Source: an optimization exercise on an open RTL-to-GDS flow (aim: small area). Production flows keep margins and buffers that such runs may drop.
At most, simulation tests tie the RTL to the original design; equivalence was not proved.
Some runs may be left out. An edit can pass the tests and still lose a function that they never use.
No functional check of the RTL was part of runs 2, 5 and 8.
Power figures rest on the tool's default switching activity, not on a simulated workload.

### flow/run.sh
#!/bin/bash
# synth_recipe.tcl (not shown) runs the flow's synth.tcl, then flattens the netlist and writes it again
# the make line also repeats each setting of config.mk as NAME=value (left out here)
make -C /OpenROAD-flow-scripts/flow DESIGN_CONFIG=/design/flow/config.mk WORK_HOME=/design/flow/orfs CLKGATE_MAP_FILE= SYNTH_SCRIPT=/design/flow/synth_recipe.tcl finish
### flow/config.mk
export PLATFORM = sky130hd
export DESIGN_NAME = crtc
export DESIGN_NICKNAME = crtc
export VERILOG_FILES = /design/flow/design.v
export SDC_FILE = /design/flow/constraint.sdc
export NUM_CORES = 4
export LEC_CHECK = 0
export CAP_MARGIN = 20
export CORE_MARGIN = 2
export CORE_UTILIZATION = 40
export SETUP_SLACK_MARGIN = 0.2
export SLEW_MARGIN = 20
### flow/constraint.sdc
create_clock -name core_clock -period 5.0 [get_ports {clk}]
set_input_delay 1.0000 -clock core_clock [delete_from_list [all_inputs] [get_ports {clk}]]
set_output_delay 1.0000 -clock core_clock [all_outputs]
set_load 0.01 [all_outputs]
### flow/design.v
module jtframe_frac_cen(
    input         clk,
    input         rst,
    input   [9:0] n,          
    input   [9:0] m,          
    output reg    cen
);
reg  [10:0] cencnt;
wire [10:0] next  = cencnt + {1'b0, n};
wire        over  = next >= {1'b0, m};
wire [10:0] next2 = next - {1'b0, m};
always @(posedge clk) begin
    if (rst) begin
        cencnt <= 11'd0;
        cen    <= 1'b0;
    end else begin
        cencnt <= over ? next2 : next;
        cen    <= over;
    end
end
endmodule
module crtc(
    input clk,
    input reset,
    output ce_pixel,
    input [1:0] wr,
    input [4:0] address,
    input [15:0] din,
    output [15:0] dout,
    output hsync,
    output hblank,
    output [11:0] hcnt,
    output vsync,
    output vblank,
    output [11:0] vcnt,
    output [11:0] arx,
    output [11:0] ary,
	output [5:0] pll_addr,
	output [31:0] pll_value,
	output reg pll_write,
	input      pll_busy
);
localparam PLL_IO_REG = 15;
localparam HCNT_REG = 16;
localparam VCNT_REG = 17;
wire [15:0] wd = din & {16{~reset}};
wire [31:0] sel = 32'd1 << address;
wire [15:0] ctrl [0:31];
genvar k;
generate
for (k = 0; k < 32; k = k + 1) begin : g_reg
    if (k == PLL_IO_REG) begin : g_io
        assign ctrl[k] = 16'd0;
    end else if (k != HCNT_REG && k != VCNT_REG) begin : g_plain
        reg [15:0] q;
        wire en_lo = reset | (wr[0] & sel[k]);
        wire en_hi = reset | (wr[1] & sel[k]);
        always @(posedge clk) begin
            if (en_lo) q[7:0] <= wd[7:0];
            if (en_hi) q[15:8] <= wd[15:8];
        end
        assign ctrl[k] = q;
    end
end
endgenerate
wire [9:0] ce_num = ctrl[0][9:0];
wire [9:0] ce_denom = ctrl[1][9:0];
wire [11:0] hact = ctrl[2][11:0];
wire [11:0] hfp = ctrl[3][11:0];
wire [11:0] hs = ctrl[4][11:0];
wire [11:0] hbp = ctrl[5][11:0];
wire [11:0] vact = ctrl[6][11:0];
wire [11:0] vfp = ctrl[7][11:0];
wire [11:0] vs = ctrl[8][11:0];
wire [11:0] vbp = ctrl[9][11:0];
assign arx = ctrl[10][11:0];
assign ary = ctrl[11][11:0];
assign pll_addr = ctrl[14][5:0];
assign pll_value = {ctrl[12], ctrl[13]};
jtframe_frac_cen ce_pix_frac(
    .clk(clk),
    .rst(reset),
    .n(ce_num),
    .m(ce_denom),
    .cen(ce_pixel)
);
reg [11:0] hb_start, vb_start;
reg [11:0] hs_start, vs_start;
reg [11:0] hs_end, vs_end;
always @(posedge clk) begin
    if (reset) begin
        hb_start <= 12'd0;
        vb_start <= 12'd0;
        hs_start <= 12'd0;
        vs_start <= 12'd0;
        hs_end <= 12'd0;
        vs_end <= 12'd0;
    end else begin
        hb_start <= hact + hbp;
        vb_start <= vact + vbp;
        hs_start <= hb_start + hfp;
        vs_start <= vb_start + vfp;
        hs_end <= hs_start + hs;
        vs_end <= vs_start + vs;
    end
end
reg [15:0] hreg, vreg;
assign hcnt = hreg[11:0];
assign vcnt = vreg[11:0];
assign ctrl[HCNT_REG] = hreg;
assign ctrl[VCNT_REG] = vreg;
wire hwrap = (hs_end != 12'd0) && ({1'b0, hcnt} + 13'd1 >= {1'b0, hs_end});
wire vwrap = (vs_end != 12'd0) && ({1'b0, vcnt} + 13'd1 >= {1'b0, vs_end});
always @(posedge clk) begin
    if (reset) begin
        hreg <= 16'd0;
    end else if (ce_pixel) begin
        hreg <= hwrap ? 16'd0 : {3'b000, {1'b0, hcnt} + 13'd1};
    end else begin
        if (wr[0] & sel[HCNT_REG]) hreg[7:0] <= din[7:0];
        if (wr[1] & sel[HCNT_REG]) hreg[15:8] <= din[15:8];
    end
end
always @(posedge clk) begin
    if (reset) begin
        vreg <= 16'd0;
    end else if (ce_pixel & hwrap) begin
        vreg <= vwrap ? 16'd0 : {3'b000, {1'b0, vcnt} + 13'd1};
    end else begin
        if (wr[0] & sel[VCNT_REG]) vreg[7:0] <= din[7:0];
        if (wr[1] & sel[VCNT_REG]) vreg[15:8] <= din[15:8];
    end
end
assign hblank = hcnt >= hb_start || hcnt < hbp;
assign hsync = hcnt >= hs_start && hcnt < hs_end;
assign vblank = vcnt >= vb_start || vcnt < vbp;
assign vsync = vcnt >= vs_start && vcnt < vs_end;
assign dout = address == PLL_IO_REG ? {16{pll_busy}} : ctrl[address];
wire pll_io_req = wr[0] && address == PLL_IO_REG;
reg pll_io_req_prev;
always @(posedge clk) begin
    if (reset) begin
        pll_io_req_prev <= 1'b0;
        pll_write <= 1'b0;
    end else begin
        pll_io_req_prev <= pll_io_req;
        pll_write <= pll_io_req & ~pll_io_req_prev;
    end
end
endmodule
**Run 1: metal layers overlaid**

Only two layers are drawn.
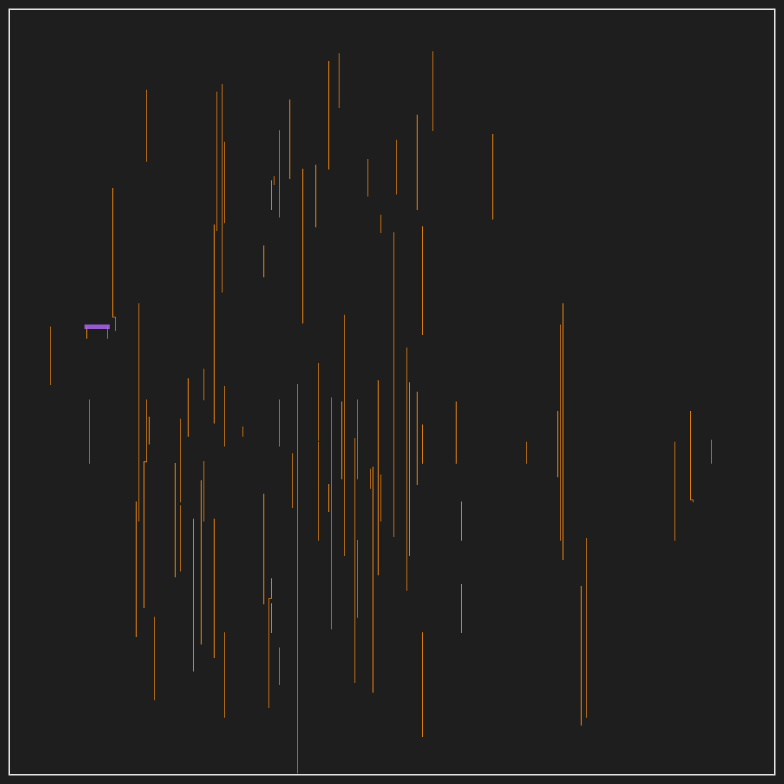
| colour | layer | wire length |
|---|---|---|
| purple | met5 | 7.40 µm |
| orange | met4 | 2960 µm |
Overall Global Routing Usage: 27.1%
routed len/inst: 28.8 µm
Post-Route WL: 101000 µm

**Run 1: gate-type map**

Bar = 100 µm.
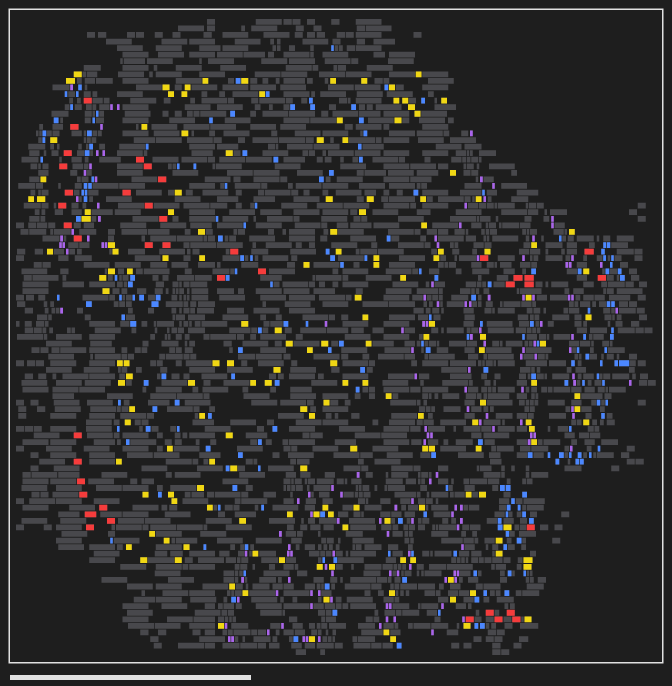
| colour | family | cells |
|---|---|---|
| yellow | AND-OR and OR-AND gates | 163 |
| purple | inverters | 146 |
| blue | NAND gates | 202 |
| red | multiplexers | 40 |
most common cell after layout, fill and taps aside: edfxtp_1
Post-Layout Cell Count: 3499
multi-input combinational area share: 32.6%

**Run 1: top view of the die**

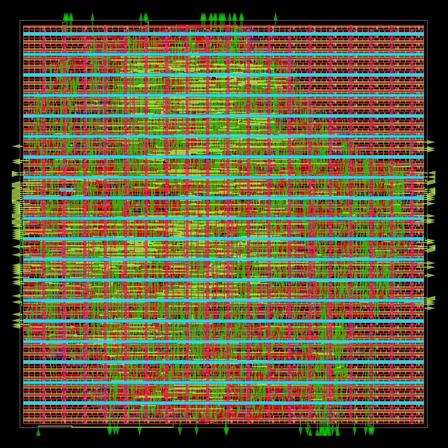
# rows: 97
DIE AREA: 0.0730 mm²

**Run 1: wire density map**

The die is cut into 27 by 27 equal tiles; dark blue is low, red is high, scaled to the fullest tile. Values are wire area over tile area, all layers added.
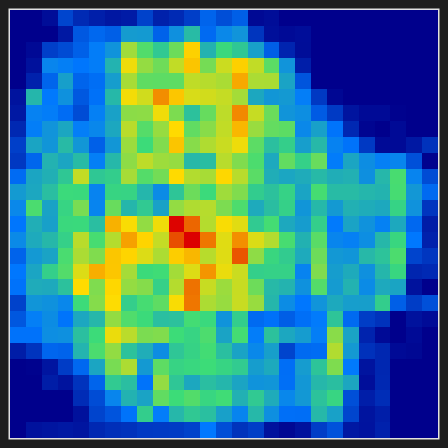
densest ninth of the die: middle
tiles over half the peak: 26%
nearly empty tiles: 14%
mean over tiles: 0.23
emptiest ninth of the die: top right
total number of vias: 21000

==> impl_metrics.yaml, run 1 <==
synth:
  synth.ff_latch_count: 582
  yosysTopAreaCell: "edfxtp_1"
  yosysUniqueCellTypes: 70
  yosys-top-cells-count: "edfxtp_1, ha_1, nor2_1"
  synth_top_flop_cell: "edfxtp_1"
  yosysWarningCount: 2
  synth_area_per_cell_um2: 12.1
  ys_seq_area_share_pct: 57.5
  ys_async_sr_fraction_pct: 0
  yosysMostFrequentCell: "edfxtp_1"
  synthXorXnorAreaFrac_pct: 2.69
  synth_edf_count: 464
  synth.area.mux_share_pct: 1.44
  synth_top_area_share_pct: 49.2
  synth_top_family_by_area: "compound AO/OA/AOI/OAI gates"
  synth-compound-area-share_pct: 14.8
finish:
  largest_reg_flops: 464
  top_regs: "g.genblk1.g_plain.q x464, hreg x16, vreg x16"
  buffers: 254
  nNonClkInverters: 146
  regArea_mm2: 0.0163
  multi_input_cells: 1462
  layout-drive-gt1-share_pct: 11.7
  final_area_mm2: 0.0336
  seq_share_pct: 48.5
  fillers: 6208
  areaGrowthSynthToFinish_pct: 18.5
  multiInputGateArea_mm2: 0.0109
  nFlopsAndLatches: 582
power:
  p_leak_nw: 13.0
  comb_power_mw: 4.13
  seq_power_mw: 6.35
  max-vdd-ir-drop_mv: 0.305
  p_clk_share_pct: 31.6
  switching_power_mw: 4.84
  power_mw: 15.3
  power.group.top: "sequential cells"
  seq_power_share_pct: 41.5
  power_frac_comb_pct: 26.9
  switching_share_pct: 31.6
grt:
  use_met3_pct: 5.23
  grt_max_degree: 89
  top_usage_layer: "met2"
  antenna_found_initial: 2
  grt_pass1_wl_um: 144000
  grtUsageMet2_pct: 42.9
clock_tree:
  cts_hold_buf: 0
  postCtsSetupRepairBufs: 0
  clock_latency_ns: 0.65
  htreeDepth: 2
  clock_path_buffers: 3
  clkSlewWorstSetupHoldPaths_ns: 0.06
die:
  core_area_mm2: 0.0700
  start_util_pct: 40.4
  die_h_um: 270
  nWellTaps: 940
route:
  top_layer_used: "met5"
  dr.pass1.iters: 6
  drt-initial-drc-count: 2900
  viasPerCell: 5.99
  dr_wl_met3_um: 10100
  met1_length_um: 42200
setup_path:
  critical_path_depth: 14
  rr_endpoint: "ce_pix_frac.cencnt[10]$_SDFF_PP0_"
  crit_end: "dout[5]"
  r2r-start: "g_reg[0].genblk1.g_plain.q[4]$_DFFE_PP_"
  cp-end-kind: "output port"
  critPathBufInv: 6
  reg2regPathDepth: 14
  path_class: "input pin to output port"
  required_ns: 4.00
  cp_slowest_stage_delay_ns: 0.52
  ff2ff_setup_slack_ns: 0.78
  critPathSlowestCell: "clkdlybuf4s50_1"
sta:
  holdWs_ns: 0.403
  fmax_ghz: 0.212
  rsz0062_at_grt: "true"
  period_needed_ns: 4.72
  fin_skew_ns: 0.0322
  max_slew.worst_pin.slew_ns: 1.10
  setup_viol: 0
  tns_ns: 0
  post-route-period-util_pct: 94.5
  slew_headroom_pct: 26.7
  final_hold_viol_count: 0
min_path:
  hp-class: "flop to flop"
  hold_end: "pll_write$_SDFF_PP0_"
run_status:
  outcome: "complete, no violations"
place:
  post-place-cells: 3381
  gp_routability_congestion: 0.911
  io_buffer_count: 133
  place_ws_ns: -0.0791
  placed_area_mm2: 0.0313
flow_run:
  maxCapViolCount: 0
==> run 2, diff against run 1 <==
==> flow/design.v (replaced) <==
module jtframe_frac_cen #(parameter W=2)(
    input         clk,
    input         rst,
    input         cen_in,
    input   [9:0] n,          
    input   [9:0] m,          
    output reg [W-1:0] cen,
    output reg [W-1:0] cenb  
);
wire [10:0] step={1'b0,n};
wire [10:0] lim ={1'b0,m};
wire [10:0] absmax = lim+step;
reg  [10:0] cencnt;
reg  [10:0] next;
reg  [10:0] next2;
always @(*) begin
    next  = cencnt+step;
    next2 = next-lim;
end
reg  half;
wire over    = next>=lim;
wire halfway = next >= (lim>>1)  && !half;
reg  [W-1:0] edgecnt;
wire [W-1:0] next_edgecnt = edgecnt + 1'b1;
wire [W-1:0] toggle = next_edgecnt & ~edgecnt;
always @(posedge clk) begin
    cen  <= {W{1'b0}};
    cenb <= {W{1'b0}};
    if (rst) begin
        cencnt  <= 11'd0;
        half    <= 1'b0;
        edgecnt <= {W{1'b0}};
    end else if (cen_in) begin
        if( cencnt >= absmax ) begin
            cencnt <= 11'd0;
        end else
        if( halfway ) begin
            half <= 1'b1;
            cenb[0] <= 1'b1;
        end
        if( over ) begin
            cencnt <= next2;
            half <= 1'b0;
            edgecnt <= next_edgecnt;
            cen <= { toggle[W-2:0], 1'b1 };
        end else begin
            cencnt <= next;
        end
    end
end
endmodule
module crtc(
    input clk,
    input reset,
    output ce_pixel,
    input [1:0] wr,
    input [4:0] address,
    input [15:0] din,
    output [15:0] dout,
    output hsync,
    output hblank,
    output [11:0] hcnt,
    output vsync,
    output vblank,
    output [11:0] vcnt,
    output [11:0] arx,
    output [11:0] ary,
	output [5:0] pll_addr,
	output [31:0] pll_value,
	output reg pll_write,
	input      pll_busy
);
reg [15:0] ctrl[32];
wire [9:0] ce_num = ctrl[0][9:0];
wire [9:0] ce_denom = ctrl[1][9:0];
wire [11:0] hact = ctrl[2][11:0];
wire [11:0] hfp = ctrl[3][11:0];
wire [11:0] hs = ctrl[4][11:0];
wire [11:0] hbp = ctrl[5][11:0];
wire [11:0] vact = ctrl[6][11:0];
wire [11:0] vfp = ctrl[7][11:0];
wire [11:0] vs = ctrl[8][11:0];
wire [11:0] vbp = ctrl[9][11:0];
assign arx = ctrl[10][11:0];
assign ary = ctrl[11][11:0];
assign pll_addr = ctrl[14][5:0];
assign pll_value = {ctrl[12], ctrl[13]};
localparam PLL_IO_REG = 15;
localparam HCNT_REG = 16;
localparam VCNT_REG = 17;
assign hcnt = ctrl[HCNT_REG][11:0];
assign vcnt = ctrl[VCNT_REG][11:0];
wire ce_pixel2;  
jtframe_frac_cen ce_pix_frac(
    .clk(clk),
    .rst(reset),
    .cen_in(1'b1),
    .n(ce_num),
    .m(ce_denom),
    .cen({ce_pixel2, ce_pixel}),
    .cenb()
);
reg [11:0] hb_start, vb_start;
reg [11:0] hs_start, vs_start;
reg [11:0] hs_end, vs_end;
assign hblank = hcnt >= hb_start || hcnt < hbp;
assign hsync = hcnt >= hs_start && hcnt < hs_end;
assign vblank = vcnt >= vb_start || vcnt < vbp;
assign vsync = vcnt >= vs_start && vcnt < vs_end;
assign dout = address == PLL_IO_REG ? {16{pll_busy}} : ctrl[address];
wire pll_io_req = wr[0] && address == PLL_IO_REG;
reg pll_io_req_prev;
integer i;
always_ff @(posedge clk) begin
    if (reset) begin
        for (i = 0; i < 32; i = i + 1) ctrl[i] <= 16'd0;
        pll_io_req_prev <= 1'b0;
        pll_write <= 1'b0;
        hb_start <= 12'd0;
        vb_start <= 12'd0;
        hs_start <= 12'd0;
        vs_start <= 12'd0;
        hs_end <= 12'd0;
        vs_end <= 12'd0;
    end else begin
    if (wr[0]) ctrl[address][7:0] <= din[7:0];
    if (wr[1]) ctrl[address][15:8] <= din[15:8];
    pll_io_req_prev <= pll_io_req;
    pll_write <= pll_io_req & ~pll_io_req_prev;
    hb_start <= hact + hbp;
    vb_start <= vact + vbp;
    hs_start <= hb_start + hfp;
    vs_start <= vb_start + vfp;
    hs_end <= hs_start + hs;
    vs_end <= vs_start + vs;
    if (ce_pixel) begin
        ctrl[HCNT_REG] <= hcnt + 12'd1;
        if (hcnt >= (hs_end - 1)) begin
            ctrl[HCNT_REG] <= 16'd0;
            ctrl[VCNT_REG] <= vcnt + 12'd1;
            if (vcnt >= (vs_end - 1)) begin
                ctrl[VCNT_REG] <= 16'd0;
            end
        end
    end
    end
end
endmodule
**Run 2: wire density map**

The die is cut into 29 by 29 equal tiles; dark blue is low, red is high, scaled to the fullest tile. Values are wire area over tile area, all layers added.
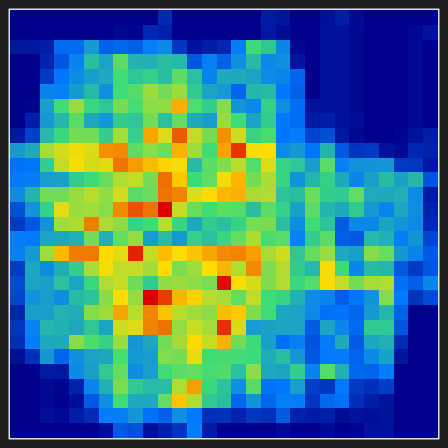
tiles over half the peak: 29%
mean over tiles: 0.24
nearly empty tiles: 18%
total number of vias: 25600
routed len/inst: 29.3 µm
Post-Route WL: 120000 µm
Overall Global Routing Usage: 27.8%

**Run 2: clock network drawn from the DEF**

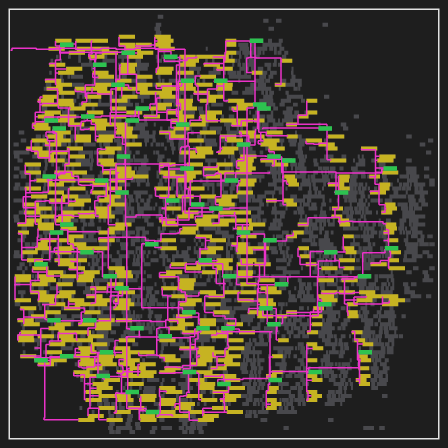
[magenta] clock wires | length: 7900 µm
[green] cells driving clock nets | count: 67
[yellow] flip-flops | count: 585
flops lie: widely spread
clock network power share: 31.2%
Clock Skews: 0.0275 ns
worst-skew pair later-pin latency: 0.62 ns

==> impl_metrics.yaml, run 2 <==
route:
  dr.pass1.iters: 6
  dr_wl_met3_um: 15300
  viasPerCell: 6.26
  met1_length_um: 46800
  drt-initial-drc-count: 3626
  top_layer_used: "met5"
clock_tree:
  clock_path_buffers: 3
  htreeDepth: 3
  postCtsSetupRepairBufs: 0
  cts_hold_buf: 0
setup_path:
  ff2ff_setup_slack_ns: 0.85
  rr_endpoint: "ctrl[14][0]$_SDFFCE_PN0P_"
  r2r-start: "hs_end[5]$_SDFF_PP0_"
  critical_path_depth: 8
  crit_end: "dout[8]"
  path_class: "input pin to output port"
  critPathBufInv: 3
  cp-end-kind: "output port"
  cp_slowest_stage_delay_ns: 0.63
power:
  power_frac_comb_pct: 28.4
  power.group.top: "sequential cells"
  max-vdd-ir-drop_mv: 0.229
  p_leak_nw: 13.5
  comb_power_mw: 4.30
  switching_power_mw: 5.11
  switching_share_pct: 33.8
finish:
  buffers: 268
  multi_input_cells: 1902
  largest_reg_flops: 499
  final_area_mm2: 0.0376
  regArea_mm2: 0.0167
  nNonClkInverters: 143
  fillers: 7556
  final_common_cell: "edfxtp_1"
  multiInputGateArea_mm2: 0.0145
grt:
  use_met3_pct: 7.78
  grtUsageMet2_pct: 42.4
  top_usage_layer: "met2"
  grt_pass1_wl_um: 173000
  antenna_found_initial: 11
synth:
  synth.ff_latch_count: 585
  synthXorXnorAreaFrac_pct: 2.81
  synth_top_family_by_area: "simple AND/OR/NAND/NOR gates"
  synth_top_area_share_pct: 45.3
  ys_seq_area_share_pct: 50.5
  yosys-top-cells-count: "edfxtp_1, nor3_1, ha_1"
  yosysTopAreaCell: "edfxtp_1"
  yosysWarningCount: 2
  synth_area_per_cell_um2: 11.5
  synth_edf_count: 499
sta:
  holdWs_ns: 0.422
  slew_headroom_pct: 30.1
  tns_ns: 0
  period_needed_ns: 4.77
place:
  placed_area_mm2: 0.0355
  io_buffer_count: 133
min_path:
  hp-class: "flop to flop"
  hold_end: "pll_write$_SDFF_PP0_"
die:
  core_area_mm2: 0.0820
  die_h_um: 292
run_status:
  outcome: "complete, no violations"
**Run 2: metal layers overlaid**

Only two layers are drawn.
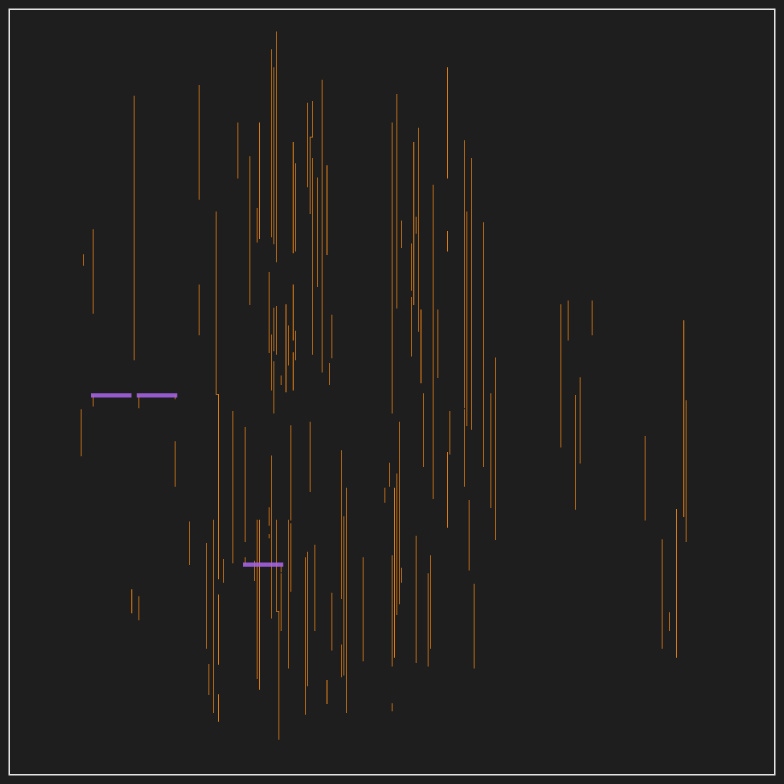
| colour | layer | wire length |
|---|---|---|
| orange | met4 | 4640 µm |
| purple | met5 | 41.4 µm |

**Run 2: gate-type map**

Bar = 100 µm.
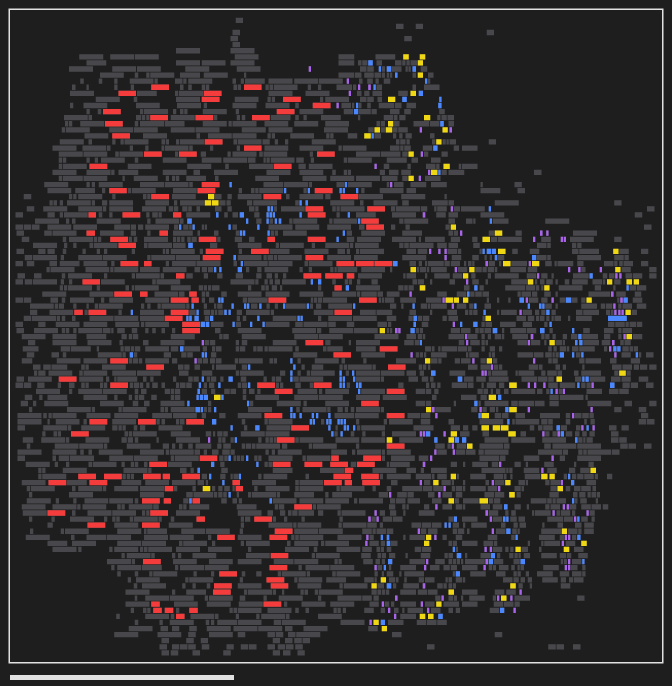
| colour | family | cells |
|---|---|---|
| yellow | AND-OR and OR-AND gates | 91 |
| red | multiplexers | 145 |
| purple | inverters | 143 |
| blue | NAND gates | 245 |
Post-Layout Cell Count: 4090
multi-input combinational area share: 38.6%

--- run 3 (changed files replaced; the others as in run 2) ---
==> flow/design.v <==
module jtframe_frac_cen(
    input         clk,
    input         rst,
    input   [9:0] n,          
    input   [9:0] m,          
    output reg    cen
);
reg  [10:0] cencnt;
wire [10:0] nxt;
wire        over;
jtframe_frac_step u_step(.acc(cencnt), .n(n), .m(m), .over(over), .nxt(nxt));
always @(posedge clk) begin
    if (rst) begin
        cencnt <= 11'd0;
        cen    <= 1'b0;
    end else begin
        cencnt <= nxt;
        cen    <= over;
    end
end
endmodule
module jtframe_frac_step(
    input  [10:0] acc,
    input   [9:0] n,
    input   [9:0] m,
    output        over,
    output [10:0] nxt
);
wire [10:0] next  = acc + {1'b0, n};
wire [10:0] next2 = next - {1'b0, m};
assign over = next >= {1'b0, m};
assign nxt  = over ? next2 : next;
endmodule
module crtc(
    input clk,
    input reset,
    output ce_pixel,
    input [1:0] wr,
    input [4:0] address,
    input [15:0] din,
    output [15:0] dout,
    output hsync,
    output hblank,
    output [11:0] hcnt,
    output vsync,
    output vblank,
    output [11:0] vcnt,
    output [11:0] arx,
    output [11:0] ary,
	output [5:0] pll_addr,
	output [31:0] pll_value,
	output reg pll_write,
	input      pll_busy
);
localparam PLL_IO_REG = 15;
localparam HCNT_REG = 16;
localparam VCNT_REG = 17;
wire [15:0] wd = din & {16{~reset}};
wire [31:0] sel = 32'd1 << address;
wire [15:0] ctrl [0:31];
genvar k;
generate
for (k = 0; k < 32; k = k + 1) begin : g_reg
    if (k == PLL_IO_REG) begin : g_io
        assign ctrl[k] = 16'd0;
    end else if (k != HCNT_REG && k != VCNT_REG) begin : g_plain
        reg [15:0] q;
        wire en_lo = reset | (wr[0] & sel[k]);
        wire en_hi = reset | (wr[1] & sel[k]);
        always @(posedge clk) begin
            if (en_lo) q[7:0] <= wd[7:0];
            if (en_hi) q[15:8] <= wd[15:8];
        end
        assign ctrl[k] = q;
    end
end
endgenerate
wire [9:0] ce_num = ctrl[0][9:0];
wire [9:0] ce_denom = ctrl[1][9:0];
wire [11:0] hact = ctrl[2][11:0];
wire [11:0] hfp = ctrl[3][11:0];
wire [11:0] hs = ctrl[4][11:0];
wire [11:0] hbp = ctrl[5][11:0];
wire [11:0] vact = ctrl[6][11:0];
wire [11:0] vfp = ctrl[7][11:0];
wire [11:0] vs = ctrl[8][11:0];
wire [11:0] vbp = ctrl[9][11:0];
assign arx = ctrl[10][11:0];
assign ary = ctrl[11][11:0];
assign pll_addr = ctrl[14][5:0];
assign pll_value = {ctrl[12], ctrl[13]};
jtframe_frac_cen ce_pix_frac(
    .clk(clk),
    .rst(reset),
    .n(ce_num),
    .m(ce_denom),
    .cen(ce_pixel)
);
reg [11:0] hb_start, vb_start;
reg [11:0] hs_start, vs_start;
reg [11:0] hs_end, vs_end;
wire [11:0] hb_sum, vb_sum, hss_sum, vss_sum, hse_sum, vse_sum;
crtc_add12 u_hb (.a(hact), .b(hbp), .s(hb_sum));
crtc_add12 u_vb (.a(vact), .b(vbp), .s(vb_sum));
crtc_add12 u_hss(.a(hb_start), .b(hfp), .s(hss_sum));
crtc_add12 u_vss(.a(vb_start), .b(vfp), .s(vss_sum));
crtc_add12 u_hse(.a(hs_start), .b(hs), .s(hse_sum));
crtc_add12 u_vse(.a(vs_start), .b(vs), .s(vse_sum));
always @(posedge clk) begin
    if (reset) begin
        hb_start <= 12'd0;
        vb_start <= 12'd0;
        hs_start <= 12'd0;
        vs_start <= 12'd0;
        hs_end <= 12'd0;
        vs_end <= 12'd0;
    end else begin
        hb_start <= hb_sum;
        vb_start <= vb_sum;
        hs_start <= hss_sum;
        vs_start <= vss_sum;
        hs_end <= hse_sum;
        vs_end <= vse_sum;
    end
end
reg [15:0] hreg, vreg;
assign hcnt = hreg[11:0];
assign vcnt = vreg[11:0];
assign ctrl[HCNT_REG] = hreg;
assign ctrl[VCNT_REG] = vreg;
wire [12:0] hinc, vinc;
wire hwrap, vwrap;
crtc_inc12 u_hinc(.a(hcnt), .y(hinc));
crtc_inc12 u_vinc(.a(vcnt), .y(vinc));
crtc_wrap12 u_hwrap(.inc(hinc), .e(hs_end), .y(hwrap));
crtc_wrap12 u_vwrap(.inc(vinc), .e(vs_end), .y(vwrap));
always @(posedge clk) begin
    if (reset) begin
        hreg <= 16'd0;
    end else if (ce_pixel) begin
        hreg <= hwrap ? 16'd0 : {3'b000, hinc};
    end else begin
        if (wr[0] & sel[HCNT_REG]) hreg[7:0] <= din[7:0];
        if (wr[1] & sel[HCNT_REG]) hreg[15:8] <= din[15:8];
    end
end
always @(posedge clk) begin
    if (reset) begin
        vreg <= 16'd0;
    end else if (ce_pixel & hwrap) begin
        vreg <= vwrap ? 16'd0 : {3'b000, vinc};
    end else begin
        if (wr[0] & sel[VCNT_REG]) vreg[7:0] <= din[7:0];
        if (wr[1] & sel[VCNT_REG]) vreg[15:8] <= din[15:8];
    end
end
wire h_lt_bs_n, h_lt_bp, h_lt_ss_n, h_lt_se;
wire v_lt_bs_n, v_lt_bp, v_lt_ss_n, v_lt_se;
crtc_lt12 u_c0(.a(hcnt), .b(hb_start), .y(h_lt_bs_n));
crtc_lt12 u_c1(.a(hcnt), .b(hbp), .y(h_lt_bp));
crtc_lt12 u_c2(.a(hcnt), .b(hs_start), .y(h_lt_ss_n));
crtc_lt12 u_c3(.a(hcnt), .b(hs_end), .y(h_lt_se));
crtc_lt12 u_c4(.a(vcnt), .b(vb_start), .y(v_lt_bs_n));
crtc_lt12 u_c5(.a(vcnt), .b(vbp), .y(v_lt_bp));
crtc_lt12 u_c6(.a(vcnt), .b(vs_start), .y(v_lt_ss_n));
crtc_lt12 u_c7(.a(vcnt), .b(vs_end), .y(v_lt_se));
assign hblank = ~h_lt_bs_n | h_lt_bp;
assign hsync = ~h_lt_ss_n & h_lt_se;
assign vblank = ~v_lt_bs_n | v_lt_bp;
assign vsync = ~v_lt_ss_n & v_lt_se;
wire [15:0] rsrc [0:31];
generate
for (k = 0; k < 32; k = k + 1) begin : g_rsrc
    if (k == PLL_IO_REG) begin : g_io
        assign rsrc[k] = {16{pll_busy}};
    end else begin : g_r
        assign rsrc[k] = ctrl[k];
    end
end
endgenerate
genvar b, g;
generate
for (b = 0; b < 16; b = b + 1) begin : g_dout
    wire [10:0] t;
    for (g = 0; g < 10; g = g + 1) begin : g_grp
        crtc_aoi222 u(
            .a0(sel[3*g]),   .b0(rsrc[3*g][b]),
            .a1(sel[3*g+1]), .b1(rsrc[3*g+1][b]),
            .a2(sel[3*g+2]), .b2(rsrc[3*g+2][b]),
            .y(t[g]));
    end
    crtc_aoi22 u_last(
        .a0(sel[30]), .b0(rsrc[30][b]),
        .a1(sel[31]), .b1(rsrc[31][b]),
        .y(t[10]));
    assign dout[b] = ~&t;
end
endgenerate
wire pll_io_req = wr[0] && sel[PLL_IO_REG];
reg pll_io_req_prev;
always @(posedge clk) begin
    if (reset) begin
        pll_io_req_prev <= 1'b0;
        pll_write <= 1'b0;
    end else begin
        pll_io_req_prev <= pll_io_req;
        pll_write <= pll_io_req & ~pll_io_req_prev;
    end
end
endmodule
module crtc_add12(
    input  [11:0] a,
    input  [11:0] b,
    output [11:0] s
);
wire [12:0] c;
assign c[0] = 1'b0;
genvar i;
generate
for (i = 0; i < 12; i = i + 1) begin : g
    assign s[i] = a[i] ^ b[i] ^ c[i];
    assign c[i+1] = (a[i] & b[i]) | (a[i] & c[i]) | (b[i] & c[i]);
end
endgenerate
endmodule
module crtc_lt12(
    input  [11:0] a,
    input  [11:0] b,
    output y
);
wire [12:0] c;
assign c[0] = 1'b0;
genvar i;
generate
for (i = 0; i < 12; i = i + 1) begin : g
    assign c[i+1] = (~a[i] & b[i]) | (~a[i] & c[i]) | (b[i] & c[i]);
end
endgenerate
assign y = c[12];
endmodule
module crtc_inc12(
    input  [11:0] a,
    output [12:0] y
);
assign y = {1'b0, a} + 13'd1;
endmodule
module crtc_wrap12(
    input  [12:0] inc,
    input  [11:0] e,
    output y
);
wire [13:0] c;
wire [12:0] ee = {1'b0, e};
assign c[0] = 1'b0;
genvar i;
generate
for (i = 0; i < 13; i = i + 1) begin : g
    assign c[i+1] = (~inc[i] & ee[i]) | (~inc[i] & c[i]) | (ee[i] & c[i]);
end
endgenerate
assign y = |e & ~c[13];
endmodule
module crtc_aoi222(
    input a0, b0, a1, b1, a2, b2,
    output y
);
assign y = ~((a0 & b0) | (a1 & b1) | (a2 & b2));
endmodule
module crtc_aoi22(
    input a0, b0, a1, b1,
    output y
);
assign y = ~((a0 & b0) | (a1 & b1));
endmodule
==> flow/config.mk <==
export PLATFORM = sky130hd
export DESIGN_NAME = crtc
export DESIGN_NICKNAME = crtc
export VERILOG_FILES = /design/flow/design.v
export SDC_FILE = /design/flow/constraint.sdc
export NUM_CORES = 4
export LEC_CHECK = 0
export CAP_MARGIN = 20
export CORE_MARGIN = 2
export CORE_UTILIZATION = 55
export CTS_BUF_LIST = sky130_fd_sc_hd__clkbuf_8
export SETUP_SLACK_MARGIN = 0.2
export SLEW_MARGIN = 20
export SYNTH_HIERARCHICAL = 1
export SYNTH_MINIMUM_KEEP_SIZE = 0
**Run 3: gate-type map**

Bar = 50 µm.
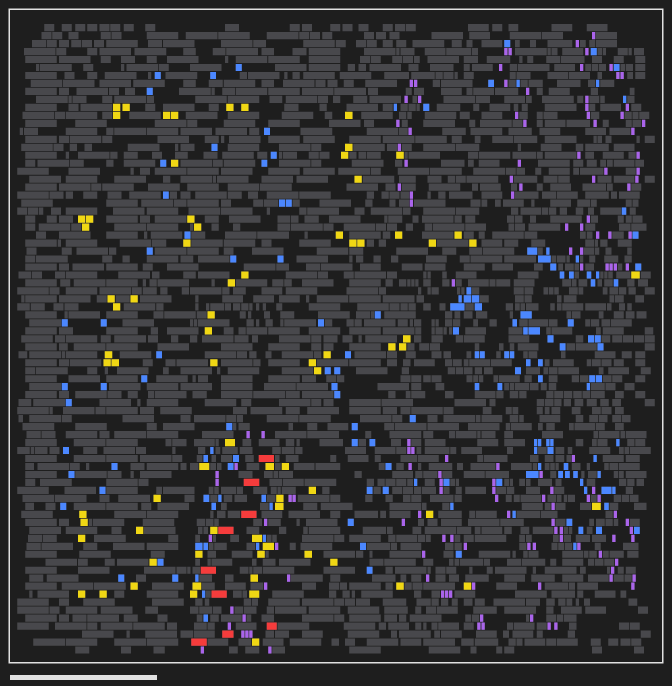
| colour | family | cells |
|---|---|---|
| blue | NAND gates | 149 |
| red | multiplexers | 9 |
| purple | inverters | 135 |
| yellow | AND-OR and OR-AND gates | 76 |
Post-Layout Cell Count: 2837
multi-input combinational area share: 28.9%

**Run 3: top view of the die**

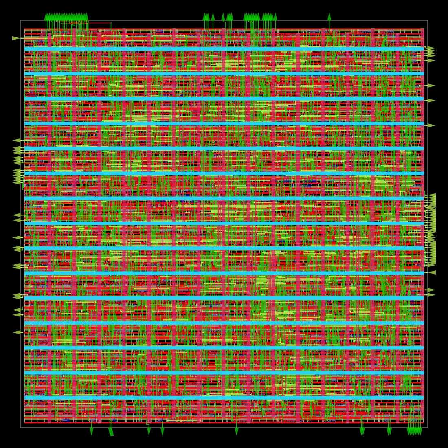
Final Util: 66.3%
DIE AREA: 0.0494 mm²
# rows: 79

==> impl_metrics.yaml, run 3 <==
place:
  io_buffer_count: 133
  placed_area_mm2: 0.0289
  gp_routability_congestion: 0.872
  place_ws_ns: -0.123
  post-place-cells: 2648
sta:
  setup_viol: 0
  max_slew.worst_pin.slew_ns: 1.00
  drv_slew: 0
  slew_headroom_pct: 33.1
  final_hold_viol_count: 0
  period_needed_ns: 4.81
  post-route-period-util_pct: 96.3
  holdWs_ns: 0.393
  fmax_ghz: 0.208
  fin_ws_ns: 0.186
  tns_ns: 0
route:
  met1_length_um: 31700
  dr.pass1.iters: 12
  postRouteAntennaNets: 0
  route.met2.wl_um: 34800
  vias: 18500
  top_layer_used: "met4"
  drt-initial-drc-count: 2953
  viasPerCell: 6.52
  dr_wl_met3_um: 7710
finish:
  final_cell_mix: "edfxtp_1, a222oi_1, inv_1"
  final_nets: 2266
  largest_register: "g.genblk1.g_plain.q"
  num-clock-buffers: 104
  multiInputGateArea_mm2: 0.00894
  layout-drive-gt1-share_pct: 19.0
  seq_share_pct: 52.6
  regArea_mm2: 0.0163
  fillers: 3483
  clkCellAreaFrac_pct: 5.81
  largest_reg_flops: 464
  top_regs: "g.genblk1.g_plain.q x464, hreg x16, vreg x16"
  diodes: 0
  nNonClkInverters: 135
  final_area_mm2: 0.0310
  areaGrowthSynthToFinish_pct: 18.3
  final_common_cell: "edfxtp_1"
  buf_share_pct: 8.64
  buffers: 292
  largestClassByArea: "registers"
  multi_input_cells: 1044
grt:
  top_usage_layer: "met2"
  grtUsageMet2_pct: 47.8
  grt_max_degree: 81
  antenna_found_initial: 0
  grt_usage_pct: 31.1
  grt_pass1_wl_um: 114000
  met1_usage_pct: 44.0
  grt-ovfl-total: 0
  grt_pass1_vias: 18300
  use_met3_pct: 6.74
setup_path:
  required_ns: 4.00
  cp_max_fo: 11
  crit_chain: "clkdlybuf4s50_1 -> buf_4 -> or3b_1 -> buf_4 -> nor2_1 -> buf_4 -> a222oi_1 -> nand4_1 -> nor2_2 -> nand4_1 -> clkdlybuf4s50_1"
  crit_end: "dout[11]"
  r2r-start: "g_reg[2].genblk1.g_plain.q[0]$_DFFE_PP_"
  critPathTopFamily: "buffers and inverters"
  start_kind: "input pin"
  reg2regPathDepth: 13
  worstPathArrival_ns: 3.81
  rr_endpoint: "hb_start[11]$_SDFF_PP0_"
  setup.worst_path.start: "address[3]"
  critPathBufInv: 5
  cp-end-kind: "output port"
  cp_slowest_stage_delay_ns: 0.53
  path_class: "input pin to output port"
  crit_top_cell: "buf_4"
  critical_path_depth: 11
  critPathSlowestCell: "clkdlybuf4s50_1"
  ff2ff_setup_slack_ns: 0.32
synth:
  synth_area_per_cell_um2: 14.0
  yosysTopAreaCell: "edfxtp_1"
  ys_seq_area_share_pct: 62.2
  synth-simple-area-share_pct: 8.70
  synth-compound-area-share_pct: 15.7
  yosysMostFrequentCell: "edfxtp_1"
  syn_inst: 1868
  synthXorXnorAreaFrac_pct: 1.65
  synth_top_family_by_area: "compound AO/OA/AOI/OAI gates"
  netlist_area_mm2: 0.0262
  yosys-top-cells-count: "edfxtp_1, a222oi_1, inv_1"
  synth.ff_latch_count: 582
  synth_edf_count: 464
  synth_top_flop_cell: "edfxtp_1"
  yosysUniqueCellTypes: 79
  synthTopCellsByArea: "edfxtp_1, dfxtp_1, a222oi_1"
  ys_async_sr_fraction_pct: 0
  synth_top_area_share_pct: 53.2
  yosysWarningCount: 8
  synthAdderAreaFrac_pct: 6.78
min_path:
  holdPathStages: 1
  hp-class: "flop to flop"
  hold_path_startpoint: "pll_io_req_prev$_SDFF_PP0_"
  hold_end: "pll_write$_SDFF_PP0_"
power:
  power.group.top: "sequential cells"
  power_frac_comb_pct: 27.4
  max-vdd-ir-drop_mv: 0.347
  switching_share_pct: 32.6
  seq_power_mw: 6.68
  p_leak_nw: 11.4
  comb_power_mw: 4.01
  seq_power_share_pct: 45.7
  pwr_density_cell_mw_per_mm2: 472
  power_mw: 14.6
  p_int_mw: 9.85
  switching_power_mw: 4.77
die:
  die_w_um: 222
  start_util_pct: 56.0
  io_pins: 134
  nWellTaps: 607
  core_area_mm2: 0.0468
  die_h_um: 222
run_status:
  outcome: "complete, no violations"
clock_tree:
  cts_tree: "built"
  postCtsSetupRepairBufs: 7
  clkSlewWorstSetupHoldPaths_ns: 0.07
  clock_path_buffers: 3
  cts.sink_count: 582
  cts_hold_buf: 0
  htreeDepth: 3
  cts_inserted_buffers: 95
**Run 3: clock network drawn from the DEF**

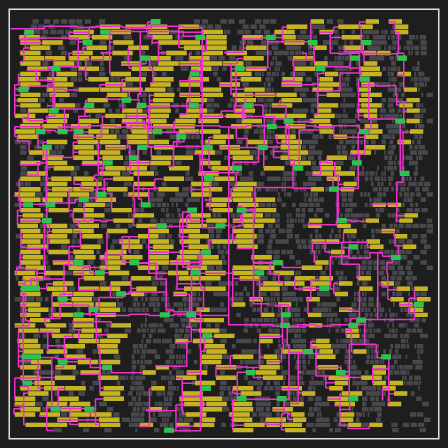
[yellow] flip-flops | count: 582
[green] cells driving clock nets | count: 95
[magenta] clock wires | length: 7370 µm
flops lie: widely spread
routed clock nets: 96
clock network power share: 26.9%
power in the clock group: 3.93 mW
Clock Skews: 0.0243 ns
worst-skew pair later-pin latency: 0.70 ns

**Run 3: metal layers overlaid**

Only two layers are drawn.
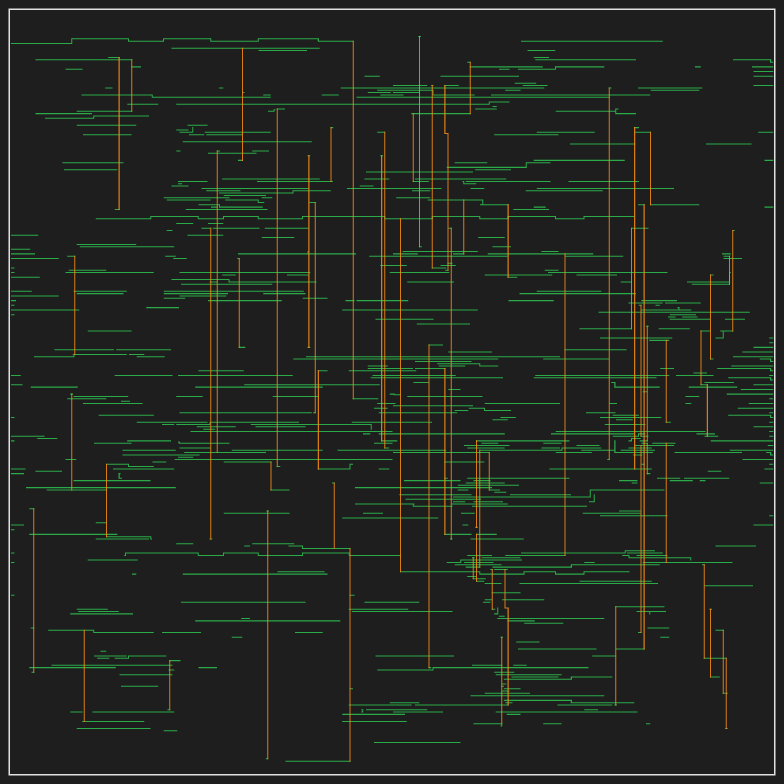
| colour | layer | wire length |
|---|---|---|
| orange | met4 | 2780 µm |
| green | met3 | 7710 µm |
routed len/inst: 27.1 µm
Post-Route WL: 77000 µm

==> run 4, diff against run 3 <==
--- a/flow/config.mk
+++ b/flow/config.mk
@@ -7,8 +7,7 @@
 export LEC_CHECK = 0
 export CAP_MARGIN = 20
 export CORE_MARGIN = 2
-export CORE_UTILIZATION = 55
-export CTS_BUF_LIST = sky130_fd_sc_hd__clkbuf_8
+export CORE_UTILIZATION = 40
 export SETUP_SLACK_MARGIN = 0.2
 export SLEW_MARGIN = 20
 export SYNTH_HIERARCHICAL = 1
**Run 4: clock network drawn from the DEF**

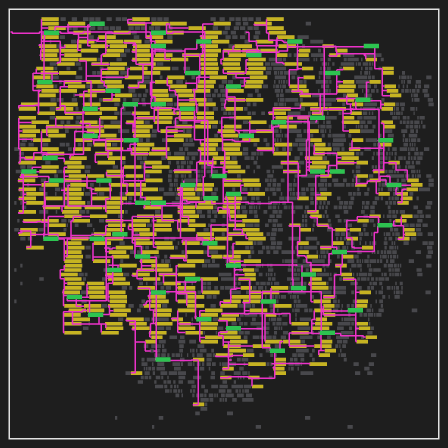
[magenta] clock wires | length: 6760 µm
[yellow] flip-flops | count: 582
[green] cells driving clock nets | count: 59
flops lie: widely spread
worst-skew pair later-pin latency: 0.64 ns
power in the clock group: 4.52 mW
Clock Skews: 0.0325 ns
clock network power share: 29.7%

**Run 4: top view of the die**

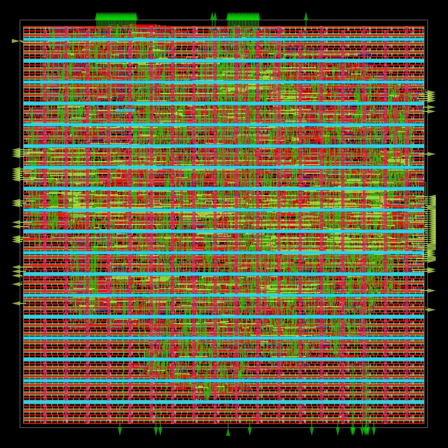
Post-Layout Cell Count: 3016
# IOs: 134
DIE AREA: 0.0676 mm²
Post-Route WL: 78100 µm
Final Util: 48.6%

==> impl_metrics.yaml, run 4 <==
grt:
  use_met3_pct: 4.07
  grt_max_degree: 100
  antenna_found_initial: 2
  grt_pass1_wl_um: 115000
  top_usage_layer: "met2"
  grtUsageMet2_pct: 35.5
  met1_usage_pct: 32.0
  grt-ovfl-total: 0
sta:
  setup_viol: 0
  fin_ws_ns: 0.274
  holdWs_ns: 0.460
  max_slew.worst_pin.slew_ns: 1.08
  post-route-period-util_pct: 94.5
  period_needed_ns: 4.73
  slew_headroom_pct: 27.6
finish:
  multiInputGateArea_mm2: 0.00893
  diodes: 0
  seq_share_pct: 51.9
  num-clock-buffers: 72
  clkCellAreaFrac_pct: 6.32
  final_cell_mix: "edfxtp_1, a222oi_1, buf_4"
  buf_share_pct: 8.34
  final_common_cell: "edfxtp_1"
  multi_input_cells: 1044
  buffers: 289
  top_regs: "g.genblk1.g_plain.q x464, hreg x16, vreg x16"
  regArea_mm2: 0.0163
  layout-drive-gt1-share_pct: 17.7
  largest_register: "g.genblk1.g_plain.q"
  areaGrowthSynthToFinish_pct: 19.9
synth:
  synth_top_flop_cell: "edfxtp_1"
  synth_area_per_cell_um2: 14.0
  yosysMostFrequentCell: "edfxtp_1"
  ys_async_sr_fraction_pct: 0
  synth-simple-area-share_pct: 8.70
  ys_seq_area_share_pct: 62.2
  syn_inst: 1868
  synthXorXnorAreaFrac_pct: 1.65
  yosys-top-cells-count: "edfxtp_1, a222oi_1, inv_1"
  synth_edf_count: 464
  netlist_area_mm2: 0.0262
  synthTopCellsByArea: "edfxtp_1, dfxtp_1, a222oi_1"
  synth_top_family_by_area: "compound AO/OA/AOI/OAI gates"
place:
  place_ws_ns: -0.194
  gp_routability_congestion: 0.884
  io_buffer_count: 133
setup_path:
  rr_endpoint: "vs_start[11]$_SDFF_PP0_"
  crit_top_cell: "buf_4"
  critPathSlowestCell: "clkdlybuf4s50_1"
  r2r-start: "g_reg[7].genblk1.g_plain.q[0]$_DFFE_PP_"
  cp-end-kind: "output port"
  setup.worst_path.start: "address[2]"
  start_kind: "input pin"
  critical_path_depth: 13
  reg2regPathDepth: 13
  required_ns: 4.00
  crit_end: "dout[8]"
  ff2ff_setup_slack_ns: 0.33
  path_class: "input pin to output port"
  worstPathArrival_ns: 3.73
  critPathBufInv: 7
  critPathTopFamily: "buffers and inverters"
power:
  p_leak_nw: 11.3
  power_frac_comb_pct: 26.3
  p_int_mw: 10.5
  pwr_density_cell_mw_per_mm2: 484
  seq_power_share_pct: 44.0
  switching_share_pct: 30.9
  switching_power_mw: 4.69
  power_mw: 15.2
  power.group.top: "sequential cells"
min_path:
  hold_path_startpoint: "pll_io_req_prev$_SDFF_PP0_"
  hold_end: "pll_write$_SDFF_PP0_"
clock_tree:
  postCtsSetupRepairBufs: 4
  cts.sink_count: 582
  htreeDepth: 2
  cts_inserted_buffers: 59
  clkSlewWorstSetupHoldPaths_ns: 0.06
  clock_path_buffers: 3
route:
  viasPerCell: 6.00
  met1_length_um: 32300
  postRouteAntennaNets: 0
  drt-initial-drc-count: 2673
  dr.pass1.iters: 10
run_status:
  outcome: "complete, no violations"
die:
  core_area_mm2: 0.0646
  nWellTaps: 855
  die_h_um: 260
**Run 4: gate-type map**

Bar = 100 µm.
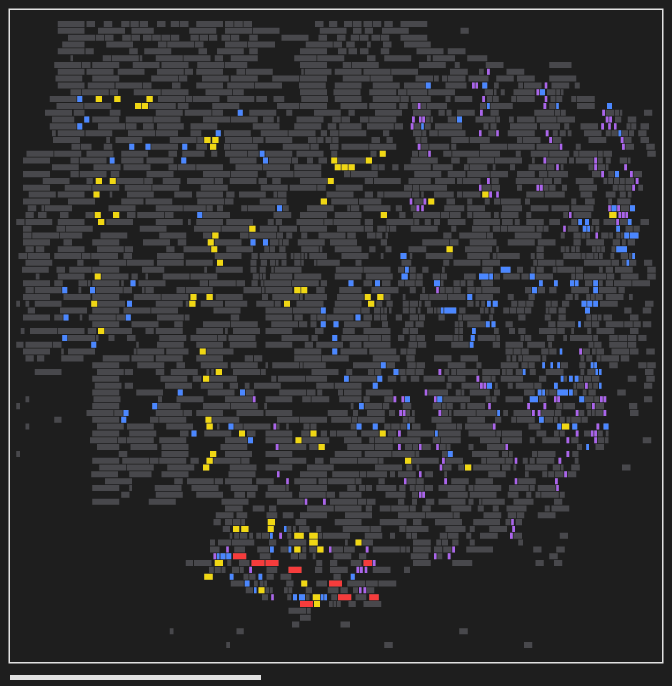
| colour | family | cells |
|---|---|---|
| purple | inverters | 135 |
| yellow | AND-OR and OR-AND gates | 76 |
| blue | NAND gates | 149 |
| red | multiplexers | 9 |
multi-input combinational area share: 28.4%

**Run 4: metal layers overlaid**

Only two layers are drawn.
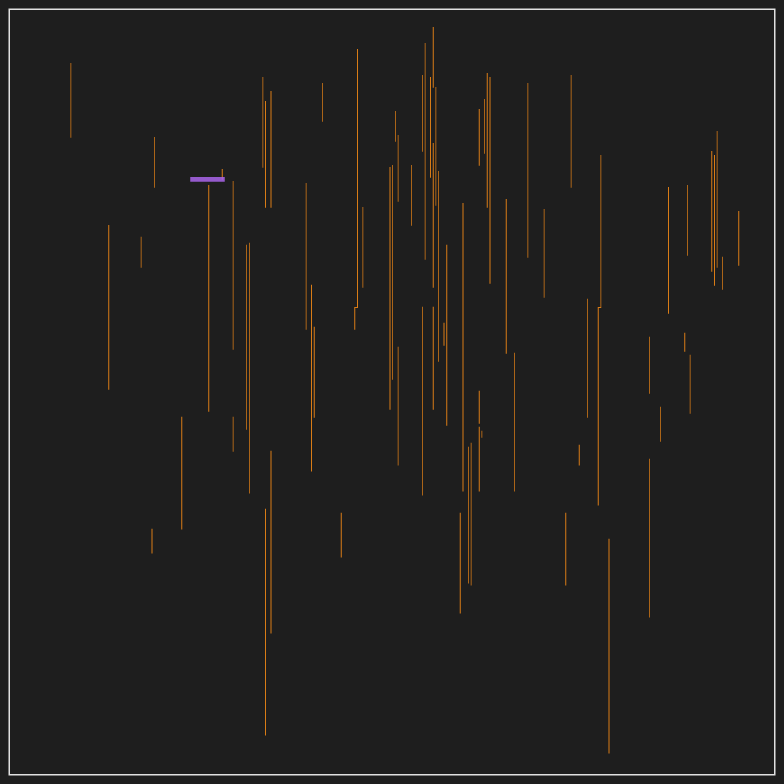
| colour | layer | wire length |
|---|---|---|
| purple | met5 | 10.1 µm |
| orange | met4 | 2960 µm |
routed len/inst: 25.9 µm
Overall Global Routing Usage: 22.9%
total number of vias: 18100

==> run 5, diff against run 4 <==
--- a/flow/design.v
+++ b/flow/design.v
@@ -26,10 +26,59 @@
     output        over,
     output [10:0] nxt
 );
-wire [10:0] next  = acc + {1'b0, n};
-wire [10:0] next2 = next - {1'b0, m};
-assign over = next >= {1'b0, m};
-assign nxt  = over ? next2 : next;
+wire [10:0] c, p, bo;
+jtframe_frac_carry  u_c(.a(acc), .b({1'b0, n}), .c(c));
+jtframe_frac_xor3   u_p(.a(acc), .b({1'b0, n}), .c(c), .y(p));
+jtframe_frac_borrow u_b(.p(p), .m(m), .bo(bo), .over(over));
+jtframe_frac_sel    u_s(.over(over), .p(p), .m(m), .bo(bo), .y(nxt));
+endmodule
+module jtframe_frac_carry(
+    input  [10:0] a,
+    input  [10:0] b,
+    output [10:0] c
+);
+assign c[0] = 1'b0;
+genvar i;
+generate
+for (i = 1; i < 11; i = i + 1) begin : g
+    assign c[i] = (a[i-1] & b[i-1]) | (a[i-1] & c[i-1]) | (b[i-1] & c[i-1]);
+end
+endgenerate
+endmodule
+module jtframe_frac_xor3(
+    input  [10:0] a,
+    input  [10:0] b,
+    input  [10:0] c,
+    output [10:0] y
+);
+assign y = a ^ b ^ c;
+endmodule
+module jtframe_frac_borrow(
+    input  [10:0] p,
+    input   [9:0] m,
+    output [10:0] bo,
+    output        over
+);
+wire [11:0] c;
+wire [10:0] mm = {1'b0, m};
+assign c[0] = 1'b0;
+genvar i;
+generate
+for (i = 0; i < 11; i = i + 1) begin : g
+    assign c[i+1] = (~p[i] & mm[i]) | (~p[i] & c[i]) | (mm[i] & c[i]);
+end
+endgenerate
+assign bo = c[10:0];
+assign over = ~c[11];
+endmodule
+module jtframe_frac_sel(
+    input         over,
+    input  [10:0] p,
+    input   [9:0] m,
+    input  [10:0] bo,
+    output [10:0] y
+);
+assign y = over ? (p ^ {1'b0, m} ^ bo) : p;
 endmodule
 module crtc(
     input clk,
@@ -128,12 +177,16 @@
 assign vcnt = vreg[11:0];
 assign ctrl[HCNT_REG] = hreg;
 assign ctrl[VCNT_REG] = vreg;
+wire h_lt_bs_n, h_lt_bp, h_lt_ss_n, h_lt_se;
+wire v_lt_bs_n, v_lt_bp, v_lt_ss_n, v_lt_se;
 wire [12:0] hinc, vinc;
-wire hwrap, vwrap;
+wire h_eq_se, v_eq_se;
 crtc_inc12 u_hinc(.a(hcnt), .y(hinc));
 crtc_inc12 u_vinc(.a(vcnt), .y(vinc));
-crtc_wrap12 u_hwrap(.inc(hinc), .e(hs_end), .y(hwrap));
-crtc_wrap12 u_vwrap(.inc(vinc), .e(vs_end), .y(vwrap));
+crtc_eq12 u_heq(.a(hinc[11:0]), .b(hs_end), .y(h_eq_se));
+crtc_eq12 u_veq(.a(vinc[11:0]), .b(vs_end), .y(v_eq_se));
+wire hwrap = (|hs_end) & (~h_lt_se | h_eq_se);
+wire vwrap = (|vs_end) & (~v_lt_se | v_eq_se);
 always @(posedge clk) begin
     if (reset) begin
         hreg <= 16'd0;
@@ -154,8 +207,6 @@
         if (wr[1] & sel[VCNT_REG]) vreg[15:8] <= din[15:8];
     end
 end
-wire h_lt_bs_n, h_lt_bp, h_lt_ss_n, h_lt_se;
-wire v_lt_bs_n, v_lt_bp, v_lt_ss_n, v_lt_se;
 crtc_lt12 u_c0(.a(hcnt), .b(hb_start), .y(h_lt_bs_n));
 crtc_lt12 u_c1(.a(hcnt), .b(hbp), .y(h_lt_bp));
 crtc_lt12 u_c2(.a(hcnt), .b(hs_start), .y(h_lt_ss_n));
@@ -242,23 +293,23 @@
     input  [11:0] a,
     output [12:0] y
 );
-assign y = {1'b0, a} + 13'd1;
-endmodule
-module crtc_wrap12(
-    input  [12:0] inc,
-    input  [11:0] e,
+wire [12:0] c;
+assign c[0] = 1'b1;
+genvar i;
+generate
+for (i = 0; i < 12; i = i + 1) begin : g
+    assign y[i] = a[i] ^ c[i];
+    assign c[i+1] = a[i] & c[i];
+end
+endgenerate
+assign y[12] = c[12];
+endmodule
+module crtc_eq12(
+    input  [11:0] a,
+    input  [11:0] b,
     output y
 );
-wire [13:0] c;
-wire [12:0] ee = {1'b0, e};
-assign c[0] = 1'b0;
-genvar i;
-generate
-for (i = 0; i < 13; i = i + 1) begin : g
-    assign c[i+1] = (~inc[i] & ee[i]) | (~inc[i] & c[i]) | (ee[i] & c[i]);
-end
-endgenerate
-assign y = |e & ~c[13];
+assign y = a == b;
 endmodule
 module crtc_aoi222(
     input a0, b0, a1, b1, a2, b2,
==> flow/flow/run.sh (new file) <==
#!/bin/bash
set -o pipefail
export BUFFER_PORTS_ARGS="-buffer_cell sky130_fd_sc_hd__buf_1"
bash standard.sh > standard.log 2>&1
==> flow/standard.sh (new file) <==
#!/bin/bash
# synth_recipe.tcl (not shown) runs the flow's synth.tcl, then flattens the netlist and writes it again
# the make line also repeats each setting of config.mk as NAME=value (left out here)
make -C /OpenROAD-flow-scripts/flow DESIGN_CONFIG=/design/flow/config.mk WORK_HOME=/design/flow/orfs CLKGATE_MAP_FILE= SYNTH_SCRIPT=/design/flow/synth_recipe.tcl "${@:-finish}"
==> flow/config.mk (replaced) <==
export PLATFORM = sky130hd
export DESIGN_NAME = crtc
export DESIGN_NICKNAME = crtc
export VERILOG_FILES = /design/flow/design.v
export SDC_FILE = /design/flow/constraint.sdc
export NUM_CORES = 4
export LEC_CHECK = 0
export CAP_MARGIN = 10
export CORE_MARGIN = 2
export CORE_UTILIZATION = 40
export CTS_CLUSTER_DIAMETER = 150
export CTS_CLUSTER_SIZE = 25
export GPL_TIMING_DRIVEN = 0
export SETUP_SLACK_MARGIN = 0.05
export SLEW_MARGIN = 10
export SYNTH_HIERARCHICAL = 1
export SYNTH_MINIMUM_KEEP_SIZE = 0
removed: flow/run.sh
**Run 5: clock network drawn from the DEF**

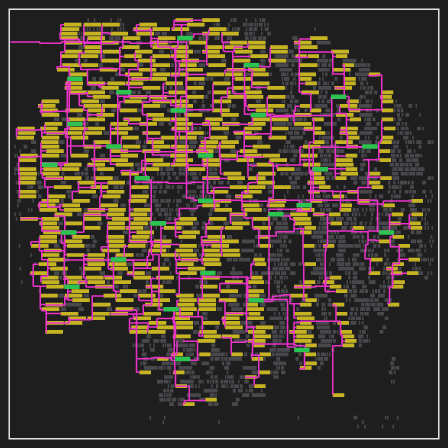
[green] cells driving clock nets | count: 27
[yellow] flip-flops | count: 582
[magenta] clock wires | length: 5900 µm
routed clock nets: 28
flops lie: widely spread
power in the clock group: 2.56 mW
Clock Skews: 0.0154 ns

**Run 5: metal layers overlaid**

Only two layers are drawn.
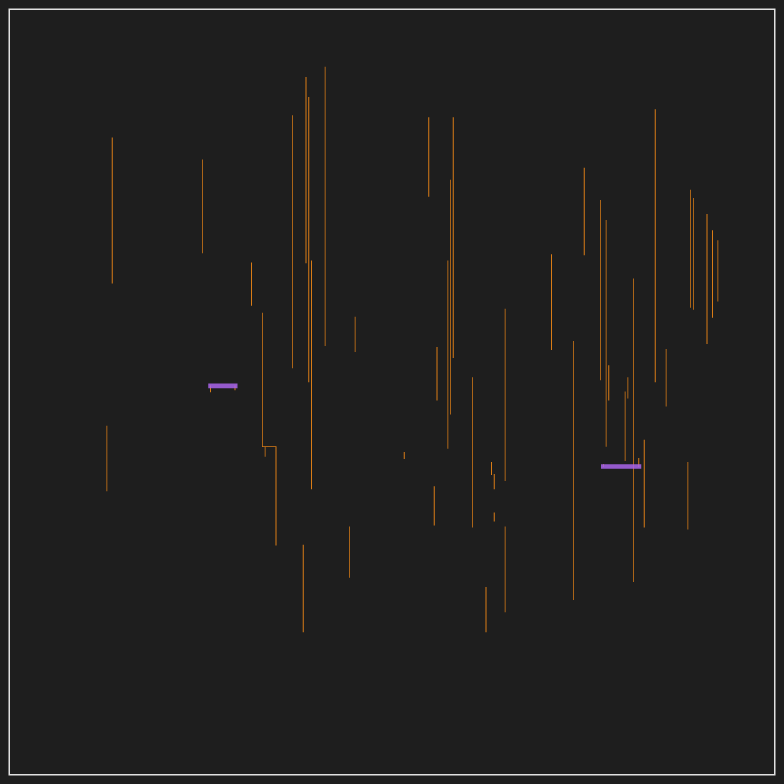
| colour | layer | wire length |
|---|---|---|
| purple | met5 | 20.2 µm |
| orange | met4 | 1890 µm |
total number of vias: 17000
routed len/inst: 26.8 µm
Overall Global Routing Usage: 22.0%

==> impl_metrics.yaml, run 5 <==
clock_tree:
  clock_path_buffers: 3
  cts.sink_count: 582
  postCtsSetupRepairBufs: 7
  clock_latency_ns: 0.63
  htreeDepth: 1
  cts_inserted_buffers: 27
synth:
  synthXorXnorAreaFrac_pct: 3.10
  yosysMostFrequentCell: "edfxtp_1"
  netlist_area_mm2: 0.0257
  yosys-top-cells-count: "edfxtp_1, a222oi_1, dfxtp_1"
  synth_area_per_cell_um2: 14.6
  synth-simple-area-share_pct: 8.12
  synth_top_family_by_area: "compound AO/OA/AOI/OAI gates"
  synth_top_flop_cell: "edfxtp_1"
  ys_seq_area_share_pct: 63.3
  synth_edf_count: 464
  syn_inst: 1760
  ys_async_sr_fraction_pct: 0
setup_path:
  worstPathArrival_ns: 3.94
  r2r-start: "g_reg[4].genblk1.g_plain.q[0]$_DFFE_PP_"
  rr_endpoint: "hs_end[11]$_SDFF_PP0_"
  path_class: "input pin to output port"
  critPathBufInv: 3
  crit_end: "dout[11]"
  setup.worst_path.start: "address[0]"
  ff2ff_setup_slack_ns: 0.15
  reg2regPathDepth: 13
  critical_path_depth: 9
  required_ns: 4.00
  cp-end-kind: "output port"
  start_kind: "input pin"
  critPathTopFamily: "simple AND/OR/NAND/NOR gates"
finish:
  seq_share_pct: 56.6
  final_common_cell: "edfxtp_1"
  regArea_mm2: 0.0163
  num-clock-buffers: 36
  largest_register: "g.genblk1.g_plain.q"
  multiInputGateArea_mm2: 0.00877
  fin_cells: 2812
  areaGrowthSynthToFinish_pct: 11.9
  final_cell_mix: "edfxtp_1, a222oi_1, buf_1"
  final_util_pct: 45.5
  top_regs: "g.genblk1.g_plain.q x464, hreg x16, vreg x16"
  buf_share_pct: 5.20
  layout-drive-gt1-share_pct: 14.6
  multi_input_cells: 972
min_path:
  hold_end: "pll_write$_SDFF_PP0_"
  hold_path_startpoint: "pll_io_req_prev$_SDFF_PP0_"
grt:
  grt-ovfl-total: 0
  antenna_found_initial: 2
  use_met3_pct: 3.13
  met1_usage_pct: 31.7
  grt_pass1_wl_um: 109000
  top_usage_layer: "met2"
  grtUsageMet2_pct: 35.5
route:
  drt-initial-drc-count: 2654
  met1_length_um: 31300
run_status:
  outcome: "complete, no violations"
sta:
  slew_headroom_pct: 10.7
  max_slew.worst_pin.slew_ns: 1.33
  post-route-period-util_pct: 98.8
  fin_ws_ns: 0.0610
  period_needed_ns: 4.94
place:
  place_ws_ns: -0.277
  io_buffer_count: 132
  gp_routability_congestion: 0.883
power:
  pwr_density_cell_mw_per_mm2: 452
  p_leak_nw: 10.1
  switching_share_pct: 32.7
  power_mw: 13.0
  seq_power_share_pct: 51.4
  switching_power_mw: 4.26
die:
  io_pins: 134
  nWellTaps: 846
**Run 5: top view of the die**

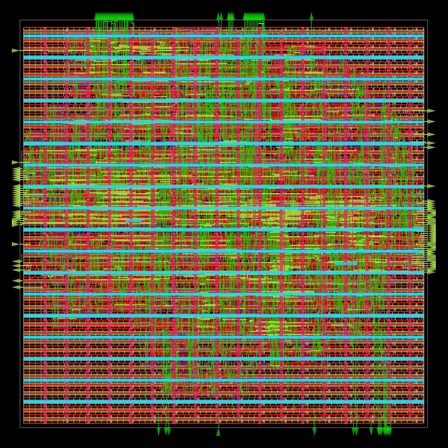
chip height: 258 µm
DIE AREA: 0.0664 mm²

**Run 5: wire density map**

The die is cut into 26 by 26 equal tiles; dark blue is low, red is high, scaled to the fullest tile. Values are wire area over tile area, all layers added.
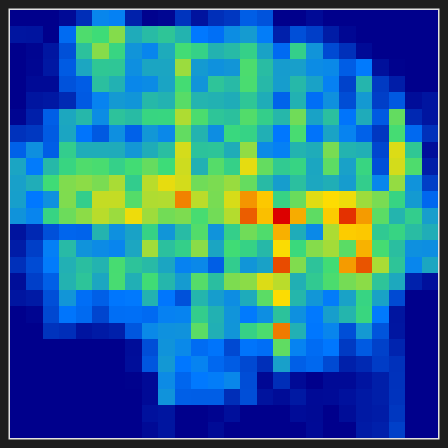
emptiest ninth of the die: bottom left
mean over tiles: 0.19
nearly empty tiles: 18%
densest ninth of the die: middle
fullest tile: 0.66
tiles over half the peak: 18%
Post-Route WL: 75400 µm

==> run 6, diff against run 5 <==
--- a/flow/design.v
+++ b/flow/design.v
@@ -207,14 +207,16 @@
         if (wr[1] & sel[VCNT_REG]) vreg[15:8] <= din[15:8];
     end
 end
-crtc_lt12 u_c0(.a(hcnt), .b(hb_start), .y(h_lt_bs_n));
-crtc_lt12 u_c1(.a(hcnt), .b(hbp), .y(h_lt_bp));
-crtc_lt12 u_c2(.a(hcnt), .b(hs_start), .y(h_lt_ss_n));
-crtc_lt12 u_c3(.a(hcnt), .b(hs_end), .y(h_lt_se));
-crtc_lt12 u_c4(.a(vcnt), .b(vb_start), .y(v_lt_bs_n));
-crtc_lt12 u_c5(.a(vcnt), .b(vbp), .y(v_lt_bp));
-crtc_lt12 u_c6(.a(vcnt), .b(vs_start), .y(v_lt_ss_n));
-crtc_lt12 u_c7(.a(vcnt), .b(vs_end), .y(v_lt_se));
+wire [11:0] hcnt_n = ~hcnt;
+wire [11:0] vcnt_n = ~vcnt;
+crtc_lt12 u_c0(.an(hcnt_n), .b(hb_start), .y(h_lt_bs_n));
+crtc_lt12 u_c1(.an(hcnt_n), .b(hbp), .y(h_lt_bp));
+crtc_lt12 u_c2(.an(hcnt_n), .b(hs_start), .y(h_lt_ss_n));
+crtc_lt12 u_c3(.an(hcnt_n), .b(hs_end), .y(h_lt_se));
+crtc_lt12 u_c4(.an(vcnt_n), .b(vb_start), .y(v_lt_bs_n));
+crtc_lt12 u_c5(.an(vcnt_n), .b(vbp), .y(v_lt_bp));
+crtc_lt12 u_c6(.an(vcnt_n), .b(vs_start), .y(v_lt_ss_n));
+crtc_lt12 u_c7(.an(vcnt_n), .b(vs_end), .y(v_lt_se));
 assign hblank = ~h_lt_bs_n | h_lt_bp;
 assign hsync = ~h_lt_ss_n & h_lt_se;
 assign vblank = ~v_lt_bs_n | v_lt_bp;
@@ -275,7 +277,7 @@
 endgenerate
 endmodule
 module crtc_lt12(
-    input  [11:0] a,
+    input  [11:0] an,
     input  [11:0] b,
     output y
 );
@@ -284,7 +286,7 @@
 genvar i;
 generate
 for (i = 0; i < 12; i = i + 1) begin : g
-    assign c[i+1] = (~a[i] & b[i]) | (~a[i] & c[i]) | (b[i] & c[i]);
+    assign c[i+1] = (an[i] & b[i]) | (an[i] & c[i]) | (b[i] & c[i]);
 end
 endgenerate
 assign y = c[12];
**Run 6: clock network drawn from the DEF**

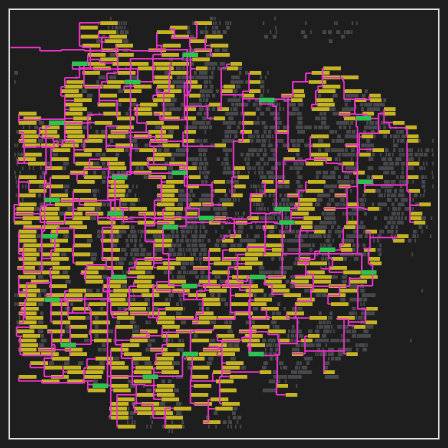
[green] cells driving clock nets | count: 27
[magenta] clock wires | length: 6250 µm
[yellow] flip-flops | count: 582
routed clock nets: 28
flops lie: widely spread
power in the clock group: 2.57 mW
worst-skew pair later-pin latency: 0.63 ns

**Run 6: gate-type map**

Bar = 100 µm.
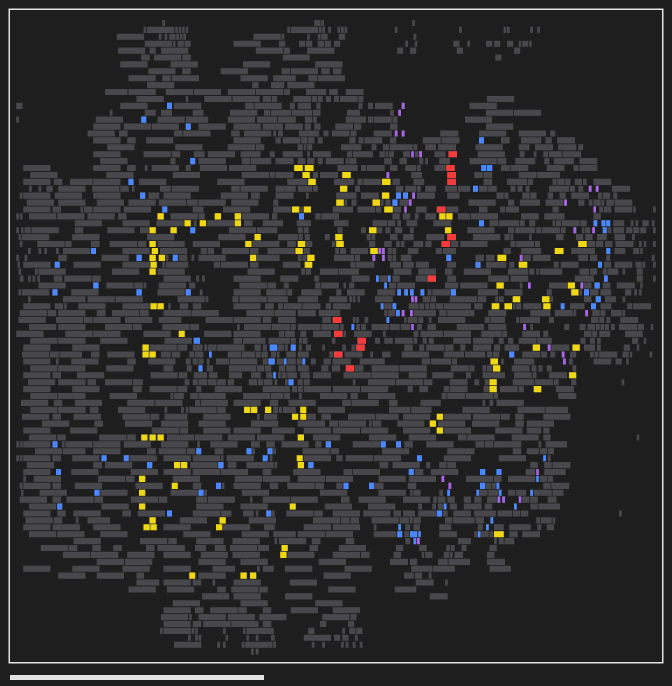
| colour | family | cells |
|---|---|---|
| yellow | AND-OR and OR-AND gates | 100 |
| red | multiplexers | 14 |
| blue | NAND gates | 108 |
| purple | inverters | 40 |
Post-Layout Cell Count: 2757
multi-input combinational area share: 30.7%

==> impl_metrics.yaml, run 6 <==
die:
  core_area_mm2: 0.0631
  io_pins: 134
  nWellTaps: 846
  die_w_um: 257
  start_util_pct: 40.5
min_path:
  hold_path_startpoint: "pll_io_req_prev$_SDFF_PP0_"
  holdPathStages: 1
  hold_end: "pll_write$_SDFF_PP0_"
  hp-class: "flop to flop"
finish:
  areaGrowthSynthToFinish_pct: 12.3
  final_common_cell: "edfxtp_1"
  buf_share_pct: 5.50
  seq_share_pct: 56.8
  multiInputGateArea_mm2: 0.00882
  clkCellAreaFrac_pct: 2.77
  largest_register: "g.genblk1.g_plain.q"
  final_cell_mix: "edfxtp_1, a222oi_1, buf_1"
  layout-drive-gt1-share_pct: 17.3
  multi_input_cells: 964
  nFlopsAndLatches: 582
  diodes: 1
  largestClassByArea: "registers"
  fillers: 5652
  nNonClkInverters: 40
  num-clock-buffers: 47
  regArea_mm2: 0.0163
  top_regs: "g.genblk1.g_plain.q x464, hreg x16, vreg x16"
  largest_reg_flops: 464
  buffers: 274
place:
  gp_routability_congestion: 0.946
  dp_hpwl_um: 55200
  post-place-cells: 2695
  placed_area_mm2: 0.0276
  io_buffer_count: 132
  place_ws_ns: -0.748
sta:
  fmax_ghz: 0.197
  period_needed_ns: 5.08
  fin_ws_ns: -0.0819
  drv_slew: 0
  max_slew.worst_pin.slew_ns: 1.08
  rsz0062_at_grt: "true"
  tns_ns: -0.0940
  fin_skew_ns: 0.0222
  post-route-period-util_pct: 102
  slew_headroom_pct: 28.0
  holdWs_ns: 0.399
  setup_viol: 2
grt:
  grt_max_degree: 30
  grt-ovfl-total: 0
  met1_usage_pct: 29.8
  use_met3_pct: 3.56
  top_usage_layer: "met2"
  grt_pass1_wl_um: 109000
  antenna_found_initial: 7
  grt_pass1_vias: 16400
  grtUsageMet2_pct: 36.6
route:
  dr_wl_met3_um: 5470
  route.met2.wl_um: 36100
  dr.pass1.iters: 14
  viasPerCell: 6.08
  top_layer_used: "met5"
  drt-initial-drc-count: 2297
  met1_length_um: 30400
  drcViolationCount: 0
power:
  comb_power_mw: 3.95
  seq_power_share_pct: 49.9
  p_int_mw: 8.72
  pwr_density_cell_mw_per_mm2: 454
  p_leak_nw: 9.85
  switching_share_pct: 33.0
  seq_power_mw: 6.50
  switching_power_mw: 4.30
  power.group.top: "sequential cells"
  power_mw: 13.0
  power_frac_comb_pct: 30.4
  max-vdd-ir-drop_mv: 0.257
synth:
  yosysMostFrequentCell: "edfxtp_1"
  synth_top_family_by_area: "compound AO/OA/AOI/OAI gates"
  synthTopCellsByArea: "edfxtp_1, dfxtp_1, a222oi_1"
  ys_seq_area_share_pct: 63.8
  synth_area_per_cell_um2: 15.1
  synth-simple-area-share_pct: 7.38
  netlist_area_mm2: 0.0255
  yosysUniqueCellTypes: 73
  synth_top_area_share_pct: 54.5
  synth-compound-area-share_pct: 15.5
  synth.ff_latch_count: 582
  syn_inst: 1688
  synth_edf_count: 464
  synth.area.mux_share_pct: 0.549
  ys_async_sr_fraction_pct: 0
  yosys-top-cells-count: "edfxtp_1, a222oi_1, dfxtp_1"
  yosysWarningCount: 8
  synthXorXnorAreaFrac_pct: 3.13
  synth_top_flop_cell: "edfxtp_1"
  synthAdderAreaFrac_pct: 6.54
setup_path:
  critPathBufInv: 3
  required_ns: 4.00
  worstPathArrival_ns: 4.08
  crit_end: "dout[2]"
  path_class: "input pin to output port"
  r2r-start: "g_reg[2].genblk1.g_plain.q[0]$_DFFE_PP_"
  crit_chain: "buf_1 -> clkbuf_2 -> or3_1 -> nor2_2 -> a222oi_1 -> nand4_1 -> nor2_2 -> nand4_1 -> buf_2"
  cp-end-kind: "output port"
  critical_path_depth: 9
  ff2ff_setup_slack_ns: 0.13
  rr_endpoint: "hb_start[11]$_SDFF_PP0_"
  start_kind: "input pin"
  setup.worst_path.start: "address[3]"
  critPathTopFamily: "simple AND/OR/NAND/NOR gates"
  reg2regPathDepth: 13
  critPathSlowestCell: "a222oi_1"
  cp_slowest_stage_delay_ns: 0.88
clock_tree:
  cts_inserted_buffers: 27
  cts_tree: "built"
  htreeDepth: 1
  postCtsSetupRepairBufs: 3
  cts.repair.resized: 50
  cts.sink_count: 582
  root_buffer: "clkbuf_16"
  cts_hold_buf: 0
  clkSlewWorstSetupHoldPaths_ns: 0.11
  clock_path_buffers: 3
run_status:
  so.violations: "negative setup slack"
  outcome: "failed layout checks"
**Run 6: metal layers overlaid**

Only two layers are drawn.
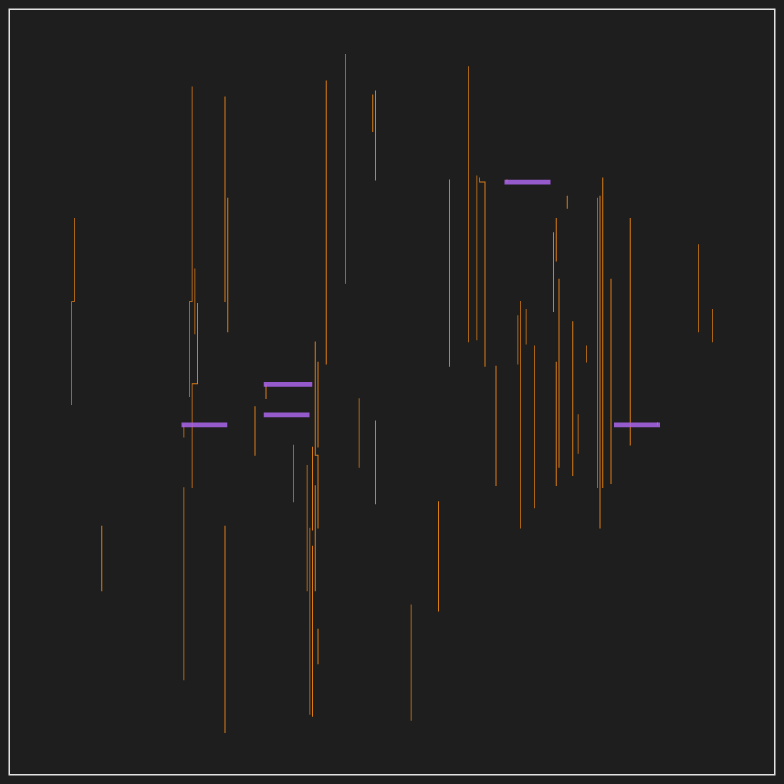
| colour | layer | wire length |
|---|---|---|
| purple | met5 | 69.9 µm |
| orange | met4 | 2430 µm |
routed len/inst: 27.0 µm
Post-Route WL: 74500 µm
total number of vias: 16800
Overall Global Routing Usage: 22.0%

**Run 6: top view of the die**

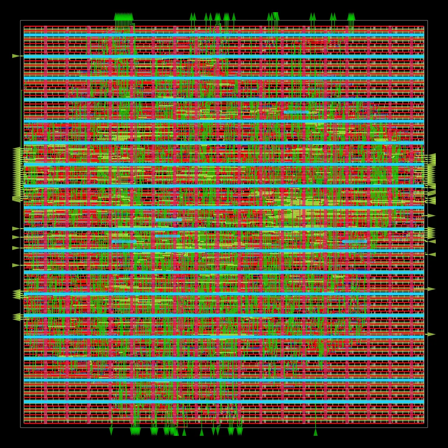
chip height: 257 µm
DIE AREA: 0.0659 mm²
Final Util: 45.5%
post-route design area: 0.0287 mm²
# rows: 92

==> run 7, diff against run 6 <==
==> flow/flow/run.sh (replaced) <==
#!/bin/bash
set -o pipefail
export BUFFER_PORTS_ARGS="-buffer_cell sky130_fd_sc_hd__buf_1"
export CTS_ARGS="-sink_clustering_enable -repair_clock_nets -sink_clustering_size 25 -sink_clustering_max_diameter 150 -dont_use_dummy_load"
bash standard.sh > standard.log 2>&1
--- a/flow/config.mk
+++ b/flow/config.mk
@@ -7,7 +7,7 @@
 export LEC_CHECK = 0
 export CAP_MARGIN = 10
 export CORE_MARGIN = 2
-export CORE_UTILIZATION = 40
+export CORE_UTILIZATION = 50
 export CTS_CLUSTER_DIAMETER = 150
 export CTS_CLUSTER_SIZE = 25
 export GPL_TIMING_DRIVEN = 0
**Run 7: wire density map**

The die is cut into 23 by 23 equal tiles; dark blue is low, red is high, scaled to the fullest tile. Values are wire area over tile area, all layers added.
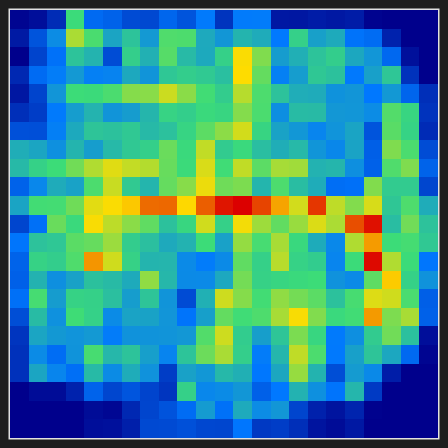
densest ninth of the die: middle
tiles over half the peak: 26%
mean over tiles: 0.22
fullest tile: 0.58
nearly empty tiles: 6.4%
routed len/inst: 27.7 µm
total number of vias: 16300
Overall Global Routing Usage: 26.5%
Post-Route WL: 70800 µm

**Run 7: metal layers overlaid**

Only two layers are drawn.
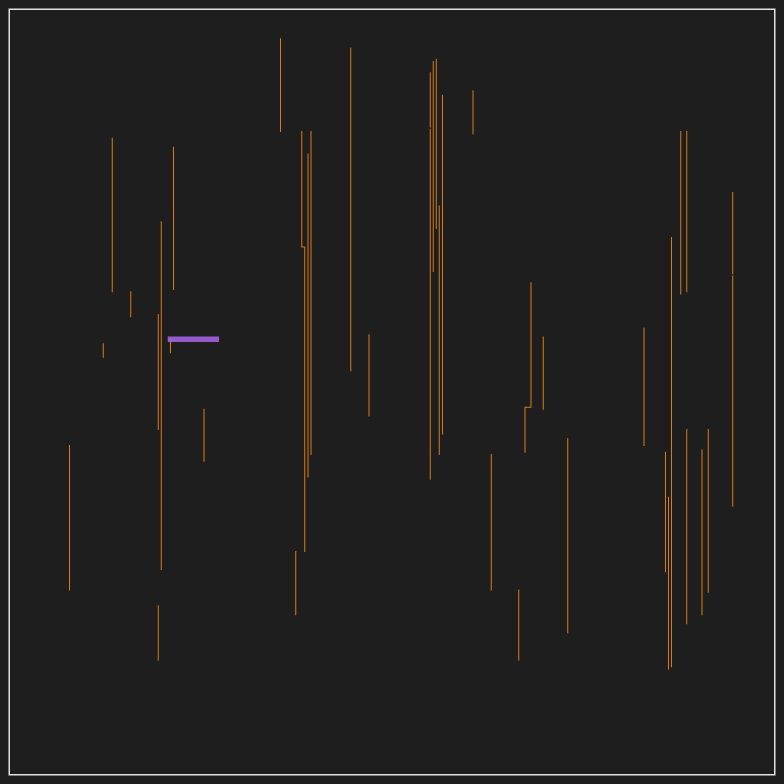
| colour | layer | wire length |
|---|---|---|
| orange | met4 | 2030 µm |
| purple | met5 | 13.8 µm |

==> impl_metrics.yaml, run 7 <==
grt:
  grt-ovfl-total: 0
  use_met3_pct: 3.46
  grt_pass1_vias: 15900
  antenna_found_initial: 2
  grtUsageMet2_pct: 42.4
  met1_usage_pct: 38.3
die:
  io_pins: 134
  core_area_mm2: 0.0503
  nWellTaps: 672
  start_util_pct: 50.8
setup_path:
  crit_chain: "buf_1 -> clkbuf_2 -> nand2_1 -> nor2_2 -> a222oi_1 -> nand4_1 -> nor2_1 -> nand4_1 -> buf_1"
  cp_slowest_stage_delay_ns: 0.89
  critPathSlowestCell: "a222oi_1"
  ff2ff_setup_slack_ns: 0.19
  worstPathArrival_ns: 3.89
  critPathBufInv: 3
  crit_end: "dout[0]"
  rr_endpoint: "vs_start[11]$_SDFF_PP0_"
  reg2regPathDepth: 13
  r2r-start: "g_reg[7].genblk1.g_plain.q[0]$_DFFE_PP_"
  cp-end-kind: "output port"
synth:
  syn_inst: 1688
  yosysMostFrequentCell: "edfxtp_1"
  netlist_area_mm2: 0.0255
  synthAdderAreaFrac_pct: 6.54
  synth_top_area_share_pct: 54.5
  synth_top_flop_cell: "edfxtp_1"
  synth_area_per_cell_um2: 15.1
  yosysWarningCount: 8
  synthTopCellsByArea: "edfxtp_1, dfxtp_1, a222oi_1"
  ys_async_sr_fraction_pct: 0
  synth.area.mux_share_pct: 0.549
  synth_edf_count: 464
power:
  switching_share_pct: 32.1
  comb_power_mw: 3.87
  seq_power_share_pct: 50.8
  p_int_mw: 8.62
  power.group.top: "sequential cells"
  pwr_density_cell_mw_per_mm2: 449
min_path:
  hp-class: "flop to flop"
  holdPathStages: 1
  hold_end: "pll_write$_SDFF_PP0_"
  hold_path_startpoint: "pll_io_req_prev$_SDFF_PP0_"
clock_tree:
  cts.repair.resized: 36
  cts_inserted_buffers: 27
  postCtsSetupRepairBufs: 8
  root_buffer: "clkbuf_16"
  clkSlewWorstSetupHoldPaths_ns: 0.10
  cts_tree: "built"
finish:
  largest_register: "g.genblk1.g_plain.q"
  fillers: 4081
  diodes: 0
  areaGrowthSynthToFinish_pct: 10.8
  multi_input_area_share_pct: 31.1
  layout-drive-gt1-share_pct: 16.9
  buf_share_pct: 5.39
  multiInputGateArea_mm2: 0.00881
  clkCellAreaFrac_pct: 2.39
  nFlopsAndLatches: 582
  largest_reg_flops: 464
route:
  top_layer_used: "met5"
  drt-initial-drc-count: 2543
  viasPerCell: 6.38
run_status:
  outcome: "complete, no violations"
sta:
  fin_skew_ns: 0.0459
  holdWs_ns: 0.392
  tns_ns: 0
  fmax_ghz: 0.204
  post-route-period-util_pct: 97.8
  setup_viol: 0
  slew_headroom_pct: 15.0
**Run 7: clock network drawn from the DEF**

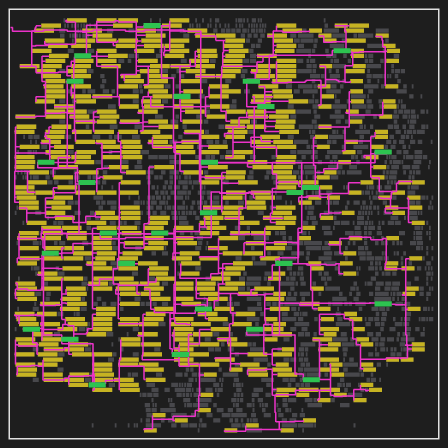
[green] cells driving clock nets | count: 27
[magenta] clock wires | length: 5850 µm
[yellow] flip-flops | count: 582
routed clock nets: 28
power in the clock group: 2.37 mW
clock network power share: 18.7%
worst-skew pair later-pin latency: 0.62 ns

**Run 7: top view of the die**

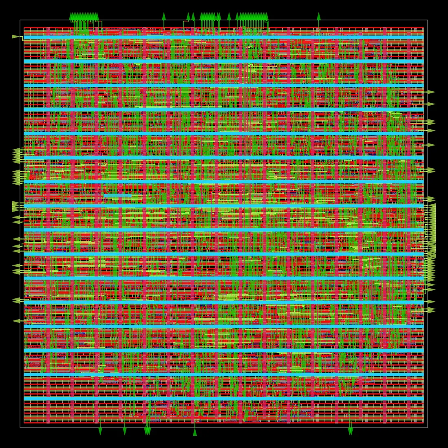
Final Util: 56.3%
DIE AREA: 0.0529 mm²
chip height: 230 µm
die width: 230 µm
post-route design area: 0.0283 mm²

==> run 8, diff against run 7 <==
--- a/flow/design.v
+++ b/flow/design.v
@@ -28,7 +28,15 @@
 );
 wire [10:0] c, p, bo;
 jtframe_frac_carry  u_c(.a(acc), .b({1'b0, n}), .c(c));
-jtframe_frac_xor3   u_p(.a(acc), .b({1'b0, n}), .c(c), .y(p));
+genvar i;
+generate
+for (i = 0; i < 10; i = i + 1) begin : g_p
+    wire t;
+    jtframe_frac_xor2 u_x0(.a(acc[i]), .b(n[i]), .y(t));
+    jtframe_frac_xor2 u_x1(.a(t), .b(c[i]), .y(p[i]));
+end
+endgenerate
+jtframe_frac_xor2 u_p10(.a(acc[10]), .b(c[10]), .y(p[10]));
 jtframe_frac_borrow u_b(.p(p), .m(m), .bo(bo), .over(over));
 jtframe_frac_sel    u_s(.over(over), .p(p), .m(m), .bo(bo), .y(nxt));
 endmodule
@@ -45,13 +53,12 @@
 end
 endgenerate
 endmodule
-module jtframe_frac_xor3(
-    input  [10:0] a,
-    input  [10:0] b,
-    input  [10:0] c,
-    output [10:0] y
+module jtframe_frac_xor2(
+    input  a,
+    input  b,
+    output y
 );
-assign y = a ^ b ^ c;
+assign y = a ^ b;
 endmodule
 module jtframe_frac_borrow(
     input  [10:0] p,
@@ -187,25 +194,23 @@
 crtc_eq12 u_veq(.a(vinc[11:0]), .b(vs_end), .y(v_eq_se));
 wire hwrap = (|hs_end) & (~h_lt_se | h_eq_se);
 wire vwrap = (|vs_end) & (~v_lt_se | v_eq_se);
+wire hstep = ce_pixel;
+wire vstep = ce_pixel & hwrap;
+wire hclr = hwrap | reset;
+wire vclr = vwrap | reset;
+wire [15:0] hval = {3'b000, hinc & {13{~hclr}}};
+wire [15:0] vval = {3'b000, vinc & {13{~vclr}}};
+wire [15:0] hd = hstep ? hval : wd;
+wire [15:0] vd = vstep ? vval : wd;
+wire hen_lo = reset | hstep | (wr[0] & sel[HCNT_REG]);
+wire hen_hi = reset | hstep | (wr[1] & sel[HCNT_REG]);
+wire ven_lo = reset | vstep | (wr[0] & sel[VCNT_REG]);
+wire ven_hi = reset | vstep | (wr[1] & sel[VCNT_REG]);
 always @(posedge clk) begin
-    if (reset) begin
-        hreg <= 16'd0;
-    end else if (ce_pixel) begin
-        hreg <= hwrap ? 16'd0 : {3'b000, hinc};
-    end else begin
-        if (wr[0] & sel[HCNT_REG]) hreg[7:0] <= din[7:0];
-        if (wr[1] & sel[HCNT_REG]) hreg[15:8] <= din[15:8];
-    end
-end
-always @(posedge clk) begin
-    if (reset) begin
-        vreg <= 16'd0;
-    end else if (ce_pixel & hwrap) begin
-        vreg <= vwrap ? 16'd0 : {3'b000, vinc};
-    end else begin
-        if (wr[0] & sel[VCNT_REG]) vreg[7:0] <= din[7:0];
-        if (wr[1] & sel[VCNT_REG]) vreg[15:8] <= din[15:8];
-    end
+    if (hen_lo) hreg[7:0] <= hd[7:0];
+    if (hen_hi) hreg[15:8] <= hd[15:8];
+    if (ven_lo) vreg[7:0] <= vd[7:0];
+    if (ven_hi) vreg[15:8] <= vd[15:8];
 end
 wire [11:0] hcnt_n = ~hcnt;
 wire [11:0] vcnt_n = ~vcnt;
--- a/flow/config.mk
+++ b/flow/config.mk
@@ -7,11 +7,11 @@
 export LEC_CHECK = 0
 export CAP_MARGIN = 10
 export CORE_MARGIN = 2
-export CORE_UTILIZATION = 50
+export CORE_UTILIZATION = 55
 export CTS_CLUSTER_DIAMETER = 150
 export CTS_CLUSTER_SIZE = 25
 export GPL_TIMING_DRIVEN = 0
-export SETUP_SLACK_MARGIN = 0.05
+export SETUP_SLACK_MARGIN = 0.2
 export SLEW_MARGIN = 10
 export SYNTH_HIERARCHICAL = 1
 export SYNTH_MINIMUM_KEEP_SIZE = 0
**Run 8: wire density map**

The die is cut into 22 by 22 equal tiles; dark blue is low, red is high, scaled to the fullest tile. Values are wire area over tile area, all layers added.
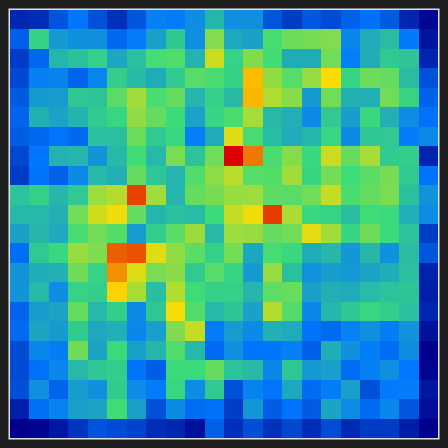
nearly empty tiles: 1.2%
emptiest ninth of the die: bottom right
tiles over half the peak: 26%
fullest tile: 0.59
routed len/inst: 28.5 µm
Post-Route WL: 69000 µm
total number of vias: 15800
Overall Global Routing Usage: 28.6%

**Run 8: metal layers overlaid**

Only two layers are drawn.
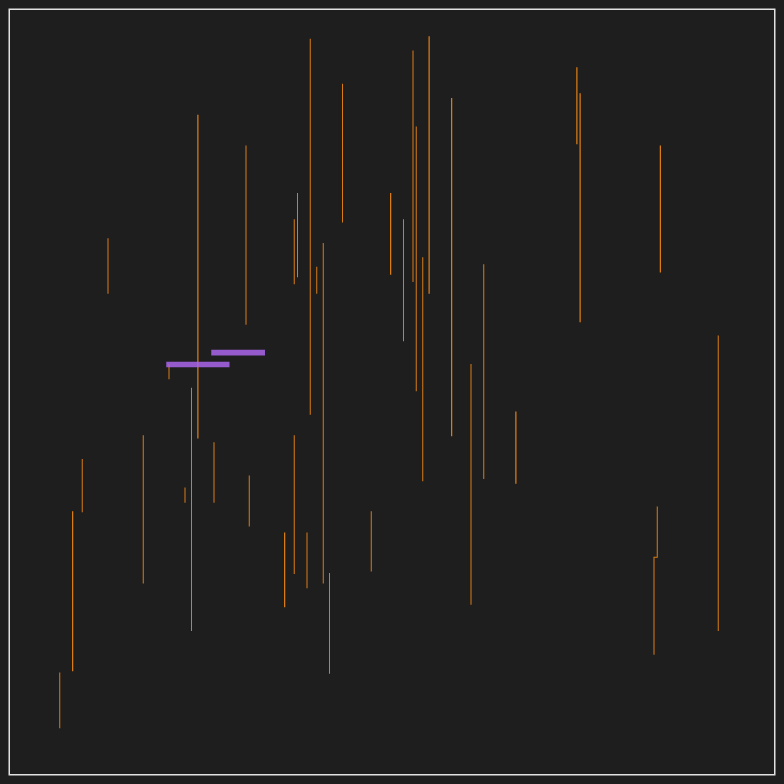
| colour | layer | wire length |
|---|---|---|
| purple | met5 | 30.4 µm |
| orange | met4 | 1640 µm |

==> impl_metrics.yaml, run 8 <==
sta:
  holdWs_ns: 0.388
  slew_headroom_pct: 29.1
  setup_viol: 0
  post-route-period-util_pct: 97.8
  drv_slew: 0
  fin_skew_ns: 0.0463
  fin_ws_ns: 0.111
  fmax_ghz: 0.205
  tns_ns: 0
route:
  top_layer_used: "met5"
  viasPerCell: 6.54
  drt-initial-drc-count: 2303
  postRouteAntennaNets: 0
die:
  io_pins: 134
  core_area_mm2: 0.0455
  nWellTaps: 600
  start_util_pct: 55.8
power:
  p_int_mw: 8.58
  power.group.top: "sequential cells"
  power_frac_comb_pct: 29.0
  switching_power_mw: 3.96
  switching_share_pct: 31.6
  comb_power_mw: 3.63
  p_clk_share_pct: 18.9
  seq_power_share_pct: 52.1
  power_mw: 12.5
  pwr_density_cell_mw_per_mm2: 445
  powerClk_mw: 2.37
  max-vdd-ir-drop_mv: 0.290
finish:
  multiInputGateArea_mm2: 0.00836
  nFlopsAndLatches: 582
  final_nets: 1937
  largest_reg_flops: 464
  final_cell_mix: "edfxtp_1, a222oi_1, buf_1"
  buf_share_pct: 5.80
  largest_register: "g.genblk1.g_plain.q"
  areaGrowthSynthToFinish_pct: 11.0
  fillers: 3533
  multi_input_cells: 917
  layout-drive-gt1-share_pct: 17.8
  clkCellAreaFrac_pct: 2.40
  diodes: 1
  nNonClkInverters: 34
  num-clock-buffers: 27
synth:
  syn_inst: 1623
  netlist_area_mm2: 0.0254
  synth_area_per_cell_um2: 15.6
  yosysWarningCount: 8
min_path:
  holdPathStages: 1
  hold_end: "pll_write$_SDFF_PP0_"
  hold_path_startpoint: "pll_io_req_prev$_SDFF_PP0_"
  hp-class: "flop to flop"
setup_path:
  crit_chain: "ha_2 -> fa_1 -> fa_1 -> fa_2 -> fa_2 -> fa_2 -> fa_2 -> fa_2 -> fa_2 -> fa_2 -> fa_1 -> xor3_1 -> nor2b_1"
  cp_max_fo: 2
  critPathSlowestCell: "edfxtp_1"
  critical_path_depth: 13
  worstPathArrival_ns: 5.35
  ff2ff_setup_slack_ns: 0.11
  cp_slowest_stage_delay_ns: 0.43
  rr_endpoint: "vb_start[11]$_SDFF_PP0_"
  critPathBufInv: 0
  reg2regPathDepth: 13
  cp-end-kind: "flop"
  path_class: "flop to flop"
  required_ns: 5.47
  crit_end: "vb_start[11]$_SDFF_PP0_"
  r2r-start: "g_reg[9].genblk1.g_plain.q[0]$_DFFE_PP_"
flow_run:
  maxCapViolCount: 0
clock_tree:
  cts_tree: "built"
  postCtsSetupRepairBufs: 6
  clock_latency_ns: 0.62
  cts_hold_buf: 0
  cts_inserted_buffers: 27
  cts.sink_count: 582
  root_buffer: "clkbuf_16"
  clkSlewWorstSetupHoldPaths_ns: 0.09
  cts.repair.resized: 31
grt:
  grt-ovfl-total: 0
  met1_usage_pct: 40.8
  top_usage_layer: "met2"
  grtUsageMet2_pct: 47.1
  antenna_found_initial: 3
  use_met3_pct: 3.81
  grt_pass1_vias: 15400
place:
  gp_routability_congestion: 0.926
  dp_hpwl_um: 51000
  io_buffer_count: 133
  placed_area_mm2: 0.0273
  place_ws_ns: -0.184
run_status:
  outcome: "complete, no violations"
**Run 8: top view of the die**

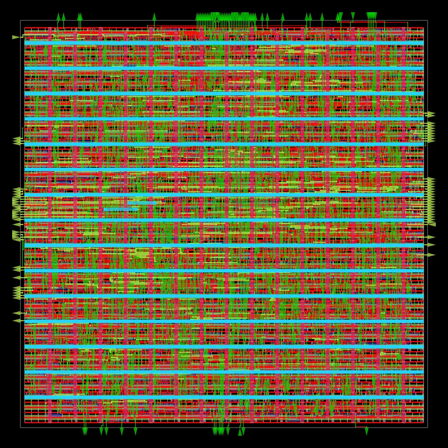
post-route design area: 0.0282 mm²
Final Util: 61.9%
chip height: 219 µm
DIE AREA: 0.0479 mm²
die width: 219 µm

**Run 8: gate-type map**

Bar = 50 µm.
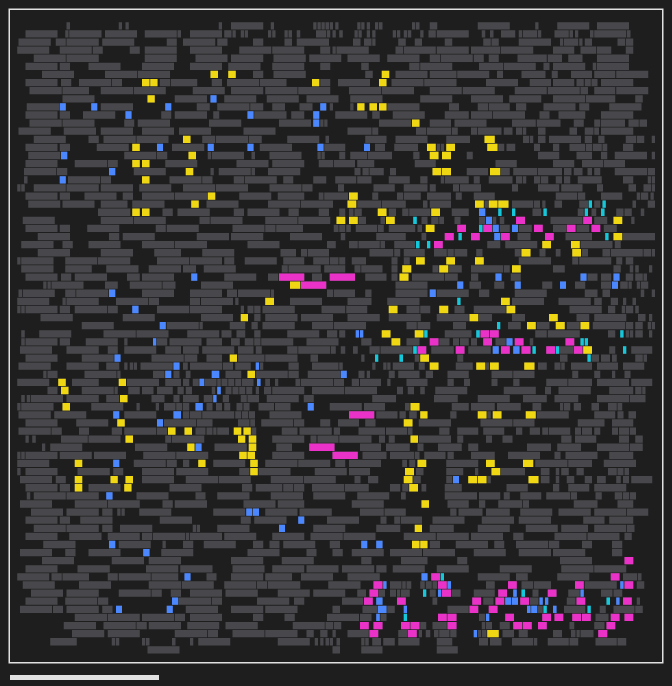
| colour | family | cells |
|---|---|---|
| yellow | AND-OR and OR-AND gates | 127 |
| cyan | inverters | 34 |
| blue | NAND gates | 92 |
| magenta | XOR/XNOR gates | 72 |
Post-Layout Cell Count: 2422
multi-input combinational area share: 29.7%

==> run 9, diff against run 8 <==
--- a/flow/design.v
+++ b/flow/design.v
@@ -271,15 +271,20 @@
     input  [11:0] b,
     output [11:0] s
 );
-wire [12:0] c;
+wire [10:0] c;
 assign c[0] = 1'b0;
 genvar i;
 generate
-for (i = 0; i < 12; i = i + 1) begin : g
+for (i = 0; i < 10; i = i + 1) begin : g
     assign s[i] = a[i] ^ b[i] ^ c[i];
     assign c[i+1] = (a[i] & b[i]) | (a[i] & c[i]) | (b[i] & c[i]);
 end
 endgenerate
+wire u0 = a[10] ^ b[10];
+wire k0 = a[10] & b[10];
+wire u1 = a[11] ^ b[11] ^ k0;
+assign s[10] = u0 ^ c[10];
+assign s[11] = u1 ^ (c[10] & u0);
 endmodule
 module crtc_lt12(
     input  [11:0] an,
**Run 9: clock network drawn from the DEF**

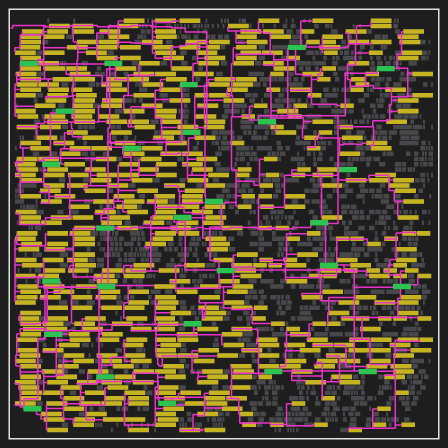
[yellow] flip-flops | count: 582
[magenta] clock wires | length: 6030 µm
[green] cells driving clock nets | count: 27
routed clock nets: 28
flops lie: widely spread
power in the clock group: 2.39 mW
Clock Skews: 0.0445 ns
clock network power share: 19.0%

**Run 9: wire density map**

The die is cut into 22 by 22 equal tiles; dark blue is low, red is high, scaled to the fullest tile. Values are wire area over tile area, all layers added.
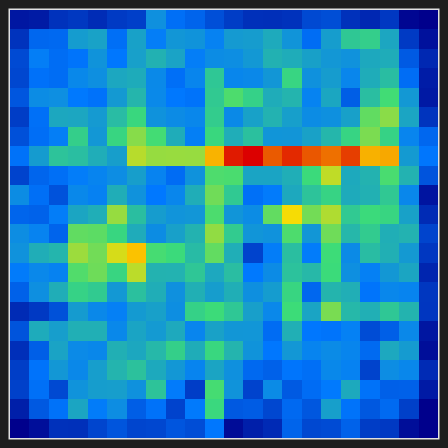
fullest tile: 0.75
mean over tiles: 0.24
tiles over half the peak: 10%
total number of vias: 16000
Overall Global Routing Usage: 29.0%
routed len/inst: 28.5 µm
Post-Route WL: 69500 µm

==> impl_metrics.yaml, run 9 <==
grt:
  met1_usage_pct: 40.4
  use_met3_pct: 5.20
  grt_max_degree: 32
  top_usage_layer: "met2"
  grtUsageMet2_pct: 46.1
  grt-ovfl-total: 0
  antenna_found_initial: 2
  grt_pass1_vias: 15700
  grt_pass1_wl_um: 102000
finish:
  regArea_mm2: 0.0166
  layout-drive-gt1-share_pct: 16.1
  fillers: 3556
  multi_input_cells: 935
  buf_share_pct: 5.85
  final_area_mm2: 0.0282
  seq_share_pct: 59.0
  diodes: 0
  nFlopsAndLatches: 582
  areaGrowthSynthToFinish_pct: 10.7
  final_cell_mix: "edfxtp_1, a222oi_1, buf_1"
  largestClassByArea: "registers"
  buffers: 260
  clkCellAreaFrac_pct: 2.40
  final_util_pct: 61.9
  largest_register: "g.genblk1.g_plain.q"
  final_nets: 1960
  num-clock-buffers: 27
  multiInputGateArea_mm2: 0.00834
  final_common_cell: "edfxtp_1"
  nNonClkInverters: 34
  largest_reg_flops: 464
  top_regs: "g.genblk1.g_plain.q x464, hreg x16, vreg x16"
sta:
  slew_headroom_pct: 30.4
  tns_ns: 0
  holdWs_ns: 0.399
  drv_slew: 0
  setup_viol: 0
  fmax_ghz: 0.209
  final_hold_viol_count: 0
  max_slew.worst_pin.slew_ns: 1.04
  period_needed_ns: 4.78
  fin_ws_ns: 0.224
  post-route-period-util_pct: 95.5
  rsz0062_at_grt: "true"
route:
  dr.pass1.iters: 9
  met1_length_um: 28600
  postRouteAntennaNets: 0
  viasPerCell: 6.54
  drt-initial-drc-count: 2116
  top_layer_used: "met5"
  dr_wl_met3_um: 5400
  route.met2.wl_um: 32600
  drcViolationCount: 0
clock_tree:
  cts_tree: "built"
  clock_latency_ns: 0.62
  clkSlewWorstSetupHoldPaths_ns: 0.10
  cts_hold_buf: 0
  postCtsSetupRepairBufs: 4
  cts_inserted_buffers: 27
  clock_path_buffers: 3
  cts.sink_count: 582
  htreeDepth: 1
  cts.repair.resized: 18
  root_buffer: "clkbuf_16"
power:
  power_frac_comb_pct: 29.0
  comb_power_mw: 3.66
  max-vdd-ir-drop_mv: 0.407
  pwr_density_cell_mw_per_mm2: 448
  seq_power_mw: 6.56
  seq_power_share_pct: 52.0
  power_mw: 12.6
  switching_share_pct: 31.9
  p_leak_nw: 9.89
  switching_power_mw: 4.02
  power.group.top: "sequential cells"
  p_int_mw: 8.59
synth:
  yosysWarningCount: 8
  syn_inst: 1641
  synth_area_per_cell_um2: 15.5
  netlist_area_mm2: 0.0254
setup_path:
  reg2regPathDepth: 14
  start_kind: "flop"
  crit_end: "vs_end[11]$_SDFF_PP0_"
  critPathTopFamily: "adder cells"
  crit_top_cell: "fa_1"
  setup.worst_path.start: "g_reg[8].genblk1.g_plain.q[0]$_DFFE_PP_"
  crit_chain: "ha_1 -> fa_1 -> fa_2 -> fa_1 -> fa_1 -> fa_1 -> fa_2 -> fa_2 -> fa_1 -> fa_1 -> ha_1 -> xor2_1 -> xnor2_1 -> nor2b_1"
  critPathBufInv: 0
  cp_slowest_stage_delay_ns: 0.45
  cp_max_fo: 2
  r2r-start: "g_reg[8].genblk1.g_plain.q[0]$_DFFE_PP_"
  ff2ff_setup_slack_ns: 0.22
  critical_path_depth: 14
  cp-end-kind: "flop"
  path_class: "flop to flop"
  rr_endpoint: "vs_end[11]$_SDFF_PP0_"
  worstPathArrival_ns: 5.25
  critPathSlowestCell: "edfxtp_1"
  required_ns: 5.47
die:
  start_util_pct: 55.9
  core_area_mm2: 0.0455
  die-area_mm2: 0.0480
  io_pins: 134
  nWellTaps: 600
  die_h_um: 219
  die_w_um: 219
flow_run:
  maxCapViolCount: 0
place:
  io_buffer_count: 133
  place_ws_ns: -0.0689
  dp_hpwl_um: 51000
  post-place-cells: 2404
  gp_routability_congestion: 0.921
  placed_area_mm2: 0.0273
min_path:
  hold_path_startpoint: "pll_io_req_prev$_SDFF_PP0_"
  hold_end: "pll_write$_SDFF_PP0_"
  hp-class: "flop to flop"
  holdPathStages: 1
run_status:
  outcome: "complete, no violations"
**Run 9: top view of the die**

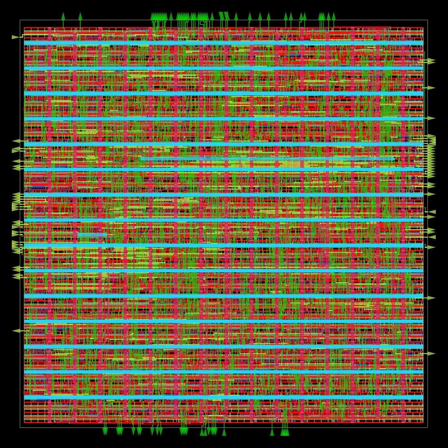
Post-Layout Cell Count: 2438
# rows: 78

**Run 9: gate-type map**

Bar = 50 µm.
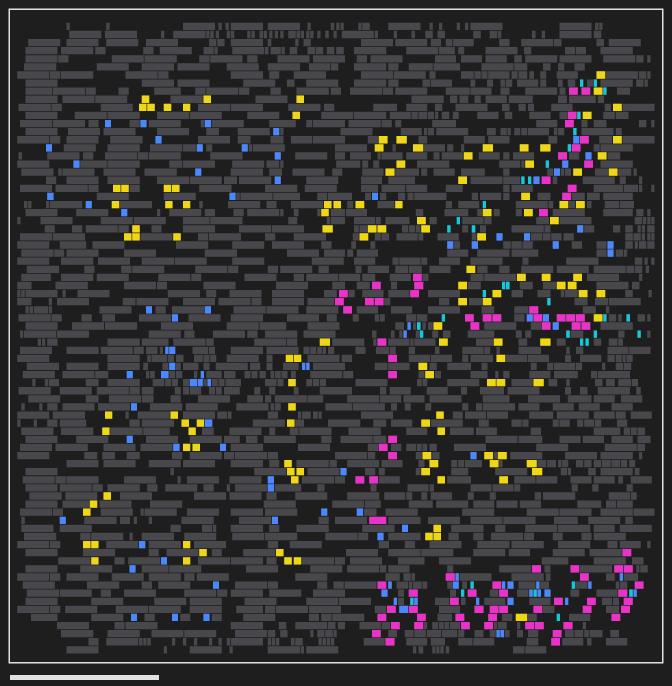
| colour | family | cells |
|---|---|---|
| cyan | inverters | 34 |
| yellow | AND-OR and OR-AND gates | 127 |
| blue | NAND gates | 92 |
| magenta | XOR/XNOR gates | 84 |
multi-input combinational area share: 29.6%

==> run 10, diff against run 9 <==
==> flow/flow/run.sh (replaced) <==
#!/bin/bash
set -o pipefail
export BUFFER_PORTS_ARGS="-buffer_cell sky130_fd_sc_hd__buf_1"
export REMOVE_ABC_BUFFERS=1
export CTS_ARGS="-sink_clustering_enable -repair_clock_nets -sink_clustering_size 25 -sink_clustering_max_diameter 150 -dont_use_dummy_load"
bash standard.sh > standard.log 2>&1
**Run 10: clock network drawn from the DEF**

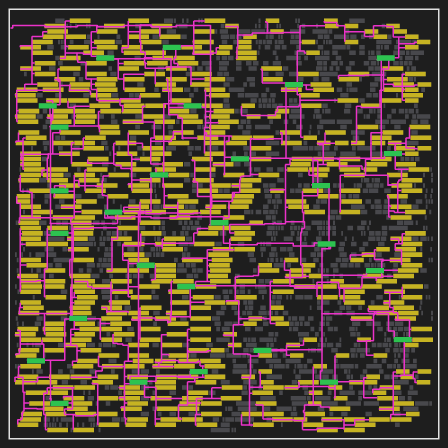
[green] cells driving clock nets | count: 27
[yellow] flip-flops | count: 582
[magenta] clock wires | length: 5900 µm
routed clock nets: 28
power in the clock group: 2.38 mW
worst-skew pair later-pin latency: 0.61 ns

**Run 10: wire density map**

The die is cut into 22 by 22 equal tiles; dark blue is low, red is high, scaled to the fullest tile. Values are wire area over tile area, all layers added.
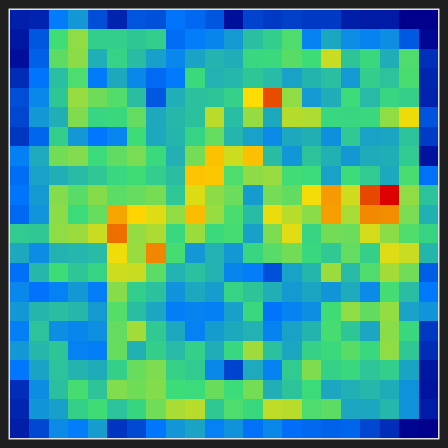
tiles over half the peak: 29%
mean over tiles: 0.23
nearly empty tiles: 1.0%
fullest tile: 0.55
Overall Global Routing Usage: 28.3%
Post-Route WL: 67900 µm

==> impl_metrics.yaml, run 10 <==
route:
  drcViolationCount: 0
  postRouteAntennaNets: 0
  dr_wl_met3_um: 5380
  met1_length_um: 29400
  route.met2.wl_um: 31600
finish:
  top_regs: "g.genblk1.g_plain.q x464, hreg x16, vreg x16"
  regArea_mm2: 0.0166
  final_common_cell: "edfxtp_1"
  largest_reg_flops: 464
  fillers: 3567
  nNonClkInverters: 34
  nFlopsAndLatches: 582
  largestClassByArea: "registers"
  buf_share_pct: 3.89
  layout-drive-gt1-share_pct: 13.1
  multiInputGateArea_mm2: 0.00837
  seq_share_pct: 60.2
  multi_input_cells: 935
  final_cell_mix: "edfxtp_1, a222oi_1, buf_1"
  buffers: 167
  final_nets: 1867
  clkCellAreaFrac_pct: 2.45
  largest_register: "g.genblk1.g_plain.q"
  final_area_mm2: 0.0276
  fin_cells: 2345
  areaGrowthSynthToFinish_pct: 8.61
  multi_input_area_share_pct: 30.3
die:
  io_pins: 134
  nWellTaps: 600
  die-area_mm2: 0.0480
  rows: 78
  core_area_mm2: 0.0455
  start_util_pct: 55.9
sta:
  max_slew.worst_pin.slew_ns: 1.07
  period_needed_ns: 4.71
  slew_headroom_pct: 28.4
  fin_skew_ns: 0.0401
  tns_ns: 0
  fmax_ghz: 0.212
  rsz0062_at_grt: "true"
  fin_ws_ns: 0.285
  post-route-period-util_pct: 94.3
  setup_viol: 0
  final_hold_viol_count: 0
  drv_slew: 0
place:
  post-place-cells: 2309
  place_ws_ns: -0.0597
  gp_routability_congestion: 0.857
  placed_area_mm2: 0.0268
  io_buffer_count: 133
  dp_hpwl_um: 48600
clock_tree:
  cts.sink_count: 582
  cts_inserted_buffers: 27
  postCtsSetupRepairBufs: 6
  cts_hold_buf: 0
  clkSlewWorstSetupHoldPaths_ns: 0.09
  clock_path_buffers: 3
  root_buffer: "clkbuf_16"
  cts_tree: "built"
  htreeDepth: 1
  cts.repair.resized: 16
power:
  switching_share_pct: 32.2
  p_int_mw: 8.49
  pwr_density_cell_mw_per_mm2: 453
  power_frac_comb_pct: 28.5
  p_clk_share_pct: 19.0
  max-vdd-ir-drop_mv: 0.389
  p_leak_nw: 9.51
  comb_power_mw: 3.57
  seq_power_share_pct: 52.5
  power.group.top: "sequential cells"
  seq_power_mw: 6.57
  power_mw: 12.5
  switching_power_mw: 4.03
synth:
  synth_area_per_cell_um2: 15.5
  syn_inst: 1641
  yosysWarningCount: 8
setup_path:
  critPathTopFamily: "simple AND/OR/NAND/NOR gates"
  worstPathArrival_ns: 3.71
  rr_endpoint: "vs_end[11]$_SDFF_PP0_"
  cp_slowest_stage_delay_ns: 0.59
  required_ns: 4.00
  cp_max_fo: 12
  path_class: "input pin to output port"
  setup.worst_path.start: "address[1]"
  ff2ff_setup_slack_ns: 0.32
  critical_path_depth: 9
  cp-end-kind: "output port"
  crit_chain: "buf_1 -> nand2b_1 -> nor2_1 -> buf_4 -> a222oi_1 -> nand4_1 -> nor2_1 -> nand4_1 -> buf_1"
  r2r-start: "g_reg[8].genblk1.g_plain.q[0]$_DFFE_PP_"
  crit_end: "dout[2]"
  reg2regPathDepth: 14
grt:
  grt-ovfl-total: 0
  grt_max_degree: 40
  grt_pass1_wl_um: 99200
  antenna_found_initial: 2
  use_met3_pct: 4.68
  met1_usage_pct: 41.7
  grtUsageMet2_pct: 44.7
  top_usage_layer: "met2"
min_path:
  hold_end: "pll_write$_SDFF_PP0_"
  hp-class: "flop to flop"
  holdPathStages: 1
  hold_path_startpoint: "pll_io_req_prev$_SDFF_PP0_"
run_status:
  outcome: "complete, no violations"
flow_run:
  maxCapViolCount: 0
**Run 10: top view of the die**

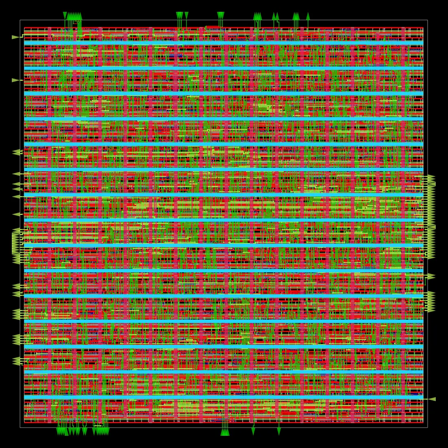
Final Util: 60.7%
die width: 219 µm

**Run 10: metal layers overlaid**

Only two layers are drawn.
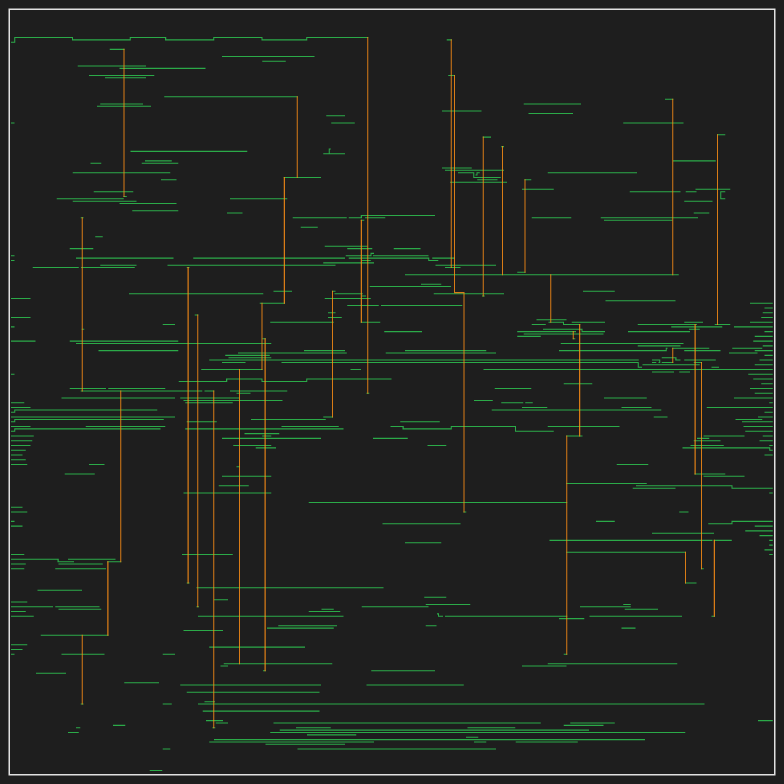
| colour | layer | wire length |
|---|---|---|
| orange | met4 | 1530 µm |
| green | met3 | 5380 µm |
total number of vias: 15500
routed len/inst: 29.0 µm

==> run 11, diff against run 10 <==
==> flow/flow/run.sh (replaced) <==
#!/bin/bash
set -o pipefail
export BUFFER_PORTS_ARGS="-buffer_cell sky130_fd_sc_hd__buf_1"
export CTS_ARGS="-sink_clustering_enable -repair_clock_nets -sink_clustering_size 25 -sink_clustering_max_diameter 150 -dont_use_dummy_load"
bash standard.sh > standard.log 2>&1
--- a/flow/config.mk
+++ b/flow/config.mk
@@ -7,10 +7,11 @@
 export LEC_CHECK = 0
 export CAP_MARGIN = 10
 export CORE_MARGIN = 2
-export CORE_UTILIZATION = 55
+export CORE_UTILIZATION = 70
 export CTS_CLUSTER_DIAMETER = 150
 export CTS_CLUSTER_SIZE = 25
 export GPL_TIMING_DRIVEN = 0
+export PLACE_DENSITY = 0.78
 export SETUP_SLACK_MARGIN = 0.2
 export SLEW_MARGIN = 10
 export SYNTH_HIERARCHICAL = 1
**Run 11: top view of the die**

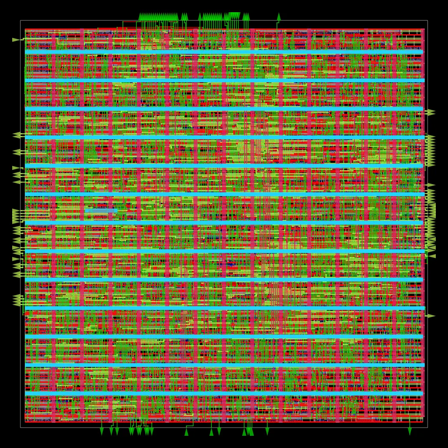
Post-Route WL: 68400 µm
post-route design area: 0.0280 mm²

**Run 11: wire density map**

The die is cut into 39 by 39 equal tiles; dark blue is low, red is high, scaled to the fullest tile. Values are wire area over tile area, all layers added.
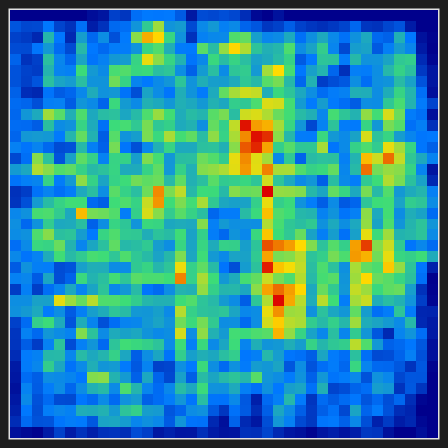
densest ninth of the die: middle
emptiest ninth of the die: bottom right
tiles over half the peak: 20%
mean over tiles: 0.31
nearly empty tiles: 3.0%
fullest tile: 0.88
total number of vias: 16600
Overall Global Routing Usage: 36.1%

==> impl_metrics.yaml, run 11 <==
clock_tree:
  cts.sink_count: 582
  cts_tree: "built"
  cts_hold_buf: 0
  postCtsSetupRepairBufs: 4
  clock_latency_ns: 0.60
die:
  core_area_mm2: 0.0357
  die-area_mm2: 0.0379
  start_util_pct: 71.3
  nWellTaps: 461
sta:
  period_needed_ns: 4.79
  drv_slew: 0
  post-route-period-util_pct: 95.9
  slew_headroom_pct: 29.4
  tns_ns: 0
  fin_ws_ns: 0.207
  fmax_ghz: 0.209
min_path:
  hp-class: "flop to flop"
  hold_end: "pll_write$_SDFF_PP0_"
route:
  drcViolationCount: 0
  postRouteAntennaNets: 0
  route.met2.wl_um: 32900
finish:
  multi_input_cells: 935
  regArea_mm2: 0.0166
  final_util_pct: 78.5
  largest_reg_flops: 464
  layout-drive-gt1-share_pct: 16.3
  final_nets: 1956
  nFlopsAndLatches: 582
  nNonClkInverters: 34
  top_regs: "g.genblk1.g_plain.q x464, hreg x16, vreg x16"
  largest_register: "g.genblk1.g_plain.q"
  largestClassByArea: "registers"
  multiInputGateArea_mm2: 0.00836
setup_path:
  reg2regPathDepth: 14
  rr_endpoint: "hb_start[11]$_SDFF_PP0_"
  critPathTopFamily: "simple AND/OR/NAND/NOR gates"
  r2r-start: "g_reg[2].genblk1.g_plain.q[0]$_DFFE_PP_"
  ff2ff_setup_slack_ns: 0.30
  required_ns: 4.00
  cp-end-kind: "output port"
  cp_max_fo: 18
run_status:
  outcome: "complete, no violations"
power:
  pwr_density_cell_mw_per_mm2: 450
  comb_power_mw: 3.66
  powerClk_mw: 2.35
  max-vdd-ir-drop_mv: 0.382
  seq_power_share_pct: 52.3
  switching_power_mw: 4.00
  power.group.top: "sequential cells"
flow_run:
  maxCapViolCount: 0
synth:
  synth_area_per_cell_um2: 15.5
  yosysWarningCount: 8
  syn_inst: 1641
grt:
  grtUsageMet2_pct: 58.9
  met1_usage_pct: 49.8
  grt_max_degree: 32
  grt-ovfl-total: 0
place:
  io_buffer_count: 133
  gp_routability_congestion: 0.960
  post-place-cells: 2261
  dp_hpwl_um: 48900
**Run 11: metal layers overlaid**

Only two layers are drawn.
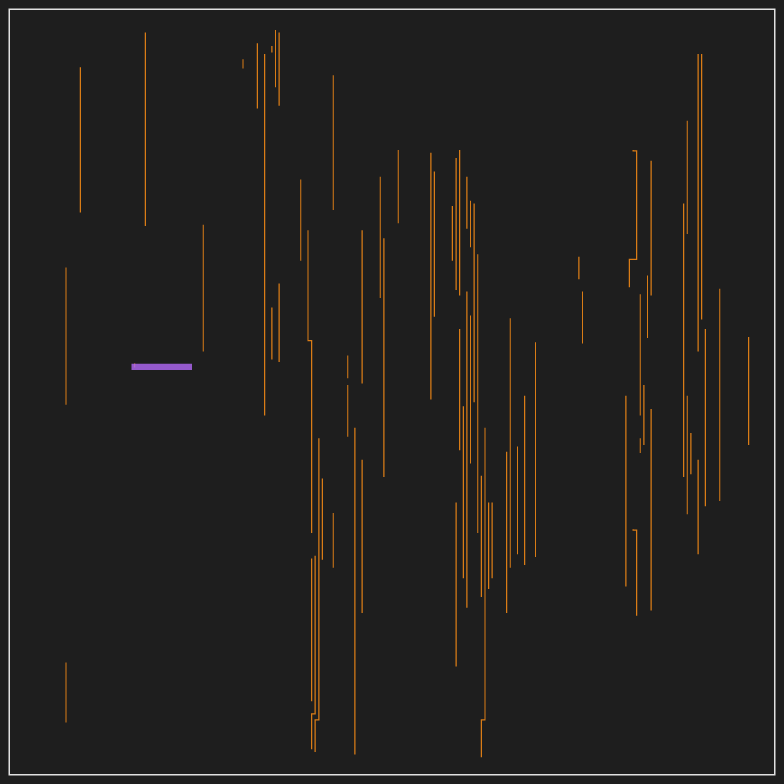
| colour | layer | wire length |
|---|---|---|
| orange | met4 | 2620 µm |
| purple | met5 | 13.8 µm |
routed len/inst: 29.8 µm

**Run 11: gate-type map**

Bar = 50 µm.
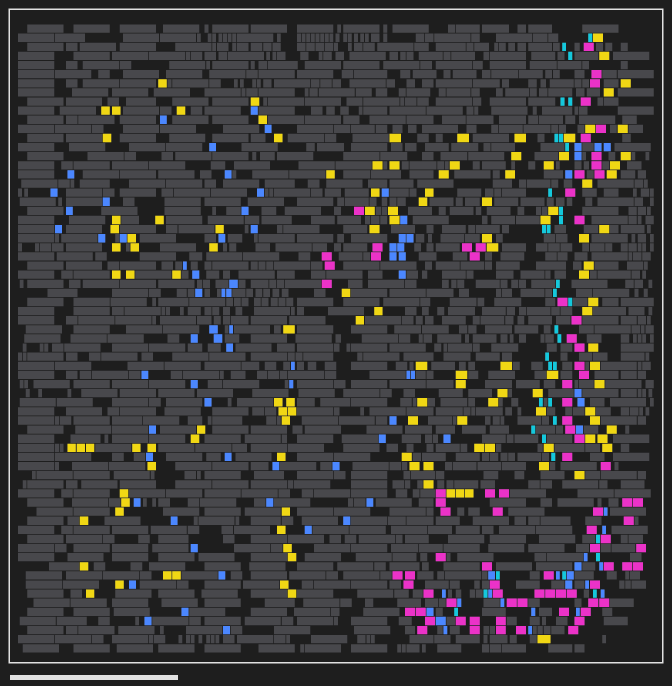
| colour | family | cells |
|---|---|---|
| blue | NAND gates | 92 |
| cyan | inverters | 34 |
| yellow | AND-OR and OR-AND gates | 127 |
| magenta | XOR/XNOR gates | 84 |
multi-input combinational area share: 29.9%
Post-Layout Cell Count: 2296


==> layout pictures side by side <==
Wire density map.
Plate I
The die is cut into 26 by 26 equal tiles; dark blue is low, red is high, scaled to the fullest tile. Values are wire area over tile area, all layers added.
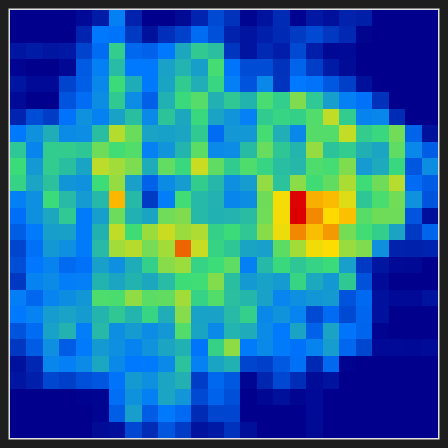
Plate II
The die is cut into 26 by 26 equal tiles; dark blue is low, red is high, scaled to the fullest tile. Values are wire area over tile area, all layers added.
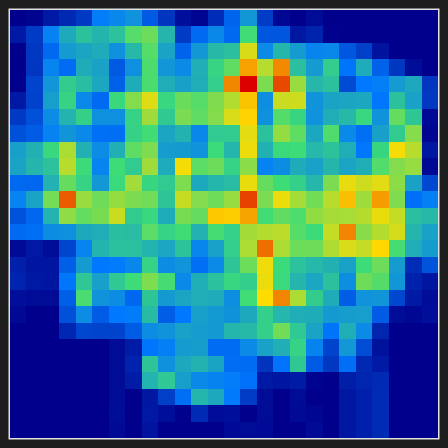
Plate III
The die is cut into 22 by 22 equal tiles; dark blue is low, red is high, scaled to the fullest tile. Values are wire area over tile area, all layers added.
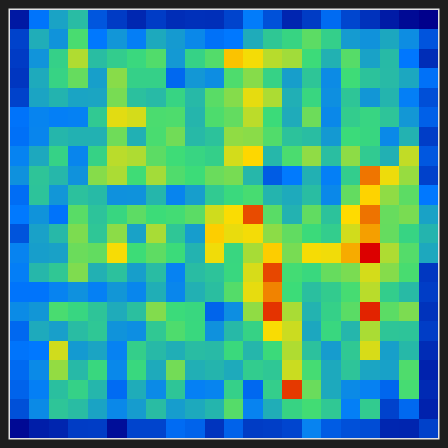
| from | picture |
|---|---|
| run 3 | Plate III |
| run 4 | Plate II |
| run 6 | Plate I |

Key to Plate II:
fullest tile: 0.63
emptiest ninth of the die: bottom left
nearly empty tiles: 17%
tiles over half the peak: 21%


## Gallery

Gate-type map.
shot_01.png
Bar = 50 µm.
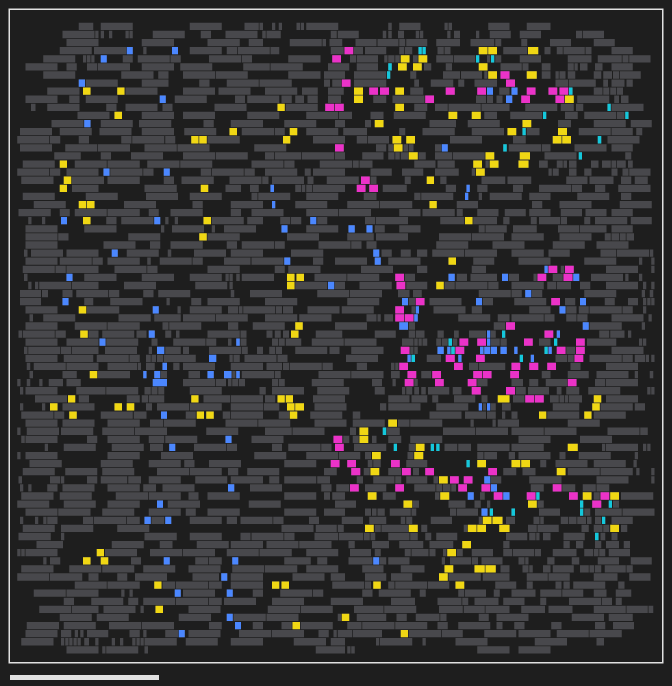
shot_02.png
Bar = 100 µm.
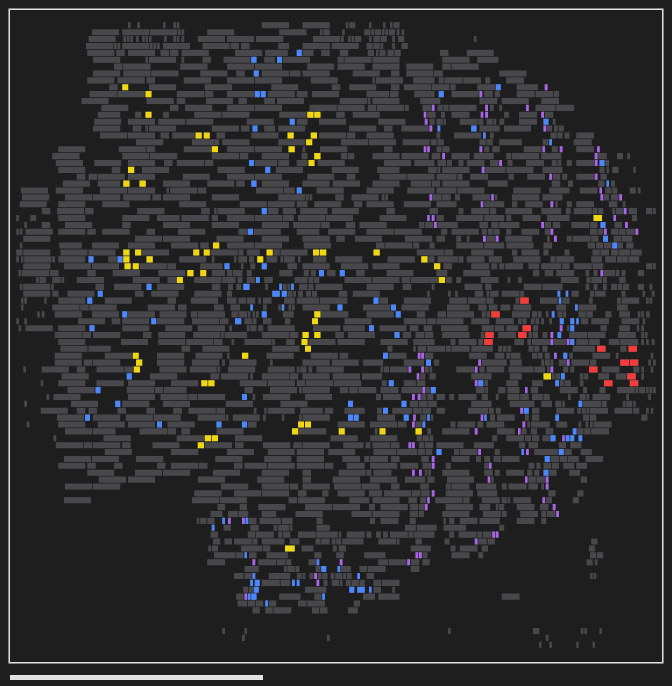
shot_03.png
Bar = 50 µm.
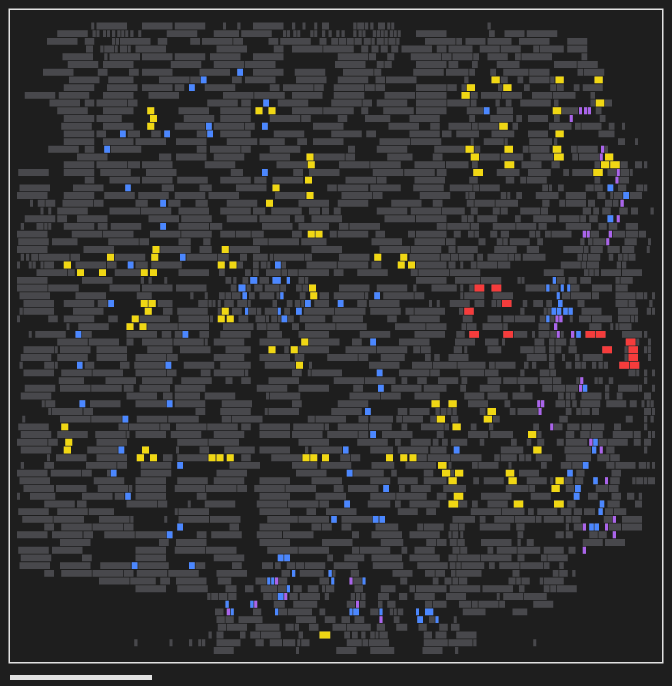
- shot_01.png = run 10
- shot_02.png = run 5
- shot_03.png = run 7
The one with the largest die is shot_02.png.

Key to shot_01.png:
| colour | family | cells |
|---|---|---|
| blue | NAND gates | 92 |
| cyan | inverters | 34 |
| magenta | XOR/XNOR gates | 84 |
| yellow | AND-OR and OR-AND gates | 127 |

-- re-timing with driven ports --
The results above use ideal ports. As a check the final layouts listed here were re-extracted and re-timed, cells and wires unchanged.
Step 1 sets driving cells, clkbuf_16 on the clock port and buf_2 on the other inputs (assumed; they add their load-dependent delay and slew).
Step 2 adds t to the input delays and takes it off the output delays; t is the mean of the earliest and latest rising clock arrival at the registers after step 1. Input paths then give back, and output paths get back, about the clock's delay inside the block.
Three values: ideal, step 1, step 2; two values: the first two.
| run | t, ns | setup slack, ns | worst hold slack (ns) |
|---|---|---|---|
| run 1 | 0.700 | 0.277 / 0.235 / 0.235 | 0.403 / 0.403 / 0.403 |
| run 2 | 0.676 | 0.227 / 0.192 / 0.192 | 0.422 / 0.422 / 0.422 |
| run 3 | 0.748 | 0.186 / 0.133 / 0.133 | 0.393 / 0.393 / 0.393 |
| run 4 | 0.685 | 0.274 / 0.244 / 0.244 | 0.460 / 0.460 / 0.460 |
| run 5 | 0.676 | 0.061 / 0.031 / 0.031 | 0.395 / 0.395 / 0.395 |
| run 6 | 0.673 | -0.082 / -0.170 / -0.170 | 0.399 / 0.399 / 0.399 |
| run 7 | 0.657 | 0.108 / 0.048 / 0.048 | 0.392 / 0.392 / 0.392 |
| run 8 | 0.647 | 0.111 / 0.111 / 0.111 | 0.388 / 0.388 / 0.388 |
| run 9 | 0.647 | 0.224 / 0.184 / 0.184 | 0.399 / 0.399 / 0.399 |
| run 10 | 0.648 | 0.285 / 0.218 / 0.218 | 0.392 / 0.392 / 0.392 |
| run 11 | 0.625 | 0.207 / 0.134 / 0.134 | 0.395 / 0.395 / 0.395 |
For run 6, which loses most, drivers alone change the setup slack by -0.088 ns; drivers and shift together by -0.088 ns.
